What follows belongs to an exercise in optimizing a design on an open flow for small area and a short achievable clock period; a production flow would make more cautious choices.
RTL that was checked went through simulation tests only; none was proved equivalent to the original.
Some runs may be left out. An edit can pass the tests and still lose a function that they never use.
Function not checked in runs 4 to 14: the RTL went through the layout flow alone.
Power figures rest on the tool's default switching activity, not on a simulated workload.

run_1/layer_met4.png
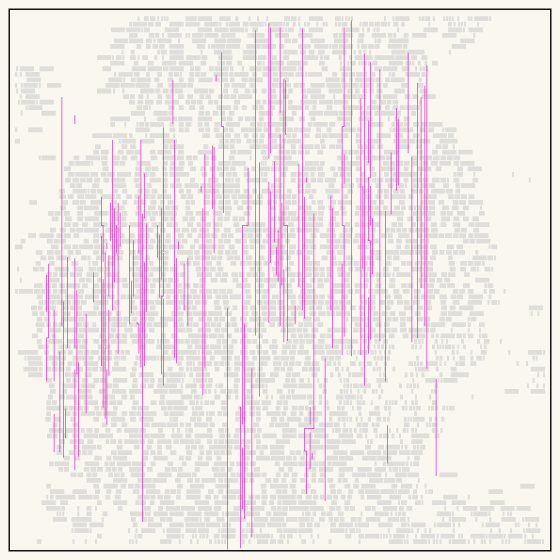
run_1/wires.png
The bar under the picture is 100 µm long. Two of the layers only.
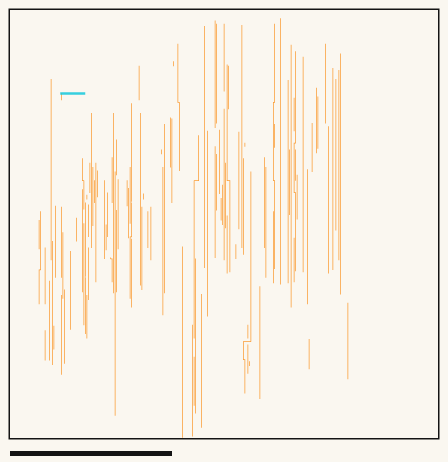
run_1/metal_density.png
26 x 26 tiles, from dark blue (low) to red (high), scaled to the fullest tile. Values are wire area over tile area, all layers added.
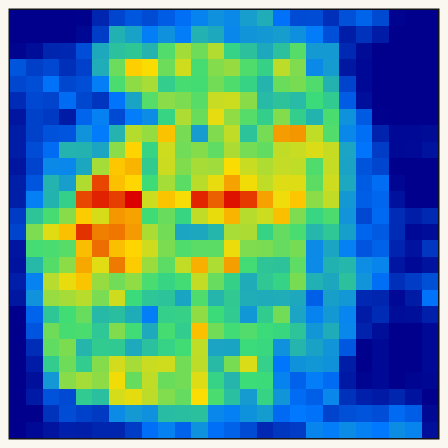
run_1/io_fan.png
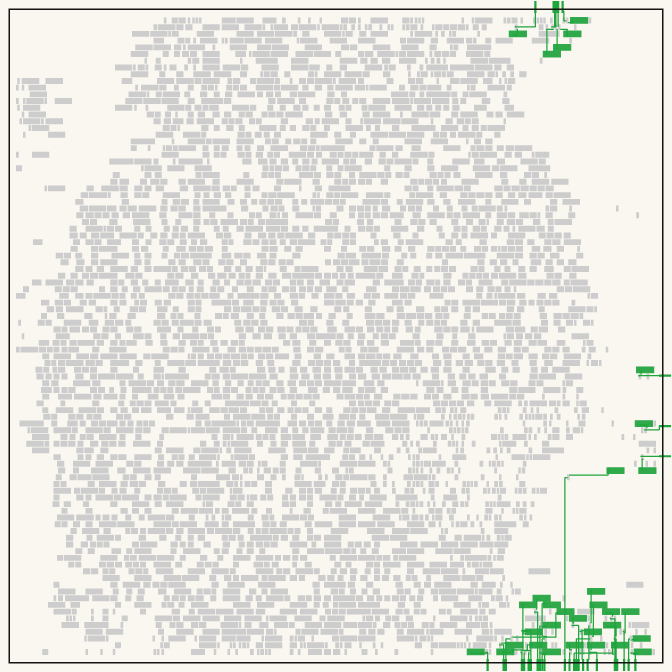
## flow/design.v in outline (module list and top-level ports)
// module multiplier: 3490 lines
// module FA: 4 lines
// module FAX: 6 lines
// module HA: 4 lines
// module HAN: 4 lines
// module OR2: 3 lines
// module FA1: 4 lines
// module MAJ: 3 lines
// module BENC: 5 lines
// module BTWO: 3 lines
// module BSGN: 3 lines
// module PPSEL: 3 lines
// module PPSELN: 3 lines
// module INV: 3 lines
// module NAND2: 3 lines
// module NOR2: 3 lines
// module XOR2: 3 lines
// module XNOR2: 3 lines
// module AOI21: 3 lines
// module OAI21: 3 lines
// module CPA: 994 lines
module multiplier (
    input clk,
    input rst,
    input start,
    input [31:0] A,
    input [31:0] B,
    input [7:0] Physical_address_in,
    input [31:0] PC_in,
    output [63:0] Product,
    output reg done,
    output reg [7:0] Physical_address_out,
    output reg [31:0] PC_out
);
  // ...
==> flow/flow/run.sh <==
#!/bin/bash
# Layout flow: the standard ORFS flow (standard.sh) with extra ORFS
# settings read from flow/knobs.txt (one VAR=value per line; @FLOW@ stands
# for this flow folder). Its output goes to standard.log.
set -euo pipefail
flowdir="$(pwd)/flow"
knobs=()
while IFS= read -r line; do
  [[ -z "$line" || "$line" == \#* ]] && continue
  knobs+=("${line//@FLOW@/$flowdir}")
done < flow/knobs.txt
bash standard.sh "${knobs[@]}" finish > standard.log 2>&1
==> flow/flow/downsize.tcl <==
# Start the layout from the smallest drive strength of every logic cell that
# synthesis sized up; the flow's timing repair then sizes up what needs it.
set n 0
foreach inst [[ord::get_db_block] getInsts] {
  set m [[$inst getMaster] getName]
  if {![regexp {^(sky130_fd_sc_hd__[a-z0-9]+)_([0-9]+)$} $m -> base size]} { continue }
  if {$size <= 1} { continue }
  if {[string match "*df*" $base] || [string match "*conb*" $base] || [string match "*clk*" $base]} { continue }
  set small [get_lib_cells -quiet ${base}_1]
  if {$small == ""} { continue }
  replace_cell [$inst getName] $small
  incr n
}
puts "downsize: $n cells set to drive strength 1"
==> flow/flow/knobs.txt <==
BUFFER_PORTS_ARGS=-buffer_cell sky130_fd_sc_hd__buf_1
PRE_FLOORPLAN_TCL=@FLOW@/downsize.tcl
==> flow/standard.sh <==
#!/bin/bash
# synth_recipe.tcl (not shown) runs the flow's synth.tcl, then flattens the netlist and writes it again
# the make line also repeats each setting of config.mk as NAME=value (left out here)
make -C /OpenROAD-flow-scripts/flow DESIGN_CONFIG=/design/flow/config.mk WORK_HOME=/design/flow/orfs CLKGATE_MAP_FILE= SYNTH_SCRIPT=/design/flow/synth_recipe.tcl "${@:-finish}"
==> flow/config.mk <==
export PLATFORM = sky130hd
export DESIGN_NAME = multiplier
export DESIGN_NICKNAME = multiplier
export VERILOG_FILES = /design/flow/design.v
export SDC_FILE = /design/flow/constraint.sdc
export NUM_CORES = 8
export LEC_CHECK = 0
export CAP_MARGIN = 20
export CORE_MARGIN = 2
export CORE_UTILIZATION = 40
export SETUP_SLACK_MARGIN = 0.9
export SLEW_MARGIN = 20
export SYNTH_HIERARCHICAL = 1
export SYNTH_MINIMUM_KEEP_SIZE = 0
==> flow/constraint.sdc <==
create_clock -name core_clock -period 5.0 [get_ports {clk}]
set_input_delay 1.0000 -clock core_clock [delete_from_list [all_inputs] [get_ports {clk}]]
set_output_delay 1.0000 -clock core_clock [all_outputs]
set_load 0.01 [all_outputs]
==> impl_results.md, run 1 <==
- Critical Path Start Type: input pin
- Initial core utilization: approximately 40%
- Setup WS post-layout: 911 ps
- Largest register FFs: 32
- Cell count along the critical path: 9
- Die H: about 260 µm
- Worst min path class: input pin to register
- Most Crowded Layer GR: met2
- Total Neg Setup Slack: 0 ps
- CP Max Fanout: 9
- M3 GR Usage: between 5 and 6%
- DR vias/cell: just under 6
- Die Wd: around 260 µm
- Yosys Warn Count: 7
- Layout Nets: between 3000 and 4000
- # rows: 95
- Final HPWL DP: between 80000 and 90000 µm
- Dpl ws: approximately 210 ps
- Initial antenna violation count: 4
- Delay-heaviest family, CP: adder cells
- Layout cell share with drive strength beyond 1: 15.8%
- Clock root buffer: clkbuf_16
- Gr ovfl total: 0
- Post-synthesis cell count: 2833
- Hold Path Depth: 1
- Commonest non-fill, non-tap cells in the layout: xor2_1, a22oi_1, fa_1, buf_1, maj3_1
- Outcome: complete, no violations
- Largest net degree at the start of global routing: roughly 70
- Hold slack: 568 ps
- Crit-path max cell delay: 680 ps
- M2 GR Usage: 47.0%
- Worst endpoint required time: ~5400 ps
- First-pass GRT wire length: approximately 150000 µm
- Full die area: 69700 µm²
- Power, Total: 0.0247 W
- Final setup fails: 0
- Core Region: between 60000 and 70000 µm²
- Placer Congestion: 0.954
- CTS clk-pin slew, worst paths: around 90 ps
- Tcrit/Tclk final: between 80% and 90%
- PD cells: between 700 and 800 nW/µm²
- ANT nets after route: 0
- Worst path cell trace: buf_1 -> buf_4 -> xor2_1 -> a22oi_1 -> or2_1 -> fa_1 -> fa_1 -> maj3_1 -> maj3_1
- Met1 usage: 38.5%
- Min Clock Period, post-route: approximately 4100 ps
- WS Path Type: input pin to register
- Htree depth: 4
- Total CTS buffers: 17
- Hold Vio Cnt, Final: 0
- Lkg Pwr: 12.0 nW
- Max Slew Vio Count: 0
- Drt pass-1 iters: 6
- Vias in the first global route: between 20000 and 25000
- Most common cell after layout, fill and taps aside: xor2_1
- Slowest-stage cell, CP: buf_1
- Clock Tree Buf Depth: 2
- Hold-fix buffers, CTS: 0
- Worst path bufs/invs: 2
- Clock sinks: approximately 170
- IR drop worst, VDD: 0.436 mV
- # Max-Cap Violations: 0
- CTS tree: done
- Crit path capture type: register
- Worst EP arrival: ~4500 ps
- Max Freq: between 0.2 and 0.25 GHz
- Fill count: between 6000 and 7000
- Slew HR: a little under two fifths
- RSZ-0062 raised after global routing: yes
- Post-route DRC: 0
- DR iter-0 viols: 2808
- Worst Max-Slew Pin Slew: approximately 940 ps
- Post-layout util: roughly half
Testbench counts for the RTL of run 1, summed over its fixed seeds: latency 24,000, ops 24,000.
-- layer_met4.png (at the start) --
wire length on this layer	6610 µm
longest straight run	164 µm
total vias in the final route: 24600
final WL: 108000 µm

-- wires.png (at the start) --
layer	color	wire length
metal 5	cyan	13.8 µm
metal 4	orange	6610 µm
routed length per instance: 25.9 µm
Total Routing Usage GR: 29.8%

-- metal_density.png (at the start) --
tiles over half the peak	34%
mean over tiles	0.26
emptiest ninth of the die	lower right
nearly empty tiles	12%
densest ninth of the die	center
fullest tile	0.71

-- io_fan.png (at the start) --
port	color	bits	direction	edge	end cells	buffers	wire
`PC_in`	green	32	input	24 bottom, 5 top, 3 right	32	32	626 µm
PortBufs: 211
IO Count: 212

-- run 1: metal layers --
metal | up-vias | part of all wire (%)
met4 | 2 | 6.1
li1 | 10900 | -
met5 | - | 0.012
met1 | 12100 | 41
met2 | 1244 | 45
met3 | 263 | 7.8
-- run 1: power by group --
part | switching (W) | internal (W)
sequential | 0.000456 | 0.00221
clock | 0.000782 | 0.000694
combinational | 0.0123 | 0.00830
total | 0.0135 | 0.0112
-- run 1: final cells by class --
class | instances | area (µm²) | share of cell area (%)
diodes | 1 | 2.50 | 0.00740
clock buffers | 17 | 425 | 1.26
clock inverters | 15 | 209 | 0.618
inverters | 32 | 120 | 0.355
multi-input cells | 2633 | 25300 | 74.8
flip-flops and latches | 168 | 3370 | 9.96
well taps | 873 | 1090 | 3.23
repair buffers | 416 | 3320 | 9.81
-- run 1: stage by stage --
stage	area [µm²]	cells
5_1_grt	33800	4155
2_1_floorplan	27800	2837
6_report	33800	4155
4_1_cts	32600	4123
3_3_place_gp	31600	4086
3_5_place_dp	31600	4086
-- run 1: what timing repair did --
action / CTS / global route
setup endpoints to repair: 86 / 91
gates resized for setup: 59 / 180
pin swaps: 5 / 33
buffers inserted: 5 / 24
endpoints found under the hold margin: 0 / 0
cloned: 0 / 7
==> run 1 -> run 2 <==
--- a/flow/config.mk
+++ b/flow/config.mk
@@ -8,7 +8,7 @@
 export CAP_MARGIN = 20
 export CORE_MARGIN = 2
 export CORE_UTILIZATION = 40
-export SETUP_SLACK_MARGIN = 0.9
+export SETUP_SLACK_MARGIN = 1.1
 export SLEW_MARGIN = 20
 export SYNTH_HIERARCHICAL = 1
 export SYNTH_MINIMUM_KEEP_SIZE = 0
run_2/metal_density.png
26 x 26 tiles, from dark blue (low) to red (high), scaled to the fullest tile. Values are wire area over tile area, all layers added.
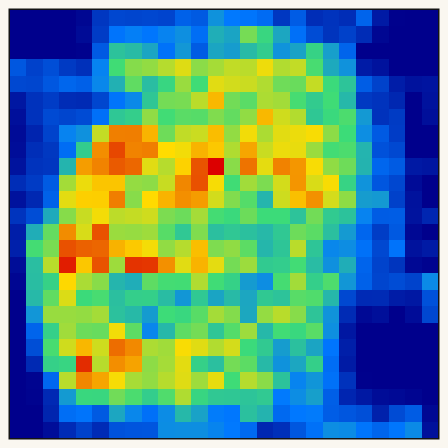
total vias in the final route: 25600
routed length per instance: 26.5 µm
Total Routing Usage GR: 30.3%
final WL: 113000 µm

run_2/congestion.png
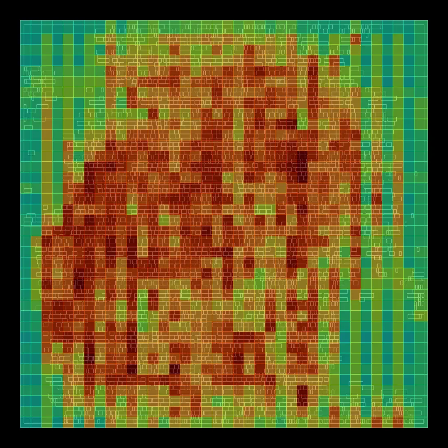
met1 usage: 38.4%
M3 GR Usage: 6.57%

==> run 2 against run 1 <==
Net effect:
- maximum frequency up 2.2%
- highest routed layer is now met4
- routed wire length grew 5.2%
- count of clock-buffer cells in the layout is the same
- sequential share of layout area is 0.70 points lower
- critical endpoint is now Product[35]
- combinational power up 13%
- sequential power increased by 5%
- global-route usage up 0.50 points
- synthesized cell count stayed put
- cell area grew 8.4%
- critical path depth increased by 1
- clock power is essentially flat
- via count up 4.2%
==> impl_results.md, run 2 <==
- Outcome: complete, no violations
- Lkg Pwr: 13.1 nW (+9.3%)
- Min Clock Period, post-route: 4000 ps (-86.4 ps)
- DR iter-0 viols: 3104 (+11%)
- Worst min path class: input pin to register
- Initial core utilization: 40.3% (unchanged)
- Htree depth: 4 (unchanged)
- Yosys Warn Count: 7 (unchanged)
- Register Area: 3390 µm² (+0.78%)
- CP Max Fanout: 3 (-6)
- Initial antenna violation count: 3 (-1)
- # Max-Cap Violations: 0 (unchanged)
- Post-synthesis cell count: 2833 (unchanged)
- Clock root buffer: clkbuf_16
- Worst EP arrival: 3000 ps (-1480 ps)
- Dpl ws: 95.6 ps (-113 ps)
- Most common cell after layout, fill and taps aside: xor2_1
- Post-route DRC: 0 (unchanged)
- Slew HR: 63.3% (+26 points)
- WS Path Type: register to primary output
- Drt pass-1 iters: 6 (unchanged)
- Max Freq: 0.250 GHz (+2.2%)
- DR vias/cell: 6.00 (+1.4%)
- Clock sinks: 168 (unchanged)
- CTS tree: done
- Fill count: 6019 (-5.3%)
- Setup WS post-layout: 998 ps (+86.4 ps)
- Clock Tree Buf Depth: 2 (unchanged)
- Final HPWL DP: 84500 µm (+0.19%)
- Die Wd: 264 µm (unchanged)
- # rows: 95 (unchanged)
- Placer Congestion: 0.957 (+0.30%)
- PD cells: 752 nW/µm² (+2.8%)
- Largest register FFs: 32 (unchanged)
- Worst Max-Slew Pin Slew: 550 ps (-392 ps)
- Die H: 264 µm (unchanged)
- Vias in the first global route: 24700 (+2.5%)
- Max Slew Vio Count: 0 (unchanged)
- IO Count: 212 (unchanged)
- Largest net degree at the start of global routing: 41 (-41%)
- First-pass GRT wire length: 157000 µm (+1.2%)
- Hold-fix buffers, CTS: 0 (unchanged)
- Gr ovfl total: 0 (unchanged)
- Layout cell share with drive strength beyond 1: 28.4% (+13 points)
- Final setup fails: 0 (unchanged)
- Crit path capture type: primary output
- Hold Vio Cnt, Final: 0 (unchanged)
- Worst endpoint required time: 4000 ps (-1390 ps)
- Layout Nets: 3765 (+3.1%)
- Full die area: 69700 µm² (unchanged)
- CTS clk-pin slew, worst paths: 80 ps (about the same)
- Multi-input gate area: 26700 µm² (+5.5%)
- Total CTS buffers: 17 (unchanged)
- Hold Path Depth: 1 (unchanged)
- Commonest non-fill, non-tap cells in the layout: xor2_1, a22oi_1, fa_1, buf_4, buf_1
- ANT nets after route: 0 (unchanged)
- IR drop worst, VDD: 0.487 mV (+12%)
- Tcrit/Tclk final: 80.0% (-1.7 points)
- RSZ-0062 raised after global routing: yes
- Critical Path Start Type: register
- Core Region: 67000 µm² (unchanged)
- Total Neg Setup Slack: 0 ps (unchanged)
- PortBufs: 211 (unchanged)
run_2/layer_met4.png
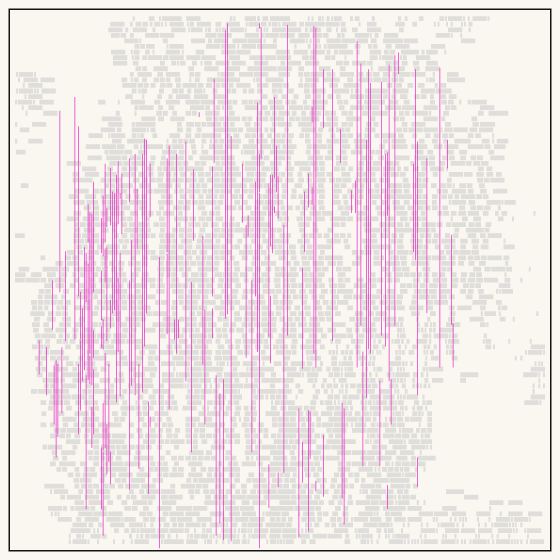
nets with wire on the layer	114
main direction	vertical
longest straight run	198 µm

-- run 2: area by class of cell --
type | instances | share of cell area, %
timing repair buffer | 528 | 12.9
sequential | 168 | 9.27
clock buffer | 17 | 1.16
tap | 873 | 2.98
clock inverter | 15 | 0.570
antenna | 3 | 0.0205
multi-input combinational | 2633 | 72.8
inverter | 32 | 0.328
-- run 2: repair_timing --
item	CTS	global route
endpoints found under the setup margin	118	102
setup buffers	28	93
pin swaps	34	202
gates cloned	7	11
resized for setup	201	435
-- run 2: worst max-delay path, cell delays in order (launching register included) --
cell and delay (ps):
dfxtp_1 390, xor2_2 270, nand2_1 240, nor2_2 220, nand2_1 150, nor2_2 180, nand2_1 110, o21ai_4 210
a21oi_2 100, xnor2_2 420, buf_1 200
-- run 2: stage by stage --
step	hold WS, ps	std cells	area [µm²]	util [%]	total power [W]
floorplan	1030	2837	27900	-	0.0162
global placement	1090	4095	31700	47.3	0.0221
detailed placement	1090	4095	31700	47.3	0.0223
CTS	539	4162	33800	50.3	0.0247
global route	545	4268	36600	54.6	0.0293
finish	567	4269	36600	54.6	0.0275
-- run 2: power breakdown --
group | internal [W] | switching (W) | total (W)
sequential | 0.00223 | 0.000568 | 0.00280
combinational | 0.00998 | 0.0133 | 0.0233
clock | 0.000698 | 0.000784 | 0.00148
total | 0.0129 | 0.0146 | 0.0275
-- run 2: per-layer routing --
| layer | routed length (µm) | vias to the layer above | track usage, % |
|---|---|---|---|
| li1 | - | 11100 | - |
| met1 | 44500 | 12700 | 38.4 |
| met2 | 49800 | 1446 | 46.9 |
| met3 | 10400 | 327 | 6.57 |
| met4 | 8520 | 0 | 18.8 |
| met5 | 0 | - | 0.832 |
==> run 2 -> run 3 <==
--- a/flow/config.mk
+++ b/flow/config.mk
@@ -8,7 +8,7 @@
 export CAP_MARGIN = 20
 export CORE_MARGIN = 2
 export CORE_UTILIZATION = 40
-export SETUP_SLACK_MARGIN = 1.1
+export SETUP_SLACK_MARGIN = 1.0
 export SLEW_MARGIN = 20
 export SYNTH_HIERARCHICAL = 1
 export SYNTH_MINIMUM_KEEP_SIZE = 0
==> run 3 against run 2 <==
Net effect:
- still clean
- combinational power is 9.9% lower
- global-route usage down 0.13 points
- critical path depth grew 3
- clock power hardly changed
- utilization decreased by 2.7 points
- final cell count is 2.0% lower
- hold slack lost 9.3 ps
- synthesized cell count unchanged
- highest routed layer unchanged
==> impl_results.md, run 3 <==
- ANT nets after route: 0 (unchanged)
- Net Sw Frac: 54.1% (+1.0 points)
- Final HPWL DP: 82500 µm (-2.3%)
- Outcome: complete, no violations
- Max Freq: 0.250 GHz (+0.17%)
- Total CTS buffers: 17 (unchanged)
- Clock Tree Buf Depth: 2 (unchanged)
- Hold Path Depth: 1 (unchanged)
- Int Pwr: 0.0116 W (-10%)
- Met1 usage: 38.6% (+0.22 points)
- Initial core utilization: 40.3% (unchanged)
- Initial antenna violation count: 3 (unchanged)
- IR drop worst, VDD: 0.454 mV (-6.7%)
- Full die area: 69700 µm² (unchanged)
- Yosys Warn Count: 7 (unchanged)
- M3 GR Usage: 5.86% (-0.71 points)
- Register Area: 3370 µm² (-0.70%)
- CTS clk-pin slew, worst paths: 90 ps (about the same)
- Largest net degree at the start of global routing: 38 (-7.3%)
- Multi-input gate area: 25700 µm² (-3.6%)
- Layout cell share with drive strength beyond 1: 20.4% (-8.0 points)
- # Max-Cap Violations: 0 (unchanged)
- PortBufs: 211 (unchanged)
- Register share of total power: 10.7% (+0.6 points)
- Worst Max-Slew Pin Slew: 873 ps (+323 ps)
- Worst EP arrival: 4390 ps (+1390 ps)
- Placer Congestion: 0.948 (-0.90%)
- IO Count: 212 (unchanged)
- Die Wd: 264 µm (unchanged)
- Hold Vio Cnt, Final: 0 (unchanged)
- Clock root buffer: clkbuf_16
- Crit path capture type: register
- Gr ovfl total: 0 (unchanged)
- Max Slew Vio Count: 0 (unchanged)
- DR vias/cell: 5.96 (-0.54%)
- M2 GR Usage: 47.5% (+0.59 points)
- First-pass GRT wire length: 156000 µm (-0.20%)
- Tcrit/Tclk final: 79.9% (-0.14 points)
- Total Neg Setup Slack: 0 ps (unchanged)
- Layout Nets: 3680 (-2.3%)
- CP Max Fanout: 7 (+4)
- Lkg Pwr: 12.4 nW (-5.5%)
- Combinational Power Share: 83.4% (-1.1 points)
- RSZ-0062 raised after global routing: yes
- Dpl ws: 136 ps (+40.7 ps)
- Final setup fails: 0 (unchanged)
- Switching pwr: 0.0137 W (-6.7%)
- Clock power share: 5.9% (+0.5 points)
- Hold-fix buffers, CTS: 0 (unchanged)
- Hold slack: 558 ps (-9.27 ps)
- Post-layout util: 51.9% (-2.7 points)
- CTS tree: done
- Fill count: 6188 (+2.8%)
- Slew HR: 41.8% (-22 points)
- # rows: 95 (unchanged)
- Die H: 264 µm (unchanged)
- DR iter-0 viols: 2958 (-4.7%)
- Commonest non-fill, non-tap cells in the layout: xor2_1, a22oi_1, fa_1, buf_1, dfxtp_1
- Post-route DRC: 0 (unchanged)
- Vias in the first global route: 24400 (-0.96%)
- Core Region: 67000 µm² (unchanged)
- Drt pass-1 iters: 7 (+1)
- WS Path Type: input pin to register
- Most common cell after layout, fill and taps aside: xor2_1
- Largest register FFs: 32 (unchanged)
- Setup WS post-layout: 1000 ps (+6.90 ps)
- Htree depth: 4 (unchanged)
- Critical Path Start Type: input pin
- Worst endpoint required time: 5400 ps (+1400 ps)
- Worst min path class: input pin to register
- Min Clock Period, post-route: 4000 ps (-6.90 ps)
- Clock sinks: 168 (unchanged)
- Post-synthesis cell count: 2833 (unchanged)
- PD cells: 725 nW/µm² (-3.6%)
- Most Crowded Layer GR: met2
## run 3: layout make-up
class                           count  share of cell area, %
Antenna cell                        3                 0.0216
Clock buffer                       17                   1.22
Clock inverter                     15                  0.615
Inverter                           32                  0.345
Multi-Input combinational cell   2633                   73.8
Sequential cell                   168                   9.69
Tap cell                          873                   3.14
Timing Repair Buffer              443                   11.1
## run 3: what timing repair did
| action | 4_1_cts | 5_1_grt |
|---|---|---|
| resized for setup | 122 | 257 |
| buffers inserted | 14 | 41 |
| endpoints found under the setup margin | 104 | 91 |
| gates cloned | 8 | 9 |
| pin swaps | 15 | 91 |
## run 3: per-layer routing
layer | up-vias | wire [µm]
li1 | 11000 | -
met1 | 12300 | 43400
met2 | 1449 | 49100
met3 | 277 | 10300
met4 | 0 | 6770
met5 | - | 0
## run 3: critical path, stage by stage
cell and delay [ps]:
buf_1 90, buf_6 150, nand2b_4 150, o22ai_4 310, clkbuf_16 260, buf_4 120, a22oi_2 70, maj3_1 400
maj3_1 400, maj3_1 430, maj3_2 350, maj3_2 330, maj3_1 340
## run 3: power by group through the flow
| stage | clock network (W) | logic (W) | registers, W |
|---|---|---|---|
| floorplan | 0 | 0.0137 | 0.00251 |
| global placement | 0 | 0.0189 | 0.00260 |
| detailed placement | 0 | 0.0193 | 0.00260 |
| CTS | 0.00153 | 0.0199 | 0.00261 |
| global route | 0.00155 | 0.0226 | 0.00276 |
| finish | 0.00148 | 0.0210 | 0.00271 |
## run 3: per-stage QoR
| step | std cells | cell area (µm²) | power [W] |
|---|---|---|---|
| after CTS | 4131 | 33100 | 0.0241 |
| after detailed placement | 4077 | 31500 | 0.0219 |
| after global placement | 4077 | 31500 | 0.0215 |
| after floorplan | 2837 | 27900 | 0.0162 |
| after global routing | 4183 | 34800 | 0.0269 |
| final | 4184 | 34800 | 0.0252 |
run_3/layer_met4.png
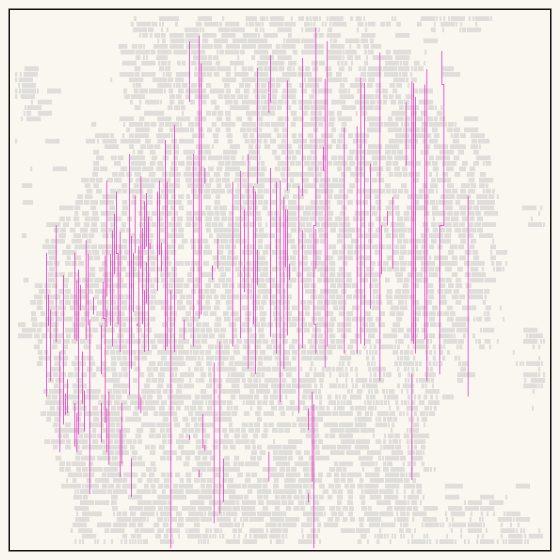
longest straight run	161 µm
share of all routed wire	6.2%
final WL: 110000 µm
total vias in the final route: 25000

run_3/io_fan.png
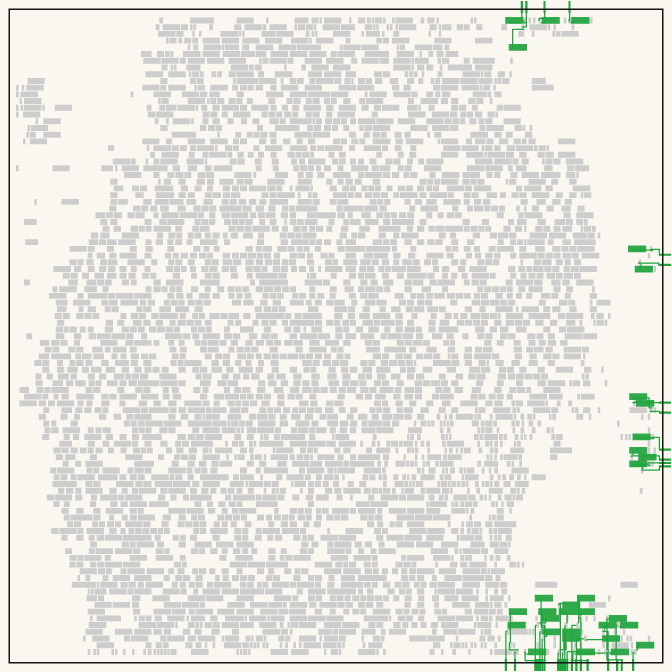
port	color	bits	direction	edge	end cells	buffers	wire
`PC_in`	green	32	input	20 bottom, 8 right, 4 top	32	32	534 µm

run_3/metal_density.png
26 x 26 tiles, from dark blue (low) to red (high), scaled to the fullest tile. Values are wire area over tile area, all layers added.
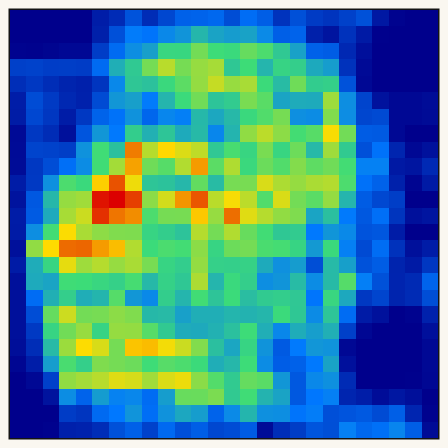
mean over tiles	0.27
emptiest ninth of the die	lower right
tiles over half the peak	27%
routed length per instance: 26.2 µm
Total Routing Usage GR: 30.2%

## Run 4: large edit since run 3, in outline
flow/design.v: 4550 -> 4553 lines; modules unchanged: 20
  multiplier: edited, 3490 -> 3493 lines
--- a/flow/config.mk
+++ b/flow/config.mk
@@ -9,5 +9,5 @@
 export CORE_MARGIN = 2
 export CORE_UTILIZATION = 40
-export SETUP_SLACK_MARGIN = 1.0
+export SETUP_SLACK_MARGIN = 0.9
 export SLEW_MARGIN = 20
 export SYNTH_HIERARCHICAL = 1
run_4/io_fan.png
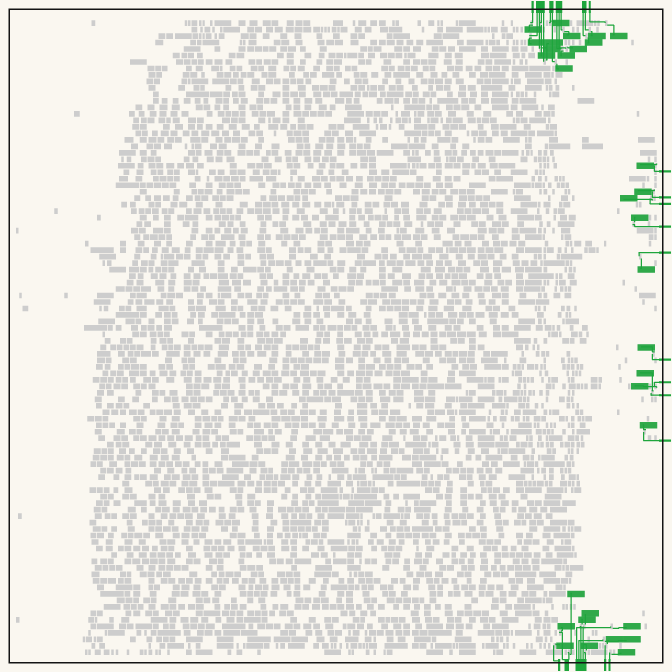
port	color	bits	direction	edge	end cells	buffers	wire
`PC_in`	green	32	input	13 top, 10 bottom, 9 right	32	32	539 µm

run_4/layer_met4.png
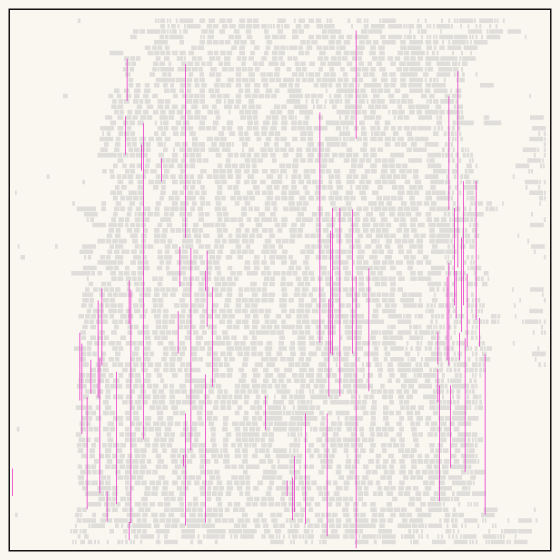
share of all routed wire	2.9%
main direction	vertical
nets with wire on the layer	52
total vias in the final route: 27100
final WL: 106000 µm

run_4/metal_density.png
27 x 27 tiles, from dark blue (low) to red (high), scaled to the fullest tile. Values are wire area over tile area, all layers added.
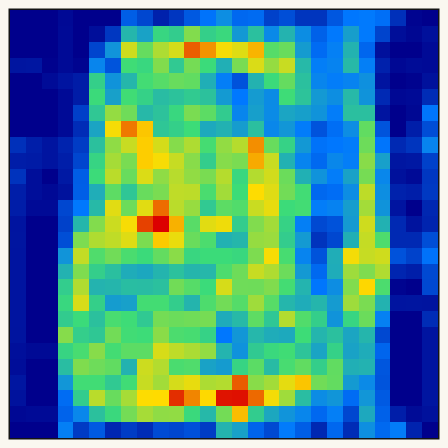
tiles over half the peak	32%
mean over tiles	0.23
nearly empty tiles	12%
fullest tile	0.65
densest ninth of the die	center
routed length per instance: 22.1 µm
Total Routing Usage GR: 27.0%

==> run 4 against run 3 <==
Net effect:
- still clean on timing, DRC and antenna
- setup slack worse by 49 ps
- critical path depth decreased by 2
- flip-flop and latch count is the same
- final cell count rose by 14%
- total power hardly changed
- cell area up 1.4%
- sequential power is 4% lower
- count of clock-buffer cells in the layout unchanged
- clock power decreased by 6%
- die area up 7.2%
- global-route usage fell by 3.1 points
- combinational power is essentially flat
- largest power group unchanged
==> impl_results.md, run 4 <==
- Post-Syn Area per Cell: ~8.6 µm²
- Power, Total: 0.0252 W (about the same)
- Hold Path Depth: 1 (unchanged)
- Synthesized area: between 20000 and 30000 µm²
- Worst min path class: input pin to register
- Die H: 273 µm (+3.6%)
- DR iter-0 viols: 2510 (-15%)
- Post-synthesis cell count: 3363 (+19%)
- Largest register FFs: 32 (unchanged)
- Post-route DRC: 0 (unchanged)
- Cell count along the critical path: 11 (-2)
- Total Neg Setup Slack: 0 ps (unchanged)
- Drt pass-1 iters: 6 (-1)
- # Max-Cap Violations: 0 (unchanged)
- Layout Cells excl Fill: 4782 (+14%)
- IO Count: 212 (unchanged)
- Post-layout util: 49.2% (-2.7 points)
- Largest net degree at the start of global routing: 39 (+2.6%)
- CP Max Fanout: 3 (-4)
- Worst endpoint required time: 4000 ps (-1400 ps)
- Die Wd: 273 µm (+3.6%)
- Worst path cell trace: xor2_4 -> a21oi_2 -> o21ai_1 -> a21oi_1 -> o21ai_1 -> a21oi_1 -> buf_4 -> o21ai_2 -> a21oi_1 -> xnor2_1 -> buf_1
- Initial antenna violation count: 1 (-2)
- IR drop worst, VDD: 0.415 mV (-8.7%)
- Delay-heaviest family, CP: compound AO/OA/AOI/OAI gates
- Clock Tree Buf Depth: 2 (unchanged)
- Final HPWL DP: 87200 µm (+5.7%)
- Core Region: 71700 µm² (+7.0%)
- Min Clock Period, post-route: 4040 ps (+48.8 ps)
- Placed cell count: 4713 (+16%)
- Critical Path Start Type: register
- Layout cell share with drive strength beyond 1: 14.0% (-6.4 points)
- Area Overhead vs Synth: 21.5%
- Most used cell, CP: a21oi_1
- RSZ-0062 raised after global routing: yes
- Initial core utilization: 40.5% (+0.14 points)
- Total CTS buffers: 17 (unchanged)
- Crit-path max cell delay: 370 ps (-60 ps)
- Clock sinks: 168 (unchanged)
- Vias in the first global route: 24900 (+2.1%)
- Placer Congestion: 0.936 (-1.3%)
- Slowest-stage cell, CP: dfxtp_1
- Htree depth: 4 (unchanged)
- Outcome: complete, no violations
- Slew HR: 39.9% (-1.9 points)
- Hold-fix buffers, CTS: 0 (unchanged)
- Max Slew Vio Count: 0 (unchanged)
- Full die area: 74700 µm² (+7.2%)
- Hold Vio Cnt, Final: 0 (unchanged)
- Crit path capture type: primary output
- WS Path Type: register to primary output
- Max Freq: 0.247 GHz (-1.2%)
- Most common cell after layout, fill and taps aside: xor2_1
- Worst Max-Slew Pin Slew: 901 ps (+28.0 ps)
- PD cells: 715 nW/µm² (-1.4%)
- DR vias/cell: 5.67 (-4.9%)
- Fill count: 6910 (+12%)
- CTS tree: done
- Layout Nets: 3936 (+7.0%)
- Yosys Warn Count: 7 (unchanged)
- PortBufs: 211 (unchanged)
- Final setup fails: 0 (unchanged)
- Lkg Pwr: 12.6 nW (+1.8%)
- # rows: 98 (+3.2%)
- Tcrit/Tclk final: 80.9% (+0.98 points)
- CTS clk-pin slew, worst paths: 90 ps (about the same)
- Gr ovfl total: 0 (unchanged)
- Clock root buffer: clkbuf_16
- First-pass GRT wire length: 153000 µm (-1.8%)
- Worst path bufs/invs: 2 (-2)
- Worst EP arrival: 3040 ps (-1350 ps)
- Commonest non-fill, non-tap cells in the layout: xor2_1, a22oi_1, maj3_1, buf_1, buf_4
- ANT nets after route: 0 (unchanged)
## run 4: cell type report
cell class	instances	area, µm²	share of cell area [%]
Clock inverter	15	178	0.504
Multi-Input combinational cell	3164	26900	76.4
Clock buffer	17	425	1.21
Tap cell	950	1190	3.37
Inverter	32	120	0.340
Antenna cell	1	2.50	0.00709
Sequential cell	168	3360	9.53
Timing Repair Buffer	435	3060	8.67
## run 4: per-stage QoR
step,area [µm²],worst slack [ps],hold slack [ps]
floorplan,29900,874,1030
global placement,33600,389,1090
detailed placement,33600,345,1090
CTS,34400,899,594
global route,35300,846,596
finish,35300,956,616
## run 4: power by group
part	switching [W]	internal (W)
clock	0.000675	0.000716
sequential	0.000398	0.00219
combinational	0.0128	0.00842
total	0.0139	0.0113
## run 4: what timing repair did
action	4_1_cts	5_1_grt
resized for setup	36	112
buffers inserted	2	32
endpoints found under the setup margin	40	80
gates cloned	0	2
pin swaps	1	18
## run 4: routing by layer
layer / global-route usage [%] / wire (µm)
met1: 37.2 / 47700
met5: 0 / 0
met3: 3.84 / 7550
met4: 8.80 / 3000
met2: 43.2 / 47300
## Run 5: large edit since run 4, in outline
flow/design.v: 4553 -> 4553 lines; modules unchanged: 20
  multiplier: edited, 3493 -> 3493 lines
run_5/layer_met4.png
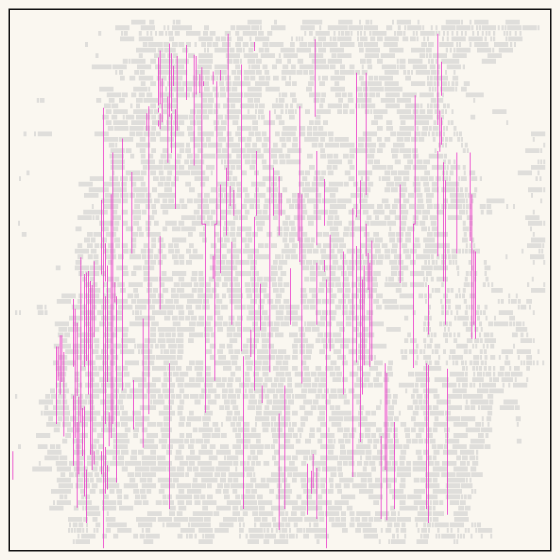
nets with wire on the layer	114
main direction	vertical
longest straight run	214 µm
share of all routed wire	5.6%
final WL: 115000 µm
total vias in the final route: 25300

run_5/metal_density.png
26 x 26 tiles, from dark blue (low) to red (high), scaled to the fullest tile. Values are wire area over tile area, all layers added.
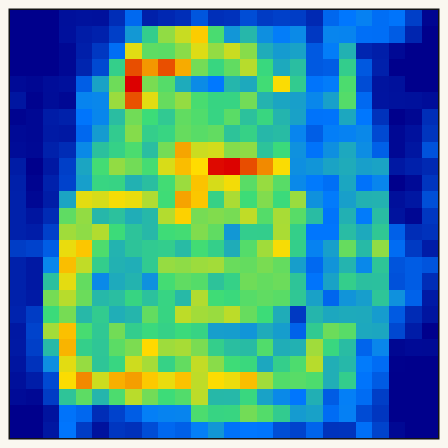
densest ninth of the die	center
tiles over half the peak	29%
fullest tile	0.82
nearly empty tiles	9.2%
emptiest ninth of the die	upper right
mean over tiles	0.29
routed length per instance: 27.8 µm
Total Routing Usage GR: 31.3%

run_5/congestion.png
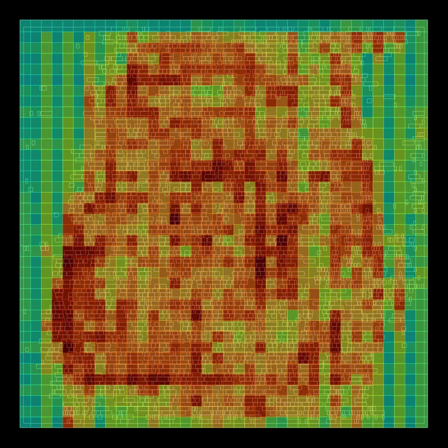
M2 GR Usage: 47.7%
met1 usage: 40.7%
M3 GR Usage: 7.81%
post-layout util: 52.2%
Most Crowded Layer GR: met2

==> run 5 against run 4 <==
Net effect:
- routed wire length rose by 8.8%
- cell area shrank 2.2%
- clock power is 3% lower
- total power increased by 1.5%
- first-iteration DRC count up 29%
- setup slack got worse by 61 ps
- via count down 6.7%
- sequential share of layout area rose by 0.22 points
- maximum frequency down 1.5%
- hold slack got worse by 29 ps
- critical endpoint is now r31_0
- largest power group unchanged
==> impl_results.md, run 5 <==
- Max Slew Vio Count: 0 (unchanged)
- Placer Congestion: 0.981 (+4.8%)
- Layout Cells excl Fill: 4134 (-14%)
- IR drop worst, VDD: 0.513 mV (+24%)
- Hold Vio Cnt, Final: 0 (unchanged)
- Critical Path Start Type: input pin
- Gr ovfl total: 0 (unchanged)
- Initial core utilization: 40.6% (+0.11 points)
- Largest net degree at the start of global routing: 42 (+7.7%)
- Clock sinks: 168 (unchanged)
- IO Count: 212 (unchanged)
- First-pass GRT wire length: 161000 µm (+4.9%)
- Most common cell after layout, fill and taps aside: xor2_1
- Slew HR: 48.5% (+8.6 points)
- Register Area: 3370 µm² (+0.11%)
- # rows: 94 (-4.1%)
- Min Clock Period, post-route: 4110 ps (+60.7 ps)
- Placed cell count: 4035 (-14%)
- DR iter-0 viols: 3242 (+29%)
- PD cells: 742 nW/µm² (+3.8%)
- Drt pass-1 iters: 8 (+2)
- Largest register FFs: 32 (unchanged)
- CTS clk-pin slew, worst paths: 80 ps (about the same)
- Full die area: 69200 µm² (-7.5%)
- Vias in the first global route: 25200 (+0.97%)
- Commonest non-fill, non-tap cells in the layout: xor2_1, a22oi_1, fa_1, buf_1, dfxtp_1
- Layout Nets: 3669 (-6.8%)
- Worst Max-Slew Pin Slew: 773 ps (-128 ps)
- # Max-Cap Violations: 0 (unchanged)
- Crit path capture type: register
- Clock root buffer: clkbuf_16
- Lkg Pwr: 12.3 nW (-2.5%)
- Htree depth: 4 (unchanged)
- RSZ-0062 raised after global routing: yes
- ANT nets after route: 0 (unchanged)
- Yosys Warn Count: 7 (unchanged)
- PortBufs: 211 (unchanged)
- Initial antenna violation count: 3 (+2)
- Tcrit/Tclk final: 82.1% (+1.2 points)
- Clock Tree Buf Depth: 2 (unchanged)
- Die H: 263 µm (-3.8%)
- Hold slack: 587 ps (-29.0 ps)
- Hold Path Depth: 1 (unchanged)
- Layout cell share with drive strength beyond 1: 22.4% (+8.4 points)
- Final setup fails: 0 (unchanged)
- Die Wd: 263 µm (-3.8%)
- CTS tree: done
- Worst endpoint required time: 5380 ps (+1380 ps)
- DR vias/cell: 6.12 (+7.9%)
- Max Freq: 0.244 GHz (-1.5%)
- Final HPWL DP: 87500 µm (+0.27%)
- Hold-fix buffers, CTS: 0 (unchanged)
- Worst EP arrival: 4490 ps (+1450 ps)
- Post-synthesis cell count: 2774 (-18%)
- WS Path Type: input pin to register
- Total Neg Setup Slack: 0 ps (unchanged)
- CP Max Fanout: 26 (+23)
- Fill count: 6088 (-12%)
- Total CTS buffers: 17 (unchanged)
- Multi-input gate area: 25600 µm² (-5.1%)
- Post-route DRC: 0 (unchanged)
- Post-DP Area: 32000 µm² (-4.8%)
- Outcome: complete, no violations
- Cell area after layout: 34500 µm² (-2.2%)
- Core Region: 66100 µm² (-7.9%)
- Worst min path class: input pin to register
## run 5: cell types whose count changed in the layout (fill, tap and decap cells not counted), sizes merged, moves of 2 or more
cell,previous run,this run
xor2,1552,961
fa,0,295
maj3,468,174
buf,408,430
clkbuf,44,50
inv,40,37
clkinvlp,0,2
## run 5: layout make-up
type	count	area share [%]
Multi-Input combinational cell	2574	74.1
Timing Repair Buffer	463	11.0
Sequential cell	168	9.76
Tap cell	864	3.13
Clock buffer	18	1.27
Clock inverter	14	0.402
Inverter	32	0.348
Antenna cell	1	0.00725
## run 5: routing by layer
metal  routed length [µm]  GRT usage [%]  up-vias
li1                     -              -    10800
met1                45700           40.7    12600
met2                50500           47.7     1626
met3                12200           7.81      288
met4                 6400           16.7        0
met5                    0          0.416        -
## run 5: what timing repair did
action	in CTS	in global routing
setup endpoints to repair	49	79
setup buffers	5	48
pin swaps	3	35
gates resized for setup	55	169
cloned	1	12
hold endpoints to repair	0	0
## run 5: worst max-delay path: stages
cell      delay (ps)
clkbuf_4         230
buf_12           250
a21boi_1         520
inv_1            300
fa_2             440
maj3_2           340
xor2_1           180
xor2_1           180
maj3_2           350
maj3_2           340
maj3_1           350
## run 5: where the power goes
part           leakage [nW]  internal, W  switching (W)
sequential             1.42      0.00219       0.000507
clock                 0.278     0.000669       0.000682
combinational          10.6      0.00893         0.0126
## run 5: through the flow
| stage | setup slack, ps | util (%) | total power [W] |
|---|---|---|---|
| floorplan | 860 | - | 0.0164 |
| global placement | 266 | 48.4 | 0.0223 |
| detailed placement | 218 | 48.4 | 0.0226 |
| CTS | 813 | 49.8 | 0.0243 |
| global route | 821 | 52.2 | 0.0272 |
| finish | 895 | 52.2 | 0.0256 |
run_5/wires.png
The bar under the picture is 100 µm long. Two of the layers only.
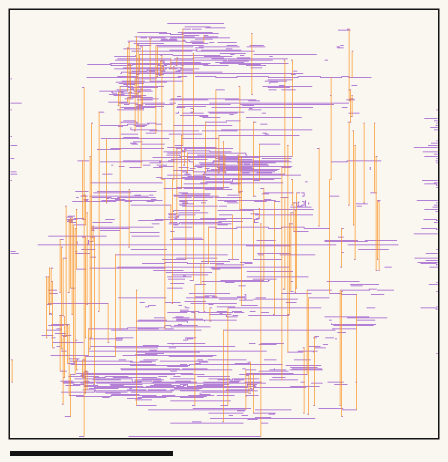

--- run 6: outline of the changes from run 5 ---
flow/design.v: 4553 -> 5057 lines; modules unchanged: 13
  multiplier: edited, 3493 -> 3490 lines
  HAN: edited, 4 -> 4 lines
  FA1: edited, 4 -> 4 lines
  BENC: edited, 5 -> 5 lines
  CPA: edited, 994 -> 1510 lines
  removed: OR2, BTWO, BSGN
==> module BENC as of run 6 <==
module BENC (input x2, input x1, input x0, output one, output two, output sgn);
  assign one = x1 ^ x0;
  assign two = ~one & (x2 ^ x1);
  assign sgn = x2 & ~(x1 & x0);
endmodule
==> module FA1 as of run 6 <==
module FA1 (input a, input b, output s, output co);
  assign s = ~(a ^ b);
  assign co = a | b;
endmodule
==> module HAN as of run 6 <==
module HAN (input a, input b, output s, output co);
  assign s = ~(a ^ b);
  assign co = a | b;
endmodule
==> flow/flow/run.sh (replaced) <==
#!/bin/bash
# Layout flow: the standard ORFS flow (standard.sh) with extra ORFS
# settings read from flow/knobs.txt (one VAR=value per line).
set -euo pipefail
knobs=()
while IFS= read -r line; do
  [[ -z "$line" || "$line" == \#* ]] && continue
  knobs+=("$line")
done < flow/knobs.txt
bash standard.sh "${knobs[@]}" finish > standard.log 2>&1
==> flow/flow/knobs.txt (replaced) <==
BUFFER_PORTS_ARGS=-buffer_cell sky130_fd_sc_hd__buf_4
--- a/flow/config.mk
+++ b/flow/config.mk
@@ -9,5 +9,5 @@
 export CORE_MARGIN = 2
 export CORE_UTILIZATION = 40
-export SETUP_SLACK_MARGIN = 0.9
+export SETUP_SLACK_MARGIN = 1.0
 export SLEW_MARGIN = 20
 export SYNTH_HIERARCHICAL = 1
removed: flow/flow/downsize.tcl
run_6/wires.png
The bar under the picture is 100 µm long. Two of the layers only.
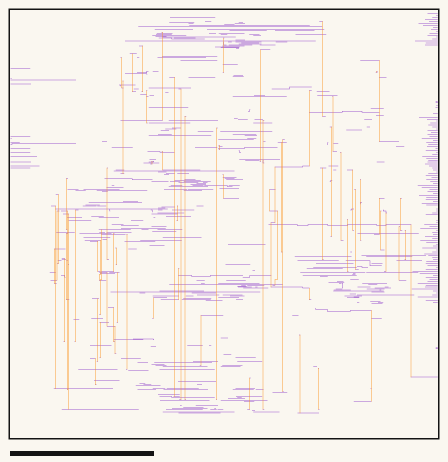
Total Routing Usage GR: 26.4%
routed length per instance: 23.0 µm
total vias in the final route: 29400
final WL: 122000 µm

run_6/io_fan.png
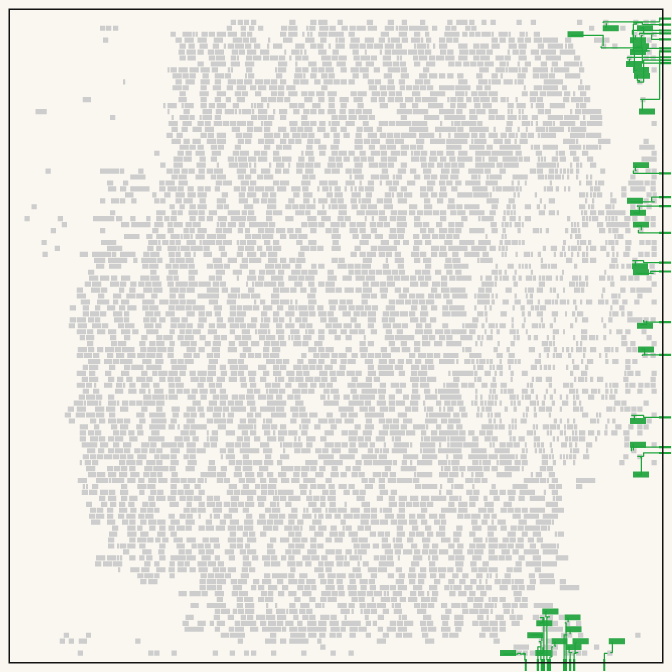
port	color	bits	direction	edge	end cells	buffers	wire
`PC_in`	green	32	input	21 right, 11 bottom	32	32	621 µm

run_6/congestion.png
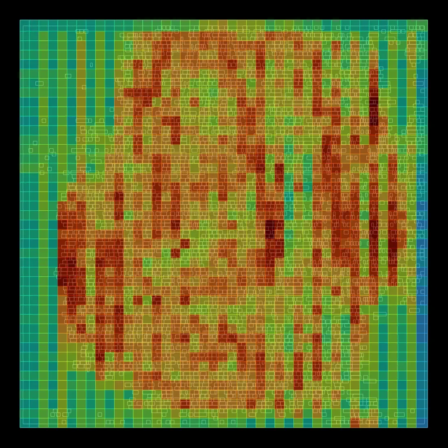
post-layout util: 47.9%
M3 GR Usage: 3.18%
M2 GR Usage: 42.4%

==> run 6 against run 5 <==
Net effect:
- maximum frequency is 2.9% higher
- flip-flop and latch count stayed put
- first-iteration DRC count fell by 39%
- cell area rose by 19%
- combinational power is 25% higher
- global-route usage decreased by 4.8 points
- routed wire length up 6.0%
- critical path type is now register to primary output
==> impl_results.md, run 6 <==
- Final setup fails: 0 (unchanged)
- Die H: 298 µm (+13%)
- Crit-path max cell delay: 520 ps (about the same)
- Synthesized area: 34600 µm²
- Crit path capture type: primary output
- Critical Path Start Type: register
- First-pass GRT wire length: 179000 µm (+11%)
- Drt pass-1 iters: 5 (-3)
- CP Max Fanout: 4 (-85%)
- Layout Cells excl Fill: 5294 (+28%)
- Clock Tree Buf Depth: 2 (unchanged)
- CTS clk-pin slew, worst paths: 70 ps (about the same)
- Worst min path class: input pin to register
- Min Clock Period, post-route: 3990 ps (-117 ps)
- Initial antenna violation count: 1 (-2)
- PD cells: 766 nW/µm² (+3.3%)
- Core Region: 85400 µm² (+29%)
- Hold-fix buffers, CTS: 0 (unchanged)
- Slowest-stage cell, CP: dfxtp_1
- Initial core utilization: 40.5% (-0.099 points)
- # Max-Cap Violations: 0 (unchanged)
- Placed cell count: 5195 (+29%)
- Die Wd: 298 µm (+13%)
- Cell area after layout: 40900 µm² (+19%)
- Htree depth: 4 (unchanged)
- # rows: 107 (+14%)
- Clock root buffer: clkbuf_16
- Total CTS buffers: 17 (unchanged)
- Total Neg Setup Slack: 0 ps (unchanged)
- Gr ovfl total: 0 (unchanged)
- Yosys Warn Count: 7 (unchanged)
- Outcome: complete, no violations
- Clock sinks: 168 (unchanged)
- Most used cell, CP: nand2_1
- Worst path cell trace: xor2_1 -> buf_4 -> nand2_1 -> nor2_1 -> nand2_1 -> nor2_1 -> nand2_1 -> o21ai_1 -> xor2_1 -> buf_4
- Commonest non-fill, non-tap cells in the layout: xor2_1, a22oi_2, maj3_2, buf_4, inv_1
- Power, Total: 0.0313 W (+22%)
- Most common cell after layout, fill and taps aside: xor2_1
- CTS tree: done
- Worst Max-Slew Pin Slew: 876 ps (+104 ps)
- Diode count: 0 (-1)
- Layout Nets: 4318 (+18%)
- Layout cell share with drive strength beyond 1: 41.3% (+19 points)
- PortBufs: 211 (unchanged)
- Slew HR: 41.4% (-7.1 points)
- Placer Congestion: 0.931 (-5.1%)
- Post-route DRC: 0 (unchanged)
- IO Count: 212 (unchanged)
- Worst EP arrival: 2990 ps (-1500 ps)
- ANT nets after route: 0 (unchanged)
- Post-synthesis cell count: 3734 (+35%)
- Vias in the first global route: 28500 (+13%)
- Final HPWL DP: 99900 µm (+14%)
- RSZ-0062 raised after global routing: yes
- Full die area: 88800 µm² (+28%)
- Hold Vio Cnt, Final: 0 (unchanged)
- Largest net degree at the start of global routing: 70 (+67%)
- WS Path Type: register to primary output
- Lkg Pwr: 15.1 nW (+23%)
- Post-Syn Area per Cell: between 9 and 10 µm²
- IR drop worst, VDD: 0.790 mV (+54%)
- Worst endpoint required time: 4000 ps (-1380 ps)
- Max Slew Vio Count: 0 (unchanged)
- Largest register FFs: 32 (unchanged)
- Max Freq: 0.251 GHz (+2.9%)
- Post-DP Area: 38800 µm² (+21%)
- DR vias/cell: 5.56 (-9.2%)
- Area Overhead vs Synth: 18.3%
- DR iter-0 viols: 1965 (-39%)
- Tcrit/Tclk final: 79.8% (-2.3 points)
- Hold Path Depth: 1 (unchanged)
run 6: stage by stage:
stage                     worst slack, ps  hold slack [ps]
after detailed placement              279             1110
after CTS                             942              584
after global placement                339             1100
after global routing                  937              592
after floorplan                       613             1030
final                                1010              619
run 6: worst max-delay path, delay by kind of cell (launching register included):
family	cells	cell delay (ps)
compound gates	1	290
xor+xnor	2	510
buf+inv	2	360
simple gates	5	830
flops	1	520
run 6: report_power, final:
part	internal (W)	switching, W
clock network	0.000755	0.000632
logic	0.0112	0.0159
registers	0.00226	0.000605
run 6: final cells by class:
cell class | count | area (µm²)
Fill cell | 8362 | 44500
Inverter | 208 | 781
Clock buffer | 17 | 425
Timing Repair Buffer | 386 | 3290
Sequential cell | 168 | 3370
Multi-Input combinational cell | 3356 | 31400
Tap cell | 1144 | 1430
Clock inverter | 15 | 175
run 6: metal layers:
| layer | track usage, % | part of all wire, % | up-vias |
|---|---|---|---|
| met5 | 0 | 0 | - |
| met4 | 9.11 | 3.4 | 0 |
| met3 | 3.18 | 5.5 | 165 |
| met2 | 42.4 | 45 | 982 |
| met1 | 36.4 | 46 | 14500 |
| li1 | - | - | 13800 |
run 6: timing repair:
item / 4_1_cts / 5_1_grt
gates resized for setup: 41 / 112
endpoints found under the setup margin: 74 / 81
buffers inserted: 13 / 53
pin swaps: 5 / 29
cloned: 1 / 0
run_6/layer_met4.png
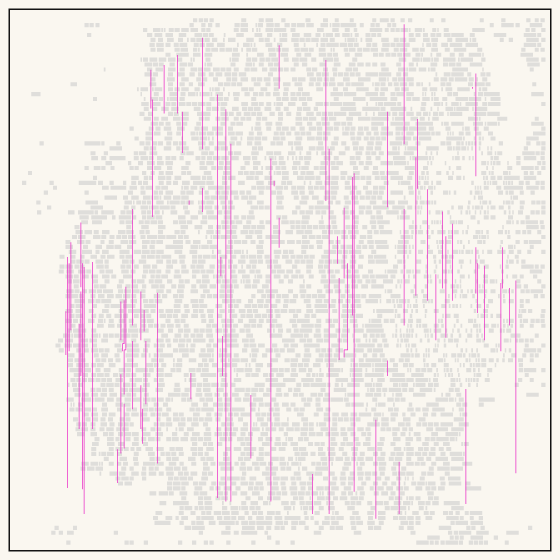

==> run 6 -> run 7 <==
--- a/flow/design.v
+++ b/flow/design.v
@@ -3503,20 +3503,29 @@
   assign co = a & b;
 endmodule
 module HAN (input a, input b, output s, output co);
-  assign s = ~(a ^ b);
-  assign co = a | b;
+  XNOR2 u_s (.a(a), .b(b), .y(s));
+  OR2 u_c (.a(a), .b(b), .y(co));
+endmodule
+module OR2 (input a, input b, output y);
+  assign y = a | b;
 endmodule
 module FA1 (input a, input b, output s, output co);
-  assign s = ~(a ^ b);
-  assign co = a | b;
+  XNOR2 u_s (.a(a), .b(b), .y(s));
+  OR2 u_c (.a(a), .b(b), .y(co));
 endmodule
 module MAJ (input a, input b, input c, output y);
   assign y = (a & b) | (a & c) | (b & c);
 endmodule
 module BENC (input x2, input x1, input x0, output one, output two, output sgn);
-  assign one = x1 ^ x0;
-  assign two = ~one & (x2 ^ x1);
-  assign sgn = x2 & ~(x1 & x0);
+  XOR2 u_one (.a(x1), .b(x0), .y(one));
+  BTWO u_two (.x2(x2), .x1(x1), .x0(x0), .y(two));
+  BSGN u_sgn (.x2(x2), .x1(x1), .x0(x0), .y(sgn));
+endmodule
+module BTWO (input x2, input x1, input x0, output y);
+  assign y = x2 ? (~x1 & ~x0) : (x1 & x0);
+endmodule
+module BSGN (input x2, input x1, input x0, output y);
+  assign y = x2 & ~(x1 & x0);
 endmodule
 module PPSEL (input one, input two, input x, input xm, output pp);
   assign pp = (one & x) | (two & xm);
==> flow/flow/run.sh (replaced) <==
#!/bin/bash
# Layout flow: the standard ORFS flow (standard.sh) with extra ORFS
# settings read from flow/knobs.txt (one VAR=value per line; @FLOW@ stands
# for this flow folder). Its output goes to standard.log.
set -euo pipefail
flowdir="$(pwd)/flow"
knobs=()
while IFS= read -r line; do
  [[ -z "$line" || "$line" == \#* ]] && continue
  knobs+=("${line//@FLOW@/$flowdir}")
done < flow/knobs.txt
bash standard.sh "${knobs[@]}" finish > standard.log 2>&1
==> flow/flow/downsize.tcl (new file) <==
# Start the layout from the smallest drive strength of every logic cell that
# synthesis sized up; the flow's timing repair then sizes up what needs it.
set n 0
foreach inst [[ord::get_db_block] getInsts] {
  set m [[$inst getMaster] getName]
  if {![regexp {^(sky130_fd_sc_hd__[a-z0-9]+)_([0-9]+)$} $m -> base size]} { continue }
  if {$size <= 1} { continue }
  if {[string match "*df*" $base] || [string match "*conb*" $base] || [string match "*clk*" $base]} { continue }
  set small [get_lib_cells -quiet ${base}_1]
  if {$small == ""} { continue }
  replace_cell [$inst getName] $small
  incr n
}
puts "downsize: $n cells set to drive strength 1"
==> flow/flow/knobs.txt (replaced) <==
BUFFER_PORTS_ARGS=-buffer_cell sky130_fd_sc_hd__buf_4
PRE_FLOORPLAN_TCL=@FLOW@/downsize.tcl
run_7/layer_met4.png
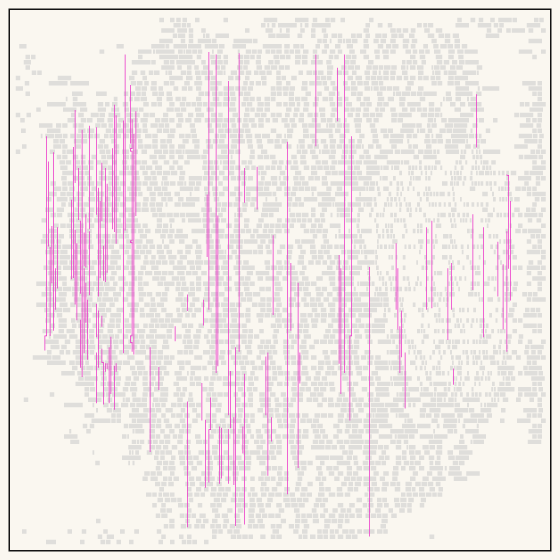
total vias in the final route: 29100
final WL: 117000 µm

run_7/congestion.png
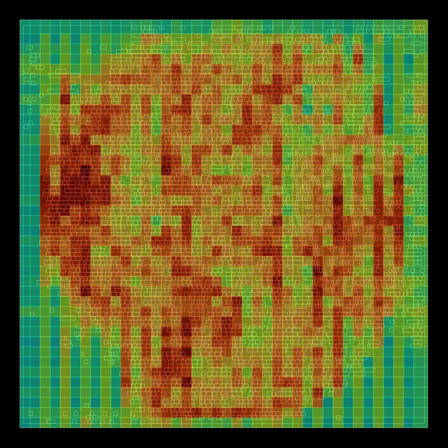
routed length per instance: 23.4 µm
M2 GR Usage: 45.9%
Total Routing Usage GR: 28.7%
met1 usage: 39.0%
M3 GR Usage: 3.67%

==> run 7 against run 6 <==
Net effect:
- critical path depth is 3 higher
- cell area is 9.1% lower
- setup slack better by 0.89 ps
- maximum frequency hardly changed
- global-route usage is 2.3 points higher
- final cell count is 5.4% lower
- combinational power is 14% lower
- utilization is 2.0 points higher
- via count is 1.1% lower
- routed wire length is 3.7% lower
- flip-flop and latch count stayed put
==> impl_results.md, run 7 <==
- Hold slack: 645 ps (+26.6 ps)
- RSZ-0062 raised after global routing: yes
- Worst min path class: input pin to register
- Total CTS buffers: 17 (unchanged)
- Yosys Warn Count: 7 (unchanged)
- DR vias/cell: 5.81 (+4.6%)
- Outcome: complete, no violations
- Clock Tree Buf Depth: 2 (unchanged)
- Most used cell, CP: xor2_1
- Placer Congestion: 0.974 (+4.7%)
- Delay-heaviest family, CP: XOR/XNOR gates
- Max Freq: 0.251 GHz (about the same)
- Die H: 279 µm (-6.5%)
- Final HPWL DP: 95500 µm (-4.4%)
- Clock root buffer: clkbuf_16
- Slew HR: 43.2% (+1.9 points)
- # Max-Cap Violations: 0 (unchanged)
- Slowest-stage cell, CP: maj3_1
- Post-Syn Area per Cell: 8.33 µm² (-10%)
- Worst path bufs/invs: 2 (unchanged)
- Initial antenna violation count: 0 (-1)
- Worst endpoint required time: 5310 ps (+1310 ps)
- Most common cell after layout, fill and taps aside: xor2_1
- Gr ovfl total: 0 (unchanged)
- Hold-fix buffers, CTS: 0 (unchanged)
- Post-synthesis cell count: 3618 (-3.1%)
- Final setup fails: 0 (unchanged)
- PD cells: 735 nW/µm² (-4.1%)
- Initial core utilization: 40.4% (-0.066 points)
- Max Slew Vio Count: 0 (unchanged)
- WS Path Type: input pin to register
- Layout cell share with drive strength beyond 1: 19.7% (-22 points)
- DR iter-0 viols: 2822 (+44%)
- Crit-path max cell delay: 420 ps (-100 ps)
- Crit path capture type: register
- Total Neg Setup Slack: 0 ps (unchanged)
- Synthesized area: 30100 µm² (-13%)
- Worst Max-Slew Pin Slew: 850 ps (-26.6 ps)
- First-pass GRT wire length: 171000 µm (-4.4%)
- CTS clk-pin slew, worst paths: 70 ps (about the same)
- Layout Nets: 4148 (-3.9%)
- IR drop worst, VDD: 0.420 mV (-47%)
- Full die area: 77600 µm² (-13%)
- ANT nets after route: 0 (unchanged)
- Min Clock Period, post-route: 3990 ps (-0.890 ps)
- Critical Path Start Type: input pin
- Worst EP arrival: 4290 ps (+1300 ps)
- Clock sinks: 168 (unchanged)
- Area Overhead vs Synth: 23.4%
- Largest net degree at the start of global routing: 39 (-44%)
- Drt pass-1 iters: 6 (+1)
- IO Count: 212 (unchanged)
- # rows: 100 (-6.5%)
- Htree depth: 4 (unchanged)
- PortBufs: 211 (unchanged)
- Hold Vio Cnt, Final: 0 (unchanged)
- Lkg Pwr: 13.5 nW (-10%)
- Diode count: 0 (unchanged)
- CP Max Fanout: 18 (+14)
- Die Wd: 279 µm (-6.5%)
- Cell count along the critical path: 13 (+3)
- Core Region: 74600 µm² (-13%)
- Tcrit/Tclk final: 79.7% (about the same)
- Worst path cell trace: buf_6 -> buf_16 -> xor2_1 -> a22oi_1 -> xor2_1 -> xor2_1 -> xor2_1 -> xor2_1 -> ha_1 -> maj3_2 -> xor2_1 -> xor2_1 -> maj3_1
- Hold Path Depth: 1 (unchanged)
- Commonest non-fill, non-tap cells in the layout: xor2_1, a22oi_1, buf_4, maj3_1, nand2_1
- Post-route DRC: 0 (unchanged)
- CTS tree: done
- Largest register FFs: 32 (unchanged)
- Vias in the first global route: 27800 (-2.7%)
run_7/io_fan.png
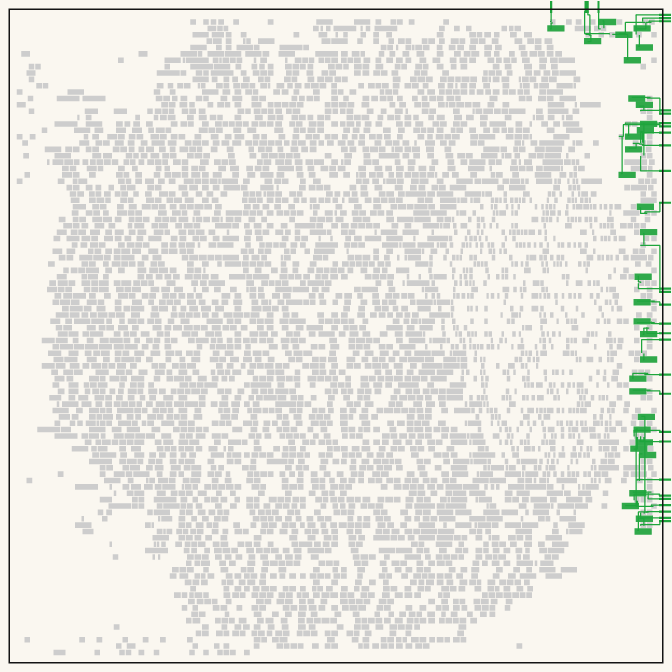
port	color	bits	direction	edge	end cells	buffers	wire
`PC_in`	green	32	input	28 right, 4 top	32	32	686 µm

run 7: cell count changes in the layout (fill, tap and decap cells not counted), moves of 172 or more:
cell and change:
a22oi_1 +438, maj3_2 -306, maj3_1 +306, a22oi_2 -438
inv_1 -172
run 7: layout make-up:
cell class              instances  area (µm²)
clock buffers                  17         425
well taps                     969        1210
inverters                      32         120
clock inverters                15         140
multi-input cells            3418       28500
repair buffers                390        3430
flip-flops and latches        168        3360
fillers                      7240       37400
run 7: layer usage:
layer | vias up | part of all wire, % | global-route usage [%]
met5 | - | 0 | 0
met4 | 0 | 4.6 | 11.7
met3 | 242 | 7.1 | 3.67
met2 | 1219 | 44 | 45.9
met1 | 14100 | 44 | 39.0
li1 | 13600 | - | -
run 7: metrics by stage:
stage	util (%)	setup slack (ps)	instances	cell area, µm²	power (W)
6_report	49.9	1010	5009	37200	0.0273
5_1_grt	49.9	956	5009	37200	0.0294
4_1_cts	48.3	954	4966	36000	0.0265
3_5_place_dp	47.0	328	4909	35000	0.0251
3_3_place_gp	47.0	356	4909	35000	0.0249
2_1_floorplan	-	970	3622	31300	0.0184
run 7: power breakdown:
part,internal [W],switching (W),total (W)
clock,0.000694,0.000596,0.00129
sequential,0.00220,0.000541,0.00275
combinational,0.00948,0.0138,0.0233
run 7: timing repair:
| action | in CTS | in global routing |
|---|---|---|
| buffers inserted | 25 | 39 |
| cloned | 0 | 4 |
| endpoints found under the setup margin | 67 | 78 |
| resized for setup | 22 | 117 |
| pin swaps | 13 | 30 |
--- run 8: outline of the changes from run 7 ---
flow/design.v: 5066 -> 4644 lines; modules unchanged: 18
  multiplier: edited, 3490 -> 3589 lines
  CPA: edited, 1510 -> 994 lines
  removed: BENC
==> flow/flow/knobs.txt (replaced) <==
BUFFER_PORTS_ARGS=-buffer_cell sky130_fd_sc_hd__buf_1
PRE_FLOORPLAN_TCL=@FLOW@/downsize.tcl
--- a/flow/config.mk
+++ b/flow/config.mk
@@ -9,5 +9,5 @@
 export CORE_MARGIN = 2
 export CORE_UTILIZATION = 40
-export SETUP_SLACK_MARGIN = 1.0
+export SETUP_SLACK_MARGIN = 0.9
 export SLEW_MARGIN = 20
 export SYNTH_HIERARCHICAL = 1
run_8/metal_density.png
28 x 28 tiles, from dark blue (low) to red (high), scaled to the fullest tile. Values are wire area over tile area, all layers added.
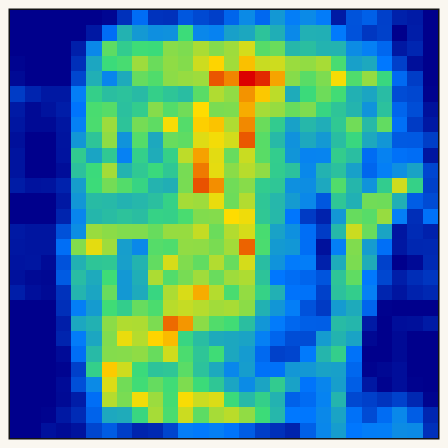
routed length per instance: 22.5 µm
total vias in the final route: 27500
final WL: 110000 µm
Total Routing Usage GR: 27.9%

run_8/io_fan.png
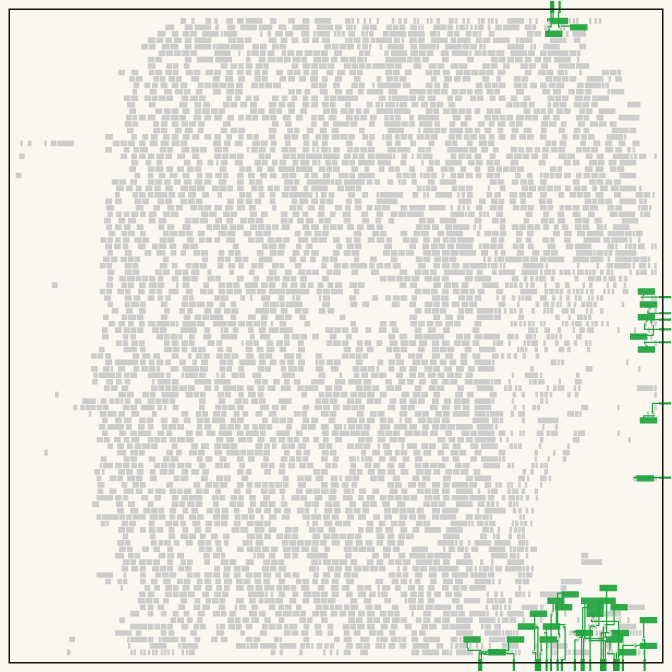
port	color	bits	direction	edge	end cells	buffers	wire
`PC_in`	green	32	input	22 bottom, 7 right, 3 top	32	32	613 µm

run_8/layer_met4.png
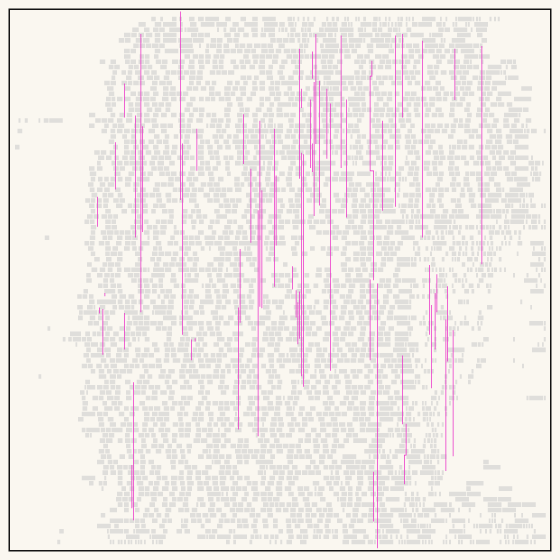
share of all routed wire	3.0%
longest straight run	141 µm

==> run 8 against run 7 <==
Net effect:
- still clean on timing, DRC and antenna
- non-clock buffer count increased by 59
- utilization decreased by 1.5 points
- flip-flop and latch count unchanged
- synthesized area decreased by 2.4%
- first-iteration DRC count decreased by 6.6%
- count of clock-buffer cells in the layout increased by 2
- cell area decreased by 5.0%
- critical path type unchanged
- via count decreased by 5.5%
- global-route usage decreased by 0.87 points
- maximum frequency decreased by 2.5%
- combinational power decreased by 9.9%
- routed wire length decreased by 6.5%
==> impl_results.md, run 8 <==
- Cell area after layout: 35300 µm² (-5.0%)
- Dpl ws: 212 ps (-115 ps)
- Post-Syn Area per Cell: 8.59 µm² (+3.1%)
- Crit path capture type: register
- First-pass GRT wire length: 159000 µm (-7.3%)
- PD cells: 703 nW/µm² (-4.3%)
- Slew HR: 44.3% (+1.1 points)
- Post-route DRC: 0 (unchanged)
- Hold Path Depth: 1 (unchanged)
- Layout Nets: 4019 (-3.1%)
- DR iter-0 viols: 2635 (-6.6%)
- Full die area: 75800 µm² (-2.3%)
- Final setup fails: 0 (unchanged)
- Setup WS post-layout: 910 ps (-103 ps)
- # rows: 99 (-1.0%)
- Worst endpoint required time: 5350 ps (+40 ps)
- CP Max Fanout: 8 (-10)
- Placer Congestion: 0.973 (-0.11%)
- Final HPWL DP: 92200 µm (-3.5%)
- Initial antenna violation count: 4 (+4)
- Yosys Warn Count: 7 (unchanged)
- Total CTS buffers: 17 (unchanged)
- Worst min path class: input pin to register
- Register share of total power: 10.3% (+0.3 points)
- Vias in the first global route: 25700 (-7.4%)
- ANT nets after route: 0 (unchanged)
- Total Neg Setup Slack: 0 ps (unchanged)
- Area Overhead vs Synth: 20.0%
- Gr ovfl total: 0 (unchanged)
- Initial core utilization: 40.3% (-0.081 points)
- Layout cell share with drive strength beyond 1: 11.0% (-8.7 points)
- CTS clk-pin slew, worst paths: 70 ps (about the same)
- Critical Path Start Type: input pin
- Post-layout util: 48.4% (-1.5 points)
- Core Region: 73000 µm² (-2.2%)
- Die Wd: 275 µm (-1.2%)
- Max Freq: 0.244 GHz (-2.5%)
- Hold Vio Cnt, Final: 0 (unchanged)
- PortBufs: 211 (unchanged)
- Synthesized area: 29400 µm² (-2.4%)
- Min Clock Period, post-route: 4090 ps (+103 ps)
- DR vias/cell: 5.65 (-2.9%)
- Htree depth: 4 (unchanged)
- Most common cell after layout, fill and taps aside: xor2_1
- Clock power share: 5.1% (+0.4 points)
- Layout Cells excl Fill: 4875 (-2.7%)
- Largest net degree at the start of global routing: 46 (+18%)
- CTS tree: done
- Post-synthesis cell count: 3427 (-5.3%)
- Combinational Power Share: 84.6% (-0.6 points)
- Outcome: complete, no violations
- Clock Tree Buf Depth: 2 (unchanged)
- Worst Max-Slew Pin Slew: 834 ps (-16.0 ps)
- Tcrit/Tclk final: 81.8% (+2.1 points)
- Placed cell count: 4813 (-2.0%)
- Worst EP arrival: 4440 ps (+150 ps)
- Net Sw Frac: 55.0% (+0.28 points)
- IO Count: 212 (unchanged)
- Hold-fix buffers, CTS: 0 (unchanged)
- Int Pwr: 0.0112 W (-9.7%)
- Clock root buffer: clkbuf_16
- WS Path Type: input pin to register
- Die H: 275 µm (-1.2%)
- Clock sinks: 168 (unchanged)
- RSZ-0062 raised after global routing: yes
- # Max-Cap Violations: 0 (unchanged)
- IR drop worst, VDD: 0.505 mV (+20%)
- Drt pass-1 iters: 7 (+1)
- Post-DP Area: 33600 µm² (-4.0%)
- Max Slew Vio Count: 0 (unchanged)
- Switching pwr: 0.0137 W (-8.7%)
- Lkg Pwr: 12.8 nW (-5.7%)
- Largest register FFs: 32 (unchanged)
- Commonest non-fill, non-tap cells in the layout: xor2_1, a22oi_1, maj3_1, buf_4, buf_1
## run 8: final cells by class
| type | count | area, µm² |
|---|---|---|
| timing repair buffer | 449 | 3170 |
| inverter | 32 | 120 |
| fill | 7174 | 37600 |
| clock buffer | 19 | 443 |
| tap | 959 | 1200 |
| antenna | 2 | 5.00 |
| clock inverter | 13 | 113 |
| multi-input combinational | 3233 | 26900 |
| sequential | 168 | 3360 |
## run 8: repair_timing
item                                    in CTS  in global routing
endpoints found under the setup margin      55                 76
hold endpoints to repair                     0                  0
buffers inserted                             7                 13
pin swaps                                    6                 21
cloned                                       1                  7
gates resized for setup                     43                144
## run 8: critical path: stages
cell	delay [ps]
clkbuf_4	210
buf_6	190
a21boi_1	530
xor2_1	230
xor2_1	290
xor2_1	200
xor2_1	320
xor2_1	200
xor2_1	120
maj3_1	380
maj3_1	400
maj3_1	350
## run 8: per-stage QoR
stage / total power (W) / hold slack (ps)
CTS: 0.0244 / 578
global route: 0.0268 / 582
finish: 0.0248 / 613
floorplan: 0.0170 / 1030
detailed placement: 0.0229 / 1090
global placement: 0.0226 / 1090
## run 8: power by group through the flow
| stage | combinational [W] | clock (W) | sequential, W |
|---|---|---|---|
| after global routing | 0.0228 | 0.00136 | 0.00261 |
| after floorplan | 0.0145 | 0 | 0.00249 |
| after global placement | 0.0201 | 0 | 0.00252 |
| after CTS | 0.0206 | 0.00131 | 0.00252 |
| final | 0.0210 | 0.00127 | 0.00255 |
| after detailed placement | 0.0203 | 0 | 0.00254 |
## run 8: metal layers
| metal | share of wire (%) | GRT usage [%] |
|---|---|---|
| met4 | 3.0 | 8.36 |
| met2 | 44 | 43.7 |
| met5 | 0.027 | 0 |
| met3 | 7.8 | 5.61 |
| met1 | 45 | 38.3 |
## Run 9: large edit since run 8, in outline
flow/design.v: 4644 -> 4644 lines; modules unchanged: 19
  multiplier: edited, 3589 -> 3589 lines
run_9/metal_density.png
26 x 26 tiles, from dark blue (low) to red (high), scaled to the fullest tile. Values are wire area over tile area, all layers added.
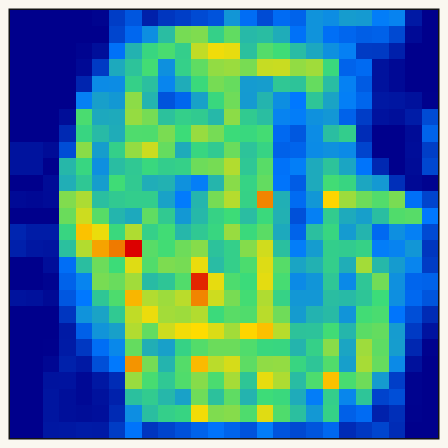
tiles over half the peak	26%
mean over tiles	0.24
fullest tile	0.74
final WL: 103000 µm
total vias in the final route: 24700
routed length per instance: 24.3 µm

run_9/wires.png
The bar under the picture is 100 µm long. Two of the layers only.
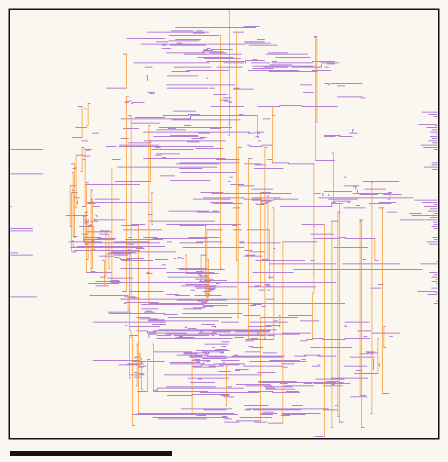
layer	color	wire length
metal 4	orange	4060 µm
metal 3	purple	8840 µm
Total Routing Usage GR: 28.3%

run_9/congestion.png
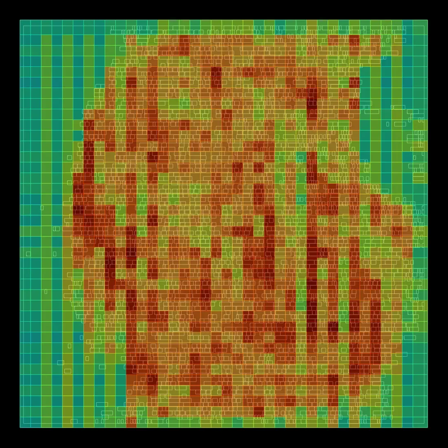
post-layout util: 50.3%
met1 usage: 39.0%
M2 GR Usage: 44.0%

==> run 9 against run 8 <==
Net effect:
- via count fell by 10%
- highest routed layer is now met4
- global-route usage up 0.41 points
- critical path type unchanged
- synthesized cell count shrank 17%
- total power shrank 3.2%
- final cell count decreased by 13%
- sequential share of layout area is 0.43 points higher
- critical endpoint is now r37_0
- non-clock buffer count rose by 26
- combinational power is 5% lower
- first-iteration DRC count up 4.4%
- sequential power is 4% higher
- count of clock-buffer cells in the layout down 2
- cell area decreased by 4.2%
==> impl_results.md, run 9 <==
- Outcome: complete, no violations
- Hold Vio Cnt, Final: 0 (unchanged)
- IR drop worst, VDD: 0.373 mV (-26%)
- Initial antenna violation count: 2 (-2)
- Clock Tree Buf Depth: 2 (unchanged)
- CP Max Fanout: 8 (unchanged)
- Layout Nets: 3750 (-6.7%)
- Worst EP arrival: 4470 ps (+30 ps)
- CTS tree: done
- Htree depth: 4 (unchanged)
- Setup WS post-layout: 867 ps (-42.9 ps)
- # Max-Cap Violations: 0 (unchanged)
- Final setup fails: 0 (unchanged)
- Gr ovfl total: 0 (unchanged)
- Crit path capture type: register
- Worst Max-Slew Pin Slew: 737 ps (-96.4 ps)
- WS Path Type: input pin to register
- Slew HR: 50.8% (+6.5 points)
- Cell area after layout: 33800 µm² (-4.2%)
- Drt pass-1 iters: 6 (-1)
- First-pass GRT wire length: 150000 µm (-5.3%)
- Critical Path Start Type: input pin
- Yosys Warn Count: 7 (unchanged)
- Min Clock Period, post-route: 4130 ps (+42.9 ps)
- Max Freq: 0.242 GHz (-1.0%)
- Largest register FFs: 32 (unchanged)
- Placer Congestion: 0.962 (-1.1%)
- Largest net degree at the start of global routing: 47 (+2.2%)
- Die H: 265 µm (-3.8%)
- Hold Path Depth: 1 (unchanged)
- Die Wd: 265 µm (-3.8%)
- IO Count: 212 (unchanged)
- Dpl ws: 139 ps (-73.4 ps)
- Core Region: 67300 µm² (-7.8%)
- Clock sinks: 168 (unchanged)
- Post-route DRC: 0 (unchanged)
- Hold-fix buffers, CTS: 0 (unchanged)
- Worst endpoint required time: 5330 ps (-20 ps)
- Most common cell after layout, fill and taps aside: xor2_1
- Full die area: 70200 µm² (-7.4%)
- Commonest non-fill, non-tap cells in the layout: xor2_1, a22oi_1, fa_1, buf_4, buf_1
- DR vias/cell: 5.85 (+3.5%)
- Total Neg Setup Slack: 0 ps (unchanged)
- Layout cell share with drive strength beyond 1: 15.5% (+4.5 points)
- PD cells: 711 nW/µm² (+1.1%)
- Post-synthesis cell count: 2838 (-17%)
- Tcrit/Tclk final: 82.7% (+0.86 points)
- Clock root buffer: clkbuf_16
- Initial core utilization: 40.5% (+0.13 points)
- Worst min path class: input pin to register
- DR iter-0 viols: 2750 (+4.4%)
- Total CTS buffers: 17 (unchanged)
- # rows: 95 (-4.0%)
- Max Slew Vio Count: 0 (unchanged)
- CTS clk-pin slew, worst paths: 70 ps (about the same)
- Vias in the first global route: 24300 (-5.6%)
- Lkg Pwr: 12.3 nW (-3.5%)
- PortBufs: 211 (unchanged)
- RSZ-0062 raised after global routing: yes
- Post-DP Area: 31700 µm² (-5.7%)
- ANT nets after route: 0 (unchanged)
- Final HPWL DP: 83900 µm (-9.0%)
run 9: layer usage:
layer | vias to the layer above | GRT usage (%) | routed length, µm
li1 | 11000 | - | -
met1 | 12200 | 39.0 | 44500
met2 | 1291 | 44.0 | 45400
met3 | 166 | 5.35 | 8840
met4 | 0 | 10.5 | 4060
met5 | - | 0 | 0
run 9: cell type report:
cell class | instances | area, µm²
diodes | 2 | 5.00
clock buffers | 17 | 425
inverters | 32 | 120
flip-flops and latches | 168 | 3370
fillers | 6329 | 33400
well taps | 873 | 1090
multi-input cells | 2643 | 25100
repair buffers | 475 | 3570
clock inverters | 15 | 176
run 9: timing repair:
action / in CTS / in global routing
buffers inserted: 16 / 22
cloned: 2 / 9
setup endpoints to repair: 82 / 80
pin swaps: 8 / 31
resized for setup: 65 / 159
run 9: per-stage QoR:
step	hold WS (ps)	std cells	power, W
after floorplan	1030	2845	0.0159
after global placement	1090	4142	0.0216
after detailed placement	1090	4142	0.0218
after CTS	607	4192	0.0235
after global routing	602	4224	0.0259
final	632	4225	0.0241
run 9: report_power, final:
group          switching [W]  internal (W)  leakage (nW)  total, W
Clock               0.000652      0.000715         0.285   0.00137
Combinational         0.0118       0.00820          10.6    0.0200
Sequential          0.000463       0.00219          1.42   0.00266
run 9: critical path, stage by stage:
cell and delay, ps:
clkbuf_4 200, buf_6 200, o22ai_4 140, buf_4 170, a22oi_1 250, xor2_1 300, xor2_2 180, maj3_1 420
maj3_1 430, maj3_1 420, maj3_1 400, maj3_1 350
==> run 9 -> run 10 <==
--- a/flow/config.mk
+++ b/flow/config.mk
@@ -8,7 +8,7 @@
 export CAP_MARGIN = 20
 export CORE_MARGIN = 2
 export CORE_UTILIZATION = 40
-export SETUP_SLACK_MARGIN = 0.9
+export SETUP_SLACK_MARGIN = 0.6
 export SLEW_MARGIN = 20
 export SYNTH_HIERARCHICAL = 1
 export SYNTH_MINIMUM_KEEP_SIZE = 0
run_10/congestion.png
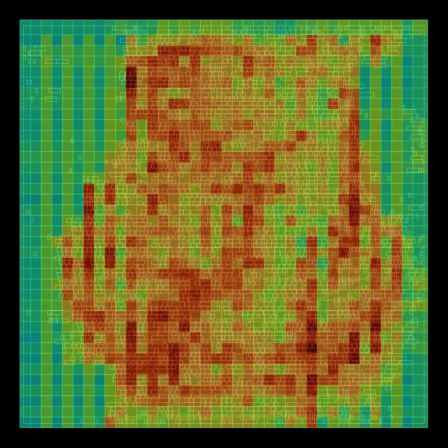
met1 usage: 38.5%
M3 GR Usage: 6.66%
routed length per instance: 23.6 µm
M2 GR Usage: 41.7%
Total Routing Usage GR: 27.4%

run_10/metal_density.png
26 x 26 tiles, from dark blue (low) to red (high), scaled to the fullest tile. Values are wire area over tile area, all layers added.
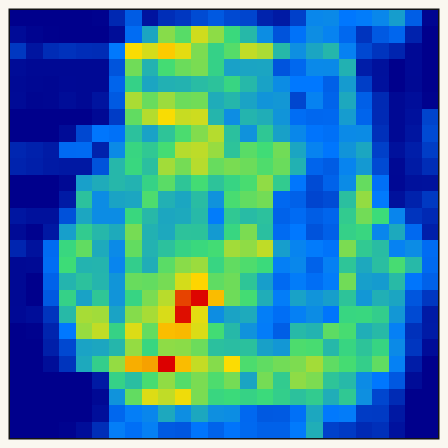
mean over tiles	0.23
emptiest ninth of the die	upper left
tiles over half the peak	21%
fullest tile	0.77
final WL: 98300 µm
total vias in the final route: 24100

==> run 10 against run 9 <==
Net effect:
- hold slack improved by 5.6 ps
- non-clock buffer count decreased by 49
- cell area fell by 5.7%
- routed wire length fell by 4.4%
- global-route usage shrank 0.86 points
- flip-flop and latch count unchanged
- synthesized cell count is the same
- sequential power down 5%
- count of clock-buffer cells in the layout grew 1
- setup slack worse by 180 ps
==> impl_results.md, run 10 <==
- Outcome: complete, no violations
- Slowest-stage cell, CP: fa_1
- DR vias/cell: 5.78 (-1.1%)
- Yosys Warn Count: 7 (unchanged)
- WS Path Type: input pin to register
- Critical Path Start Type: input pin
- Hold Path Depth: 1 (unchanged)
- Die Wd: 265 µm (unchanged)
- Gr ovfl total: 0 (unchanged)
- Crit path capture type: register
- # Max-Cap Violations: 0 (unchanged)
- Slew HR: 45.8% (-5.0 points)
- Largest register FFs: 32 (unchanged)
- Tcrit/Tclk final: 86.3% (+3.7 points)
- Worst path cell trace: clkbuf_2 -> buf_4 -> xor2_1 -> a22oi_1 -> fa_1 -> maj3_1 -> maj3_1 -> maj3_1 -> maj3_1 -> maj3_1
- PortBufs: 211 (unchanged)
- Hold slack: 638 ps (+5.57 ps)
- Worst Max-Slew Pin Slew: 812 ps (+75.0 ps)
- Worst path bufs/invs: 2 (-1)
- First-pass GRT wire length: 145000 µm (-3.3%)
- Worst endpoint required time: 5330 ps (about the same)
- Most common cell after layout, fill and taps aside: xor2_1
- # rows: 95 (unchanged)
- Clock root buffer: clkbuf_16
- Hold Vio Cnt, Final: 0 (unchanged)
- Largest net degree at the start of global routing: 46 (-2.1%)
- CTS clk-pin slew, worst paths: 70 ps (about the same)
- Register Area: 3360 µm² (-0.15%)
- Drt pass-1 iters: 7 (+1)
- Fill count: 6560 (+3.6%)
- Htree depth: 4 (unchanged)
- Post-synthesis cell count: 2838 (unchanged)
- Placed cell count: 4140 (-0.048%)
- Max Freq: 0.232 GHz (-4.2%)
- Core Region: 67300 µm² (unchanged)
- Clock sinks: 168 (unchanged)
- Worst EP arrival: 4640 ps (+170 ps)
- Vias in the first global route: 23400 (-3.7%)
- DR iter-0 viols: 2859 (+4.0%)
- PD cells: 719 nW/µm² (+1.1%)
- Die H: 265 µm (unchanged)
- Initial antenna violation count: 6 (+4)
- IR drop worst, VDD: 0.434 mV (+16%)
- Setup WS post-layout: 684 ps (-183 ps)
- Post-route DRC: 0 (unchanged)
- Placer Congestion: 0.974 (+1.3%)
- Min Clock Period, post-route: 4320 ps (+183 ps)
- RSZ-0062 raised after global routing: yes
- Commonest non-fill, non-tap cells in the layout: xor2_1, a22oi_1, fa_1, buf_1, buf_4
- Final HPWL DP: 83300 µm (-0.66%)
- CTS tree: done
- Layout Cells excl Fill: 4173 (-1.2%)
- Most used cell, CP: maj3_1
- Dpl ws: 144 ps (+4.58 ps)
- Crit-path max cell delay: 530 ps (+100 ps)
- Delay-heaviest family, CP: adder cells
- Total CTS buffers: 17 (unchanged)
- Worst min path class: input pin to register
- Full die area: 70200 µm² (unchanged)
- Layout Nets: 3699 (-1.4%)
- Clock Tree Buf Depth: 2 (unchanged)
- Multi-input gate area: 23900 µm² (-4.5%)
- Layout cell share with drive strength beyond 1: 9.03% (-6.5 points)
- Post-CTS setup buffer count: 0 (-16)
- Initial core utilization: 40.5% (unchanged)
- Final setup fails: 0 (unchanged)
- CP Max Fanout: 12 (+4)
- Cell count along the critical path: 10 (-2)
- Max Slew Vio Count: 0 (unchanged)
- ANT nets after route: 0 (unchanged)
- IO Count: 212 (unchanged)
- Hold-fix buffers, CTS: 0 (unchanged)
- Lkg Pwr: 11.7 nW (-5.1%)
- Total Neg Setup Slack: 0 ps (unchanged)
run_10/wires.png
The bar under the picture is 100 µm long. Two of the layers only.
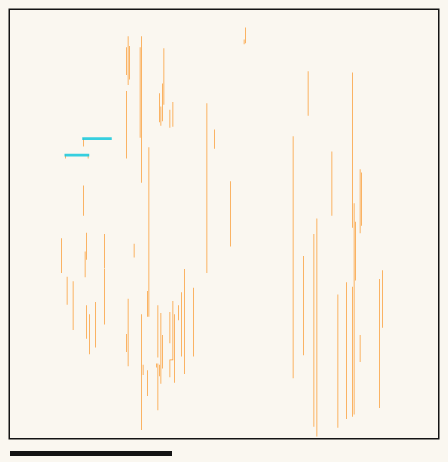

## run 10: layout make-up
cell class | count | share of cell area (%)
antenna | 1 | 0.00785
clock buffer | 18 | 1.38
tap | 873 | 3.42
clock inverter | 14 | 0.404
multi-input combinational | 2641 | 75.1
timing repair buffer | 426 | 8.78
sequential | 168 | 10.5
inverter | 32 | 0.377
## run 10: power by group
part	internal [W]	total, W	leakage (nW)	switching, W
combinational	0.00775	0.0191	9.99	0.0114
clock	0.000673	0.00130	0.278	0.000622
sequential	0.00219	0.00253	1.42	0.000340
total	0.0106	0.0229	11.7	0.0123
## run 10: metal layers
metal / vias to the layer above / routed length (µm) / track usage [%]
met3: 152 / 10100 / 6.66
li1: 11000 / - / -
met4: 4 / 2710 / 7.86
met2: 1219 / 41900 / 41.7
met1: 11800 / 43600 / 38.5
met5: - / 30 / 0
## run 10: what timing repair did
item | CTS | global route
gates resized for setup | 3 | 23
pin swaps | 0 | 0
setup endpoints to repair | 4 | 32
## run 10: through the flow
step	utilization (%)	cell area (µm²)	total power (W)
finish	47.4	31900	0.0229
global route	47.4	31900	0.0249
CTS	47.3	31800	0.0228
detailed placement	46.4	31200	0.0215
global placement	46.4	31200	0.0212
floorplan	-	27400	0.0159
run_10/layer_met4.png
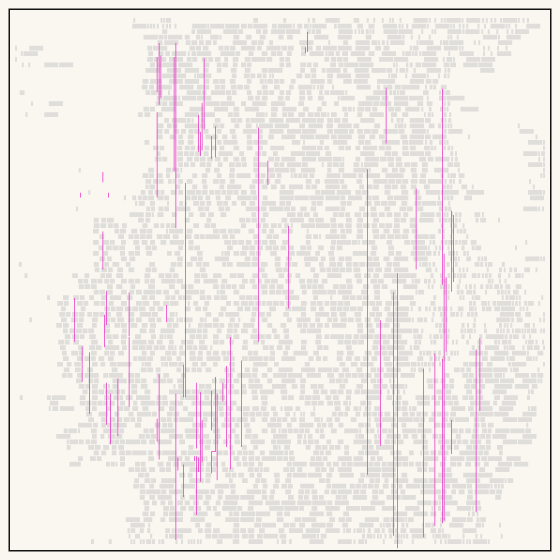

==> run 10 -> run 11 <==
--- a/flow/config.mk
+++ b/flow/config.mk
@@ -8,7 +8,7 @@
 export CAP_MARGIN = 20
 export CORE_MARGIN = 2
 export CORE_UTILIZATION = 40
-export SETUP_SLACK_MARGIN = 0.6
+export SETUP_SLACK_MARGIN = 0.75
 export SLEW_MARGIN = 20
 export SYNTH_HIERARCHICAL = 1
 export SYNTH_MINIMUM_KEEP_SIZE = 0
run_11/layer_met4.png
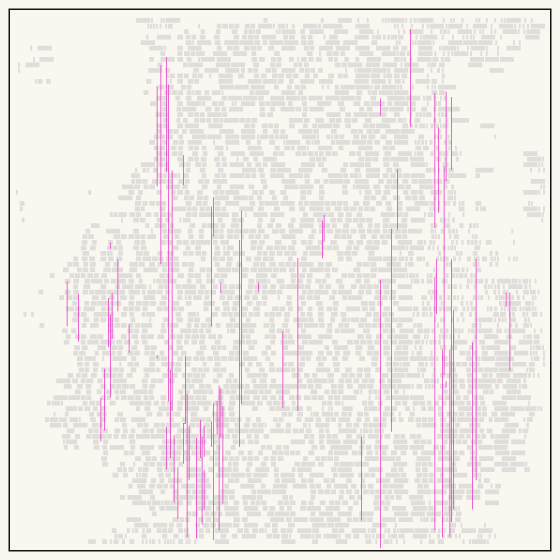
nets with wire on the layer	54
main direction	vertical
wire length on this layer	3230 µm
share of all routed wire	3.3%
final WL: 99100 µm
total vias in the final route: 24100

run_11/wires.png
The bar under the picture is 100 µm long. Two of the layers only.
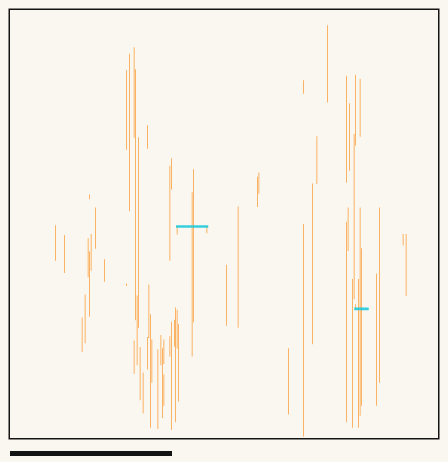
layer	color	wire length
metal 5	cyan	25.8 µm
metal 4	orange	3230 µm
Total Routing Usage GR: 27.6%
routed length per instance: 23.7 µm

run_11/congestion.png
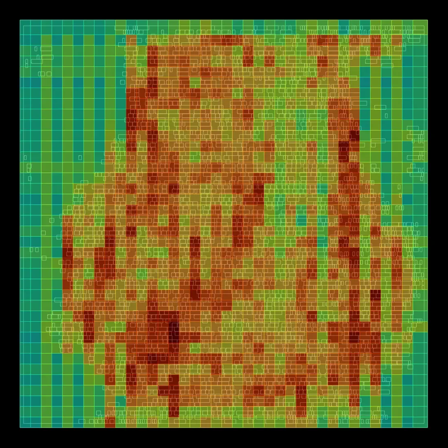
M2 GR Usage: 42.1%
met1 usage: 38.6%
M3 GR Usage: 6.20%
post-layout util: 48.3%

==> run 11 against run 10 <==
Net effect:
- first-iteration DRC count is 1.4% lower
- total power is 2.8% higher
- critical path type unchanged
- non-clock buffer count rose by 7
- count of clock-buffer cells in the layout is the same
- setup slack improved by 96 ps
- combinational power is 3% higher
- largest cell class unchanged
- routed wire length is 0.77% higher
- final cell count increased by 0.17%
==> impl_results.md, run 11 <==
- WS Path Type: input pin to register
- Dpl ws: 142 ps (-1.48 ps)
- Worst EP arrival: 4530 ps (-110 ps)
- Met2 WL: 42800 µm (+1.9%)
- Critical Path Start Type: input pin
- IO Count: 212 (unchanged)
- Largest net degree at the start of global routing: 76 (+65%)
- Met3 Routed Length: 9680 µm (-3.9%)
- Power, Total: 0.0236 W (+2.8%)
- Commonest non-fill, non-tap cells in the layout: xor2_1, a22oi_1, fa_1, buf_1, buf_4
- Post-route DRC: 0 (unchanged)
- Clock root buffer: clkbuf_16
- Max Slew Vio Count: 0 (unchanged)
- Layout cell share with drive strength beyond 1: 11.2% (+2.1 points)
- DR iter-0 viols: 2818 (-1.4%)
- Worst endpoint required time: 5310 ps (-20 ps)
- Most used cell, CP: maj3_1
- DR top layer: met5
- Outcome: complete, no violations
- Layout Nets: 3706 (+0.19%)
- Register share of total power: 10.9% (about the same)
- Die H: 265 µm (unchanged)
- PD cells: 726 nW/µm² (+0.96%)
- Net Sw Frac: 53.3% (-0.37 points)
- # Max-Cap Violations: 0 (unchanged)
- Final setup fails: 0 (unchanged)
- PortBufs: 211 (unchanged)
- Worst path cell trace: buf_1 -> buf_4 -> nand2b_1 -> o22ai_2 -> clkbuf_4 -> a22oi_1 -> xor2_1 -> xor2_2 -> xor2_1 -> xor2_1 -> maj3_1 -> maj3_1 -> maj3_1 -> maj3_1
- Post-synthesis cell count: 2838 (unchanged)
- Hold slack: 645 ps (+7.15 ps)
- Total CTS buffers: 17 (unchanged)
- CP Max Fanout: 7 (-5)
- Metal-1 WL: 43400 µm (-0.41%)
- Clock Tree Buf Depth: 2 (unchanged)
- First-pass GRT wire length: 147000 µm (+0.86%)
- Initial core utilization: 40.5% (unchanged)
- Cell count along the critical path: 14 (+4)
- Min Clock Period, post-route: 4220 ps (-95.7 ps)
- Htree depth: 4 (unchanged)
- Lkg Pwr: 11.9 nW (+1.4%)
- IR drop worst, VDD: 0.442 mV (+1.8%)
- Crit path capture type: register
- Delay-heaviest family, CP: adder cells
- Slew HR: 39.7% (-6.1 points)
- Worst min path class: input pin to register
- Vias in the first global route: 23800 (+1.7%)
- Hold Vio Cnt, Final: 0 (unchanged)
- Final HPWL DP: 83100 µm (-0.24%)
- DR vias/cell: 5.76 (-0.40%)
- Hold Path Depth: 1 (unchanged)
- Gr ovfl total: 0 (unchanged)
- Most common cell after layout, fill and taps aside: xor2_1
- Clock power share: 6.0% (+0.4 points)
- Worst path bufs/invs: 3 (+1)
- Tcrit/Tclk final: 84.4% (-1.9 points)
- CTS tree: done
- Hold-fix buffers, CTS: 0 (unchanged)
- Setup WS post-layout: 780 ps (+95.7 ps)
- Initial antenna violation count: 2 (-4)
- CTS clk-pin slew, worst paths: 70 ps (about the same)
- # rows: 95 (unchanged)
- Int Pwr: 0.0110 W (+3.6%)
- Die Wd: 265 µm (unchanged)
- Largest register FFs: 32 (unchanged)
- Drt pass-1 iters: 7 (unchanged)
- Total Neg Setup Slack: 0 ps (unchanged)
- Fill count: 6532 (-0.43%)
- Yosys Warn Count: 7 (unchanged)
- Worst Max-Slew Pin Slew: 902 ps (+89.7 ps)
- RSZ-0062 raised after global routing: yes
- Placer Congestion: 0.972 (-0.17%)
- ANT nets after route: 0 (unchanged)
- Full die area: 70200 µm² (unchanged)
- Slowest-stage cell, CP: maj3_1
- Max Freq: 0.237 GHz (+2.3%)
- Switching pwr: 0.0126 W (+2.1%)
- Crit-path max cell delay: 450 ps (-80 ps)
- Combinational Power Share: 83.1% (-0.2 points)
- Clock sinks: 168 (unchanged)
- Core Region: 67300 µm² (unchanged)
-- run 11: routing by layer --
layer  GRT usage (%)  up-vias
met5               0        -
met4            9.16        4
met3            6.20      150
met2            42.1     1090
met1            38.6    11900
li1                -    10900
-- run 11: area by class of cell --
type                    count  area (µm²)  share of cell area (%)
multi-input cells        2641       24300                    75.0
flip-flops and latches    168        3360                    10.4
repair buffers            433        2920                    9.00
well taps                 873        1090                    3.36
clock buffers              18         439                    1.35
clock inverters            14         183                   0.563
inverters                  32         120                   0.370
diodes                      1        2.50                 0.00771
-- run 11: what timing repair did --
action | 4_1_cts | 5_1_grt
resized for setup | 15 | 83
endpoints found under the setup margin | 29 | 76
pin swaps | 0 | 9
cloned | 0 | 1
buffers inserted | 0 | 3
-- run 11: stage by stage --
stage                     instance area [µm²]  cells
after floorplan                         27500   2845
after global placement                  31400   4143
after detailed placement                31400   4143
after CTS                               32100   4175
after global routing                    32500   4179
final                                   32500   4180
-- run 11: power by group through the flow --
stage	registers [W]	clock network, W	logic (W)
final	0.00256	0.00141	0.0196
after detailed placement	0.00258	0	0.0192
after CTS	0.00255	0.00145	0.0193
after global placement	0.00256	0	0.0190
after global routing	0.00262	0.00149	0.0213
after floorplan	0.00249	0	0.0134
==> run 11 -> run 12 <==
--- a/flow/config.mk
+++ b/flow/config.mk
@@ -8,7 +8,7 @@
 export CAP_MARGIN = 20
 export CORE_MARGIN = 2
 export CORE_UTILIZATION = 40
-export SETUP_SLACK_MARGIN = 0.75
+export SETUP_SLACK_MARGIN = 0.45
 export SLEW_MARGIN = 20
 export SYNTH_HIERARCHICAL = 1
 export SYNTH_MINIMUM_KEEP_SIZE = 0
run_12/metal_density.png
26 x 26 tiles, from dark blue (low) to red (high), scaled to the fullest tile. Values are wire area over tile area, all layers added.
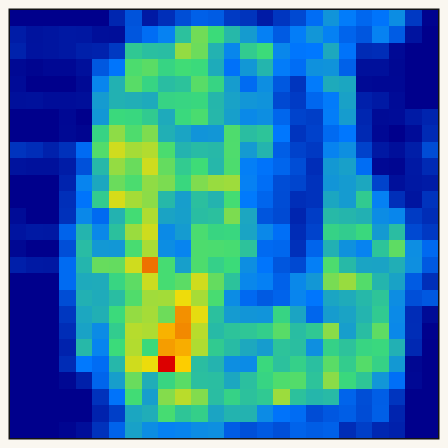
densest ninth of the die	bottom center
fullest tile	0.83
nearly empty tiles	15%
mean over tiles	0.23
tiles over half the peak	15%
total vias in the final route: 24000
final WL: 98000 µm
Total Routing Usage GR: 27.3%

run_12/io_fan.png
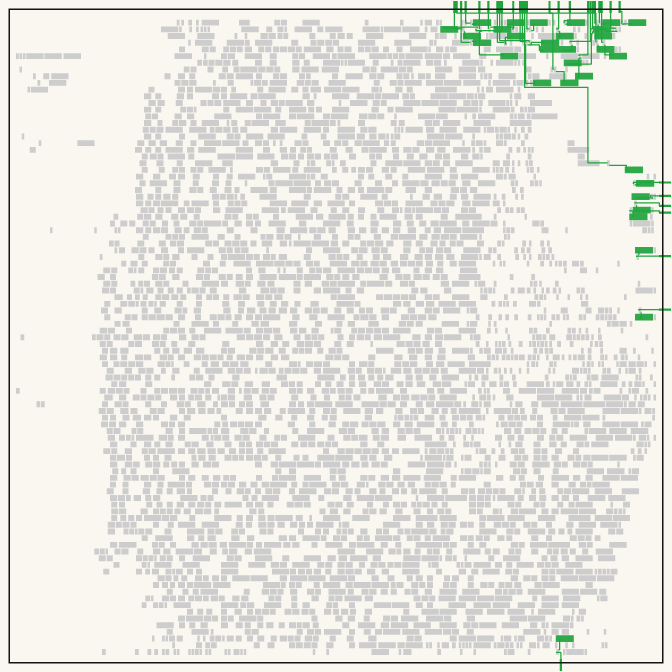
port	color	bits	direction	edge	end cells	buffers	wire
`PC_in`	green	32	input	25 top, 6 right, 1 bottom	32	32	727 µm

==> run 12 against run 11 <==
Net effect:
- utilization fell by 1.3 points
- count of clock-buffer cells in the layout did not move
- hold slack improved by 4.7 ps
- sequential share of layout area rose by 0.29 points
- highest routed layer unchanged
- final cell count fell by 0.43%
- largest cell class unchanged
- combinational power fell by 3%
- total power fell by 2.3%
==> impl_results.md, run 12 <==
- Outcome: complete, no violations
- Post-synthesis cell count: 2838 (unchanged)
- Placer Congestion: 0.991 (+1.9%)
- Gr ovfl total: 0 (unchanged)
- Die H: 265 µm (unchanged)
- Full die area: 70200 µm² (unchanged)
- Hold-fix buffers, CTS: 0 (unchanged)
- CP Max Fanout: 23 (+16)
- Initial antenna violation count: 6 (+4)
- Final HPWL DP: 83100 µm (about the same)
- Clock root buffer: clkbuf_16
- Yosys Warn Count: 7 (unchanged)
- Initial core utilization: 40.5% (unchanged)
- Multi-input gate area: 23800 µm² (-2.4%)
- RSZ-0062 raised after global routing: no
- PortBufs: 211 (unchanged)
- Layout cell share with drive strength beyond 1: 7.67% (-3.5 points)
- # rows: 95 (unchanged)
- PD cells: 729 nW/µm² (+0.42%)
- Register Area: 3360 µm² (unchanged)
- Largest register FFs: 32 (unchanged)
- Commonest non-fill, non-tap cells in the layout: xor2_1, a22oi_1, fa_1, buf_1, buf_4
- DR vias/cell: 5.77 (+0.17%)
- Final setup fails: 0 (unchanged)
- Die Wd: 265 µm (unchanged)
- Crit path capture type: register
- Drt pass-1 iters: 7 (unchanged)
- Htree depth: 4 (unchanged)
- Slew HR: 47.4% (+7.7 points)
- IO Count: 212 (unchanged)
- Max Slew Vio Count: 0 (unchanged)
- Worst endpoint required time: 5320 ps (about the same)
- CTS clk-pin slew, worst paths: 70 ps (about the same)
- Min Clock Period, post-route: 4500 ps (+279 ps)
- ANT nets after route: 0 (unchanged)
- # Max-Cap Violations: 0 (unchanged)
- CTS tree: done
- Critical Path Start Type: input pin
- Clock sinks: 168 (unchanged)
- Total Neg Setup Slack: 0 ps (unchanged)
- Post-CTS setup buffer count: 0 (unchanged)
- IR drop worst, VDD: 0.411 mV (-7.0%)
- Layout Nets: 3684 (-0.59%)
- Lkg Pwr: 11.6 nW (-2.4%)
- First-pass GRT wire length: 144000 µm (-1.4%)
- Worst EP arrival: 4820 ps (+290 ps)
- Worst Max-Slew Pin Slew: 789 ps (-113 ps)
- Clock Tree Buf Depth: 2 (unchanged)
- Hold Path Depth: 1 (unchanged)
- Total CTS buffers: 17 (unchanged)
- Core Region: 67300 µm² (unchanged)
- WS Path Type: input pin to register
- DR iter-0 viols: 2875 (+2.0%)
- Vias in the first global route: 23000 (-3.4%)
- Max Freq: 0.222 GHz (-6.2%)
- Worst min path class: input pin to register
- Hold Vio Cnt, Final: 0 (unchanged)
- Largest net degree at the start of global routing: 46 (-39%)
- Fill count: 6558 (+0.40%)
- Post-route DRC: 0 (unchanged)
- Tcrit/Tclk final: 90.0% (+5.6 points)
- Most common cell after layout, fill and taps aside: xor2_1
- Post-layout util: 47.0% (-1.3 points)
run_12/wires.png
The bar under the picture is 100 µm long. Two of the layers only.
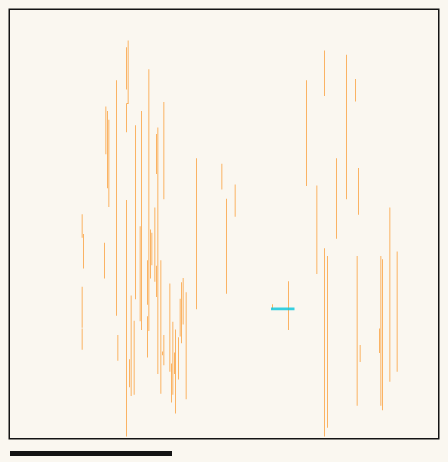
layer	color	wire length
metal 4	orange	3330 µm
metal 5	cyan	12.9 µm
routed length per instance: 23.5 µm

==> run 12: power by group <==
group	switching, W	total [W]	internal, W
Combinational	0.0114	0.0191	0.00768
Clock	0.000585	0.00140	0.000815
Sequential	0.000335	0.00252	0.00219
Total	0.0123	0.0230	0.0107
==> run 12: through the flow <==
stage	hold slack, ps	cell area [µm²]	power, W	instances	setup slack, ps
floorplan	1030	27300	0.0159	2845	452
global placement	1090	30900	0.0213	4125	207
detailed placement	1090	30900	0.0215	4125	193
CTS	624	31600	0.0230	4157	546
global route	629	31600	0.0249	4159	467
finish	649	31600	0.0230	4162	501
==> run 12: area by class of cell <==
cell class,count,share of cell area (%)
diodes,5,0.0396
clock buffers,18,1.39
clock inverters,14,0.582
inverters,32,0.380
multi-input cells,2641,75.2
flip-flops and latches,168,10.6
well taps,873,3.46
repair buffers,411,8.27
==> run 12: per-layer routing <==
| metal | vias to the layer above | GRT usage [%] | wire length, µm |
|---|---|---|---|
| met3 | 144 | 4.47 | 9100 |
| met5 | - | 0 | 12 |
| met1 | 11800 | 39.5 | 43900 |
| met2 | 1174 | 41.2 | 41600 |
| met4 | 2 | 9.09 | 3330 |
| li1 | 10900 | - | - |
==> run 12: critical path, stage by stage <==
cell and delay (ps):
clkbuf_2 300, buf_4 390, xor2_1 540, a22oi_1 310
fa_1 600, fa_1 450, fa_1 420, maj3_1 400
maj3_1 380
==> run 12: what timing repair did <==
action / 4_1_cts / 5_1_grt
gates cloned: 0 / 0
endpoints found under the hold margin: 0 / 0
endpoints found under the setup margin: 3 / 4
resized for setup: 3 / 1
==> run 12 -> run 13 <==
--- a/flow/config.mk
+++ b/flow/config.mk
@@ -8,7 +8,7 @@
 export CAP_MARGIN = 20
 export CORE_MARGIN = 2
 export CORE_UTILIZATION = 40
-export SETUP_SLACK_MARGIN = 0.45
+export SETUP_SLACK_MARGIN = 0.3
 export SLEW_MARGIN = 20
 export SYNTH_HIERARCHICAL = 1
 export SYNTH_MINIMUM_KEEP_SIZE = 0
run_13/layer_met4.png
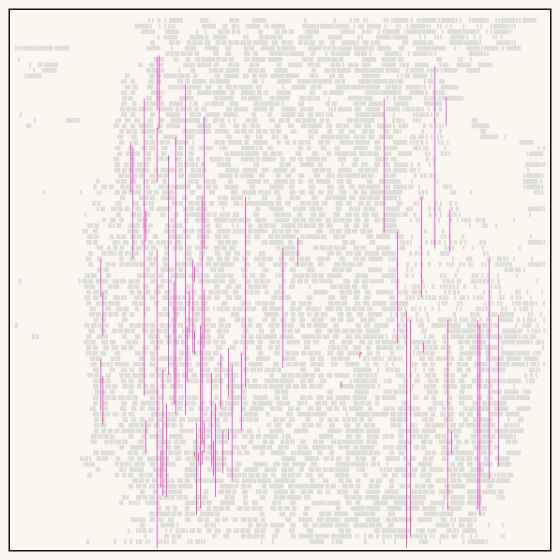
share of all routed wire	3.2%
wire length on this layer	3100 µm
main direction	vertical
final WL: 97900 µm
total vias in the final route: 24000

run_13/io_fan.png
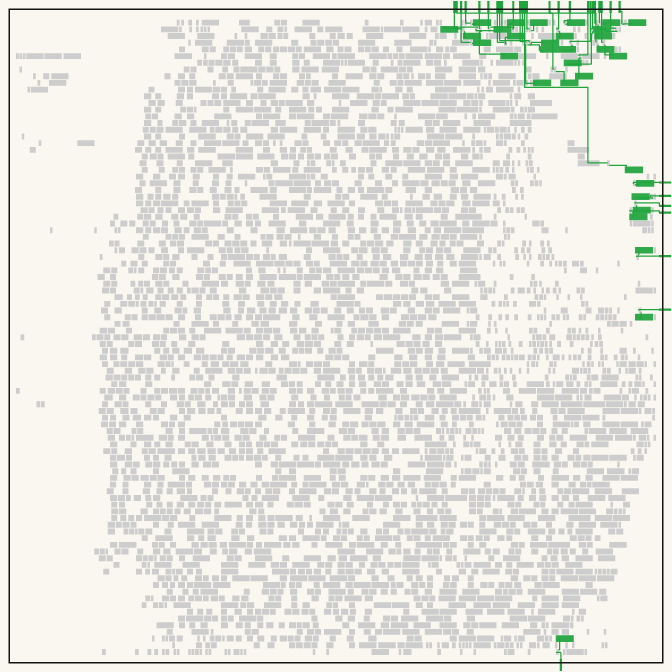
port	color	bits	direction	edge	end cells	buffers	wire
`PC_in`	green	32	input	25 top, 6 right, 1 bottom	32	32	728 µm

==> run 13 against run 12 <==
Net effect:
- non-clock buffer count did not move
- setup slack got worse by 100 ps
- sequential share of layout area barely moved
- first-iteration DRC count grew 3.0%
- total power about the same
- hold slack got worse by 0.96 ps
- combinational power hardly changed
- die area is the same
- count of clock-buffer cells in the layout unchanged
- routed wire length barely moved
- maximum frequency shrank 2.2%
- final cell count is essentially flat
- highest routed layer unchanged
==> impl_results.md, run 13 <==
- Power, Total: 0.0230 W (about the same)
- Lkg Pwr: 11.6 nW (about the same)
- Total Neg Setup Slack: 0 ps (unchanged)
- Register Area: 3360 µm² (unchanged)
- Worst min path class: input pin to register
- Layout Nets: 3684 (unchanged)
- Worst Max-Slew Pin Slew: 789 ps (+0.595 ps)
- Crit-path max cell delay: 550 ps (-50 ps)
- Clock sinks: 168 (unchanged)
- Initial core utilization: 40.5% (unchanged)
- # Max-Cap Violations: 0 (unchanged)
- Most common cell after layout, fill and taps aside: xor2_1
- Fill count: 6558 (unchanged)
- WS Path Type: register to primary output
- Layout cell share with drive strength beyond 1: 7.61% (-0.061 points)
- Initial antenna violation count: 6 (unchanged)
- CTS tree: done
- Largest register FFs: 32 (unchanged)
- Vias in the first global route: 23000 (-0.048%)
- Net Sw Frac: 53.6% (about the same)
- Total CTS buffers: 17 (unchanged)
- Register share of total power: 11.0% (about the same)
- Crit path capture type: primary output
- Full die area: 70200 µm² (unchanged)
- Min Clock Period, post-route: 4600 ps (+101 ps)
- Yosys Warn Count: 7 (unchanged)
- Final setup fails: 0 (unchanged)
- Die Wd: 265 µm (unchanged)
- Combinational Power Share: 82.9% (about the same)
- M2 GR Usage: 41.2% (about the same)
- IO Count: 212 (unchanged)
- First-pass GRT wire length: 144000 µm (about the same)
- Met1 usage: 39.5% (unchanged)
- Placer Congestion: 0.991 (unchanged)
- Slowest-stage cell, CP: a21oi_1
- Int Pwr: 0.0107 W (about the same)
- PortBufs: 211 (unchanged)
- Drt pass-1 iters: 6 (-1)
- Clock root buffer: clkbuf_16
- Slew HR: 47.4% (about the same)
- # rows: 95 (unchanged)
- PD cells: 728 nW/µm² (about the same)
- Hold Vio Cnt, Final: 0 (unchanged)
- Largest net degree at the start of global routing: 46 (unchanged)
- ANT nets after route: 0 (unchanged)
- Clock Tree Buf Depth: 2 (unchanged)
- DR vias/cell: 5.78 (+0.17%)
- M3 GR Usage: 4.47% (unchanged)
- Htree depth: 4 (unchanged)
- IR drop worst, VDD: 0.410 mV (-0.23%)
- Max Slew Vio Count: 0 (unchanged)
- Max Freq: 0.217 GHz (-2.2%)
- RSZ-0062 raised after global routing: yes
- Clock power share: 6.1% (about the same)
- Post-synthesis cell count: 2838 (unchanged)
- Worst EP arrival: 3600 ps (-1220 ps)
- Tcrit/Tclk final: 92.0% (+2.0 points)
- Final HPWL DP: 83100 µm (unchanged)
- CTS clk-pin slew, worst paths: 80 ps (about the same)
- Post-route DRC: 0 (unchanged)
- Multi-input gate area: 23800 µm² (about the same)
- Hold Path Depth: 1 (unchanged)
- DR iter-0 viols: 2962 (+3.0%)
- CP Max Fanout: 3 (-87%)
- Worst endpoint required time: 4000 ps (-1320 ps)
- Critical Path Start Type: register
- Most used cell, CP: a21oi_1
- Die H: 265 µm (unchanged)
- Outcome: complete, no violations
- Worst path cell trace: xor2_1 -> a21oi_1 -> o21ai_1 -> a21oi_1 -> o21ai_1 -> a21oi_1 -> o21ai_1 -> a21oi_1 -> xnor2_1 -> buf_1
- Core Region: 67300 µm² (unchanged)
- Commonest non-fill, non-tap cells in the layout: xor2_1, a22oi_1, fa_1, buf_1, buf_4
- Switching pwr: 0.0123 W (-0.12%)
- Gr ovfl total: 0 (unchanged)
- Most Crowded Layer GR: met2
run_13/metal_density.png
26 x 26 tiles, from dark blue (low) to red (high), scaled to the fullest tile. Values are wire area over tile area, all layers added.
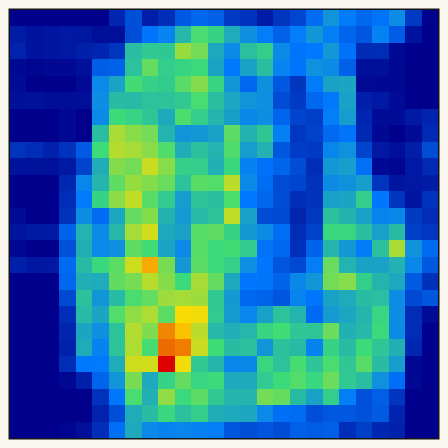
nearly empty tiles	15%
densest ninth of the die	bottom center
mean over tiles	0.23
fullest tile	0.83
tiles over half the peak	15%
routed length per instance: 23.5 µm
Total Routing Usage GR: 27.3%

[run 13: changes by cell type in the layout (fill, tap and decap cells not counted)]
| cell | delta |
|---|---|
| a21oi_1 | +2 |
| a21oi_2 | -2 |
| diode_2 | -1 |
[run 13: what timing repair did]
action / 4_1_cts / 5_1_grt
endpoints found under the hold margin: 0 / 0
gates resized for setup: 0 / 2
hold buffers: 0 / 0
setup buffers: 0 / 0
endpoints found under the setup margin: 0 / 3
[run 13: critical path: cells and delay by family, from the launching register on]
kind | cells | cell delay (ps)
XOR/XNOR | 2 | 360
flip-flops | 1 | 320
buffers and inverters | 1 | 190
AO/OA/AOI/OAI | 7 | 2260
[run 13: layer usage]
metal	part of all wire, %	wire (µm)
met4	3.2	3100
met2	43	41900
met1	45	44000
met3	9.1	8880
met5	0.012	12
[run 13: power by group through the flow]
stage               Clock (W)  Sequential (W)  Combinational, W
floorplan                   0         0.00249            0.0134
global placement            0         0.00254            0.0187
detailed placement          0         0.00256            0.0190
CTS                   0.00143         0.00253            0.0190
global route          0.00147         0.00259            0.0208
finish                0.00140         0.00253            0.0191
[run 13: layout make-up]
cell class / count / share of cell area, %
flip-flops and latches: 168 / 10.6
clock buffers: 18 / 1.39
diodes: 4 / 0.0317
inverters: 32 / 0.380
multi-input cells: 2641 / 75.2
repair buffers: 411 / 8.28
well taps: 873 / 3.46
clock inverters: 14 / 0.582
[run 13: through the flow]
stage               utilization [%]  cells  setup slack [ps]  instance area [µm²]  hold slack [ps]
finish                         46.9   4161               400                31600              648
detailed placement             46.0   4125               193                30900             1090
global placement               46.0   4125               207                30900             1090
floorplan                         -   2845               452                27300             1030
global route                   46.9   4159               260                31600              629
CTS                            46.9   4157               418                31600              624
==> run 13 -> run 14 <==
--- a/flow/flow/downsize.tcl
+++ b/flow/flow/downsize.tcl
@@ -5,7 +5,7 @@
   set m [[$inst getMaster] getName]
   if {![regexp {^(sky130_fd_sc_hd__[a-z0-9]+)_([0-9]+)$} $m -> base size]} { continue }
   if {$size <= 1} { continue }
-  if {[string match "*df*" $base] || [string match "*conb*" $base] || [string match "*clk*" $base]} { continue }
+  if {[string match "*df*" $base] || [string match "*conb*" $base] || [string match "*clk*" $base] || [string match "*maj3*" $base]} { continue }
   set small [get_lib_cells -quiet ${base}_1]
   if {$small == ""} { continue }
   replace_cell [$inst getName] $small
--- a/flow/config.mk
+++ b/flow/config.mk
@@ -8,7 +8,7 @@
 export CAP_MARGIN = 20
 export CORE_MARGIN = 2
 export CORE_UTILIZATION = 40
-export SETUP_SLACK_MARGIN = 0.3
+export SETUP_SLACK_MARGIN = 0.6
 export SLEW_MARGIN = 20
 export SYNTH_HIERARCHICAL = 1
 export SYNTH_MINIMUM_KEEP_SIZE = 0
==> run 14 against run 13 <==
Net effect:
- total power up 2.4%
- final cell count down 0.41%
- critical path depth up 3
- synthesized cell count unchanged
- maximum frequency up 7.9%
- flip-flop and latch count unchanged
- non-clock buffer count down 22
- still clean
- routed wire length up 2.2%
==> impl_results.md, run 14 <==
- Outcome: complete, no violations
- ANT nets after route: 0 (unchanged)
- Min Clock Period, post-route: 4260 ps (-335 ps)
- Cell area after layout: 31600 µm² (about the same)
- Die H: 266 µm (+0.39%)
- RSZ-0062 raised after global routing: yes
- WS Path Type: input pin to register
- Largest register FFs: 32 (unchanged)
- Hold Path Depth: 1 (unchanged)
- Commonest non-fill, non-tap cells in the layout: xor2_1, a22oi_1, fa_1, buf_1, maj3_2
- Worst EP arrival: 4680 ps (+1080 ps)
- First-pass GRT wire length: 147000 µm (+1.6%)
- Post-synthesis cell count: 2838 (unchanged)
- Post-route DRC: 0 (unchanged)
- Core Region: 68200 µm² (+1.4%)
- Layout cell share with drive strength beyond 1: 12.7% (+5.1 points)
- Total Neg Setup Slack: 0 ps (unchanged)
- Gr ovfl total: 0 (unchanged)
- CTS clk-pin slew, worst paths: 70 ps (about the same)
- # Max-Cap Violations: 0 (unchanged)
- Post-DP Area: 30900 µm² (about the same)
- Worst path cell trace: buf_2 -> buf_4 -> xor2_1 -> a22oi_1 -> fa_1 -> xor2_1 -> xor2_1 -> xor2_1 -> xor2_1 -> xor2_1 -> xor2_1 -> xor2_1 -> xor2_1
- Htree depth: 4 (unchanged)
- Hold slack: 598 ps (-50.5 ps)
- Layout Cells excl Fill: 4144 (-0.41%)
- Worst Max-Slew Pin Slew: 866 ps (+76.9 ps)
- PD cells: 745 nW/µm² (+2.3%)
- Drt pass-1 iters: 7 (+1)
- Total CTS buffers: 17 (unchanged)
- Most used cell, CP: xor2_1
- Hold-fix buffers, CTS: 0 (unchanged)
- Placed cell count: 4112 (-0.32%)
- Slew HR: 42.2% (-5.1 points)
- Full die area: 70700 µm² (+0.79%)
- DR iter-0 viols: 2794 (-5.7%)
- Critical Path Start Type: input pin
- Slowest-stage cell, CP: fa_1
- CP Max Fanout: 20 (+17)
- Hold Vio Cnt, Final: 0 (unchanged)
- Placer Congestion: 0.962 (-2.9%)
- Initial core utilization: 40.2% (-0.24 points)
- Initial antenna violation count: 7 (+1)
- Max Slew Vio Count: 0 (unchanged)
- IO Count: 212 (unchanged)
- CTS tree: done
- Clock sinks: 168 (unchanged)
- Worst endpoint required time: 5420 ps (+1420 ps)
- IR drop worst, VDD: 0.460 mV (+12%)
- Lkg Pwr: 11.6 nW (+0.16%)
- Worst min path class: input pin to register
- PortBufs: 211 (unchanged)
- Final setup fails: 0 (unchanged)
- Clock root buffer: clkbuf_16
- Vias in the first global route: 23300 (+1.6%)
- Most common cell after layout, fill and taps aside: xor2_1
- Clock Tree Buf Depth: 2 (unchanged)
- DR vias/cell: 5.82 (+0.62%)
- Max Freq: 0.234 GHz (+7.9%)
- # rows: 96 (+1.1%)
- Crit path capture type: register
- Crit-path max cell delay: 550 ps (about the same)
[run 14: power by group]
| group | internal (W) | leakage (nW) | switching (W) |
|---|---|---|---|
| registers | 0.00219 | 1.42 | 0.000363 |
| logic | 0.00807 | 9.88 | 0.0115 |
| clock network | 0.000804 | 0.290 | 0.000622 |
| total | 0.0111 | 11.6 | 0.0125 |
[run 14: cell type report]
type	count	area [µm²]
diodes	1	2.50
clock buffers	19	443
clock inverters	12	166
fillers	6664	36600
inverters	32	120
multi-input cells	2641	24100
flip-flops and latches	168	3360
well taps	882	1100
repair buffers	389	2360
[run 14: routing by layer]
layer / up-vias / GRT usage [%] / part of all wire (%)
met5: - / 0 / 0.041
met1: 11800 / 38.0 / 43
met3: 193 / 5.25 / 8.8
met4: 6 / 11.3 / 3.9
met2: 1200 / 43.3 / 44
li1: 10900 / - / -
[run 14: stage by stage]
step	power, W	utilization (%)	setup WS (ps)
5_1_grt	0.0255	46.3	580
3_5_place_dp	0.0219	45.3	240
2_1_floorplan	0.0165	-	741
6_report	0.0236	46.3	735
3_3_place_gp	0.0216	45.3	238
4_1_cts	0.0235	46.3	605
[run 14: critical path: cells and delay by family]
family	cells	cell delay, ps
AOI/OAI and AO/OA	1	490
adders and majority gates	1	550
xor gates and xnor gates	9	1870
buffers and inverters	2	760
[run 14: timing repair]
item,in CTS,in global routing
gates resized for setup,7,14
pin swaps,0,0
setup buffers,0,0
endpoints found under the setup margin,10,18
run_14/layer_met4.png
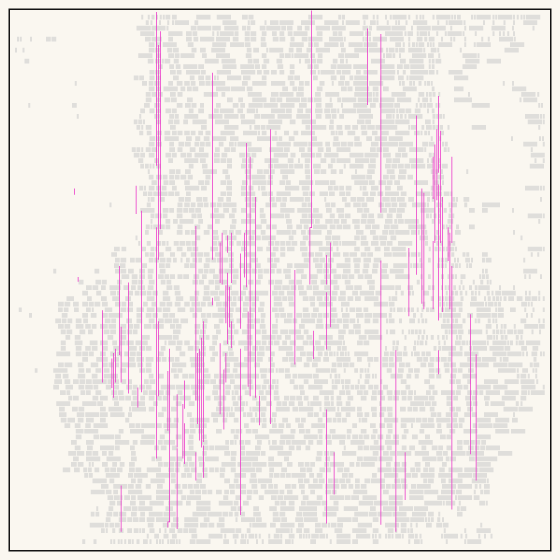
longest straight run	145 µm
share of all routed wire	4.0%
wire length on this layer	3950 µm
nets with wire on the layer	69
main direction	vertical
final WL: 100000 µm
total vias in the final route: 24100

run_14/wires.png
The bar under the picture is 100 µm long. Two of the layers only.
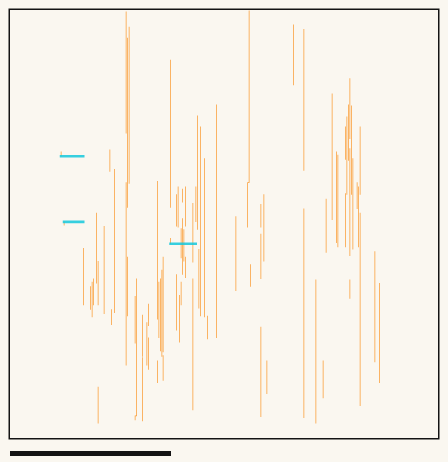
layer	color	wire length
metal 4	orange	3950 µm
metal 5	cyan	41.4 µm
Total Routing Usage GR: 27.8%
routed length per instance: 24.1 µm

run_14/io_fan.png
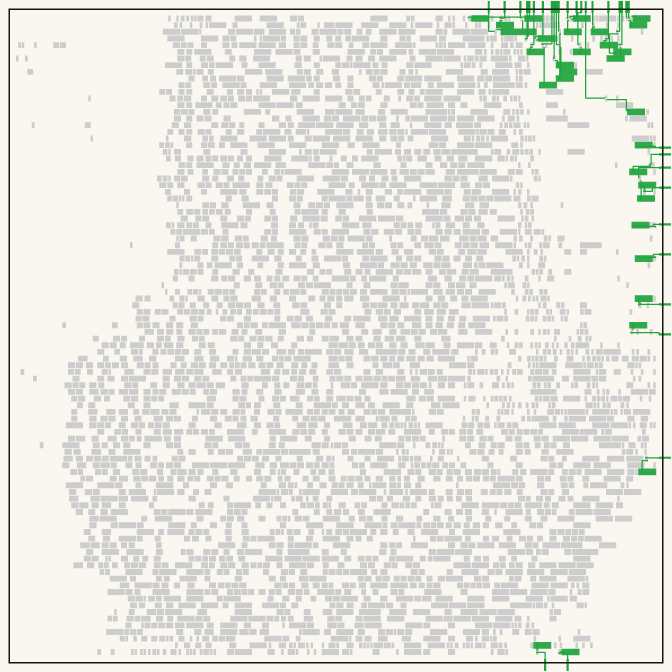


==> layout pictures side by side <==
Wire density map.
image #1
26 x 26 tiles, from dark blue (low) to red (high), scaled to the fullest tile. Values are wire area over tile area, all layers added.
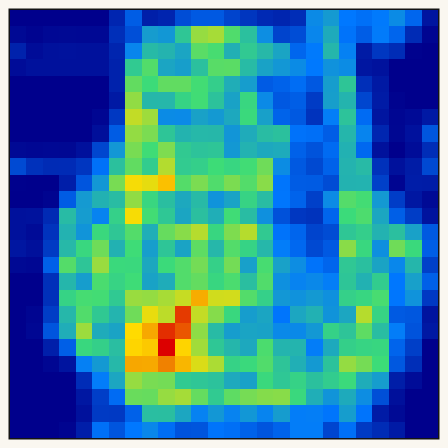
image #2
30 x 30 tiles, from dark blue (low) to red (high), scaled to the fullest tile. Values are wire area over tile area, all layers added.
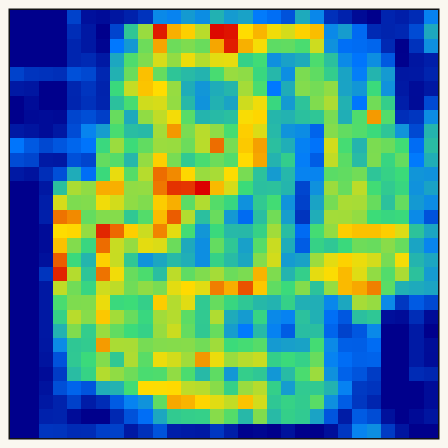
image #3
28 x 28 tiles, from dark blue (low) to red (high), scaled to the fullest tile. Values are wire area over tile area, all layers added.
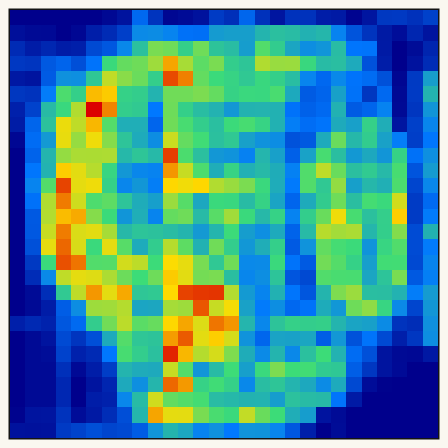
image #2: run 6
image #3: run 7
image #1: run 11

-- what the ideal ports hide --
No port has a modelled driver above. Below, the same layouts with a new extraction and two added sets of constraints. Step 1 assumes that a clkbuf_16 drives the clock port and a buf_2 every other input. Step 2 moves the port delays by t, midway between the first and last clock arrival at a register: inputs arrive t later, outputs are due t later. That takes back most of the time a late clock gives input paths. Slacks: ideal / step 1 / step 2; pairs: ideal / step 1.
| run | t (ns) | slack for setup (ns) | hold WS [ns] | clock arrival spread, ns | cell pins on the clock port's net |
|---|---|---|---|---|---|
| run 1 | 0.562 | 0.911 / 0.915 / 0.374 | 0.568 / 0.535 / 1.098 | 0.017 / 0.017 | 1 |
| run 2 | 0.578 | 0.998 / 0.931 / 0.403 | 0.567 / 0.524 / 1.102 | 0.024 / 0.024 | 1 |
| run 3 | 0.575 | 1.004 / 0.973 / 0.418 | 0.558 / 0.518 / 1.094 | 0.023 / 0.023 | 1 |
| run 4 | 0.518 | 0.956 / 0.905 / 0.467 | 0.616 / 0.586 / 1.104 | 0.023 / 0.023 | 1 |
| run 5 | 0.556 | 0.895 / 0.840 / 0.288 | 0.587 / 0.553 / 1.109 | 0.019 / 0.018 | 1 |
| run 6 | 0.534 | 1.012 / 0.950 / 0.472 | 0.619 / 0.586 / 1.120 | 0.011 / 0.011 | 1 |
| run 7 | 0.494 | 1.013 / 1.022 / 0.531 | 0.645 / 0.621 / 1.115 | 0.013 / 0.014 | 1 |
| run 8 | 0.513 | 0.910 / 0.897 / 0.384 | 0.613 / 0.593 / 1.106 | 0.016 / 0.016 | 1 |
| run 9 | 0.501 | 0.867 / 0.875 / 0.374 | 0.632 / 0.608 / 1.109 | 0.026 / 0.026 | 1 |
| run 10 | 0.495 | 0.684 / 0.681 / 0.186 | 0.638 / 0.613 / 1.108 | 0.027 / 0.028 | 1 |
| run 11 | 0.487 | 0.780 / 0.765 / 0.282 | 0.645 / 0.621 / 1.109 | 0.029 / 0.029 | 1 |
| run 12 | 0.487 | 0.501 / 0.515 / 0.028 | 0.649 / 0.623 / 1.110 | 0.021 / 0.021 | 1 |
| run 13 | 0.487 | 0.400 / 0.352 / 0.037 | 0.648 / 0.622 / 1.109 | 0.022 / 0.022 | 1 |
| run 14 | 0.534 | 0.735 / 0.686 / 0.191 | 0.598 / 0.566 / 1.101 | 0.025 / 0.025 | 1 |
After both steps every run listed still meets setup and hold. For run 5, which loses most, drivers alone change the setup slack by -0.055 ns; drivers and shift together by -0.607 ns.
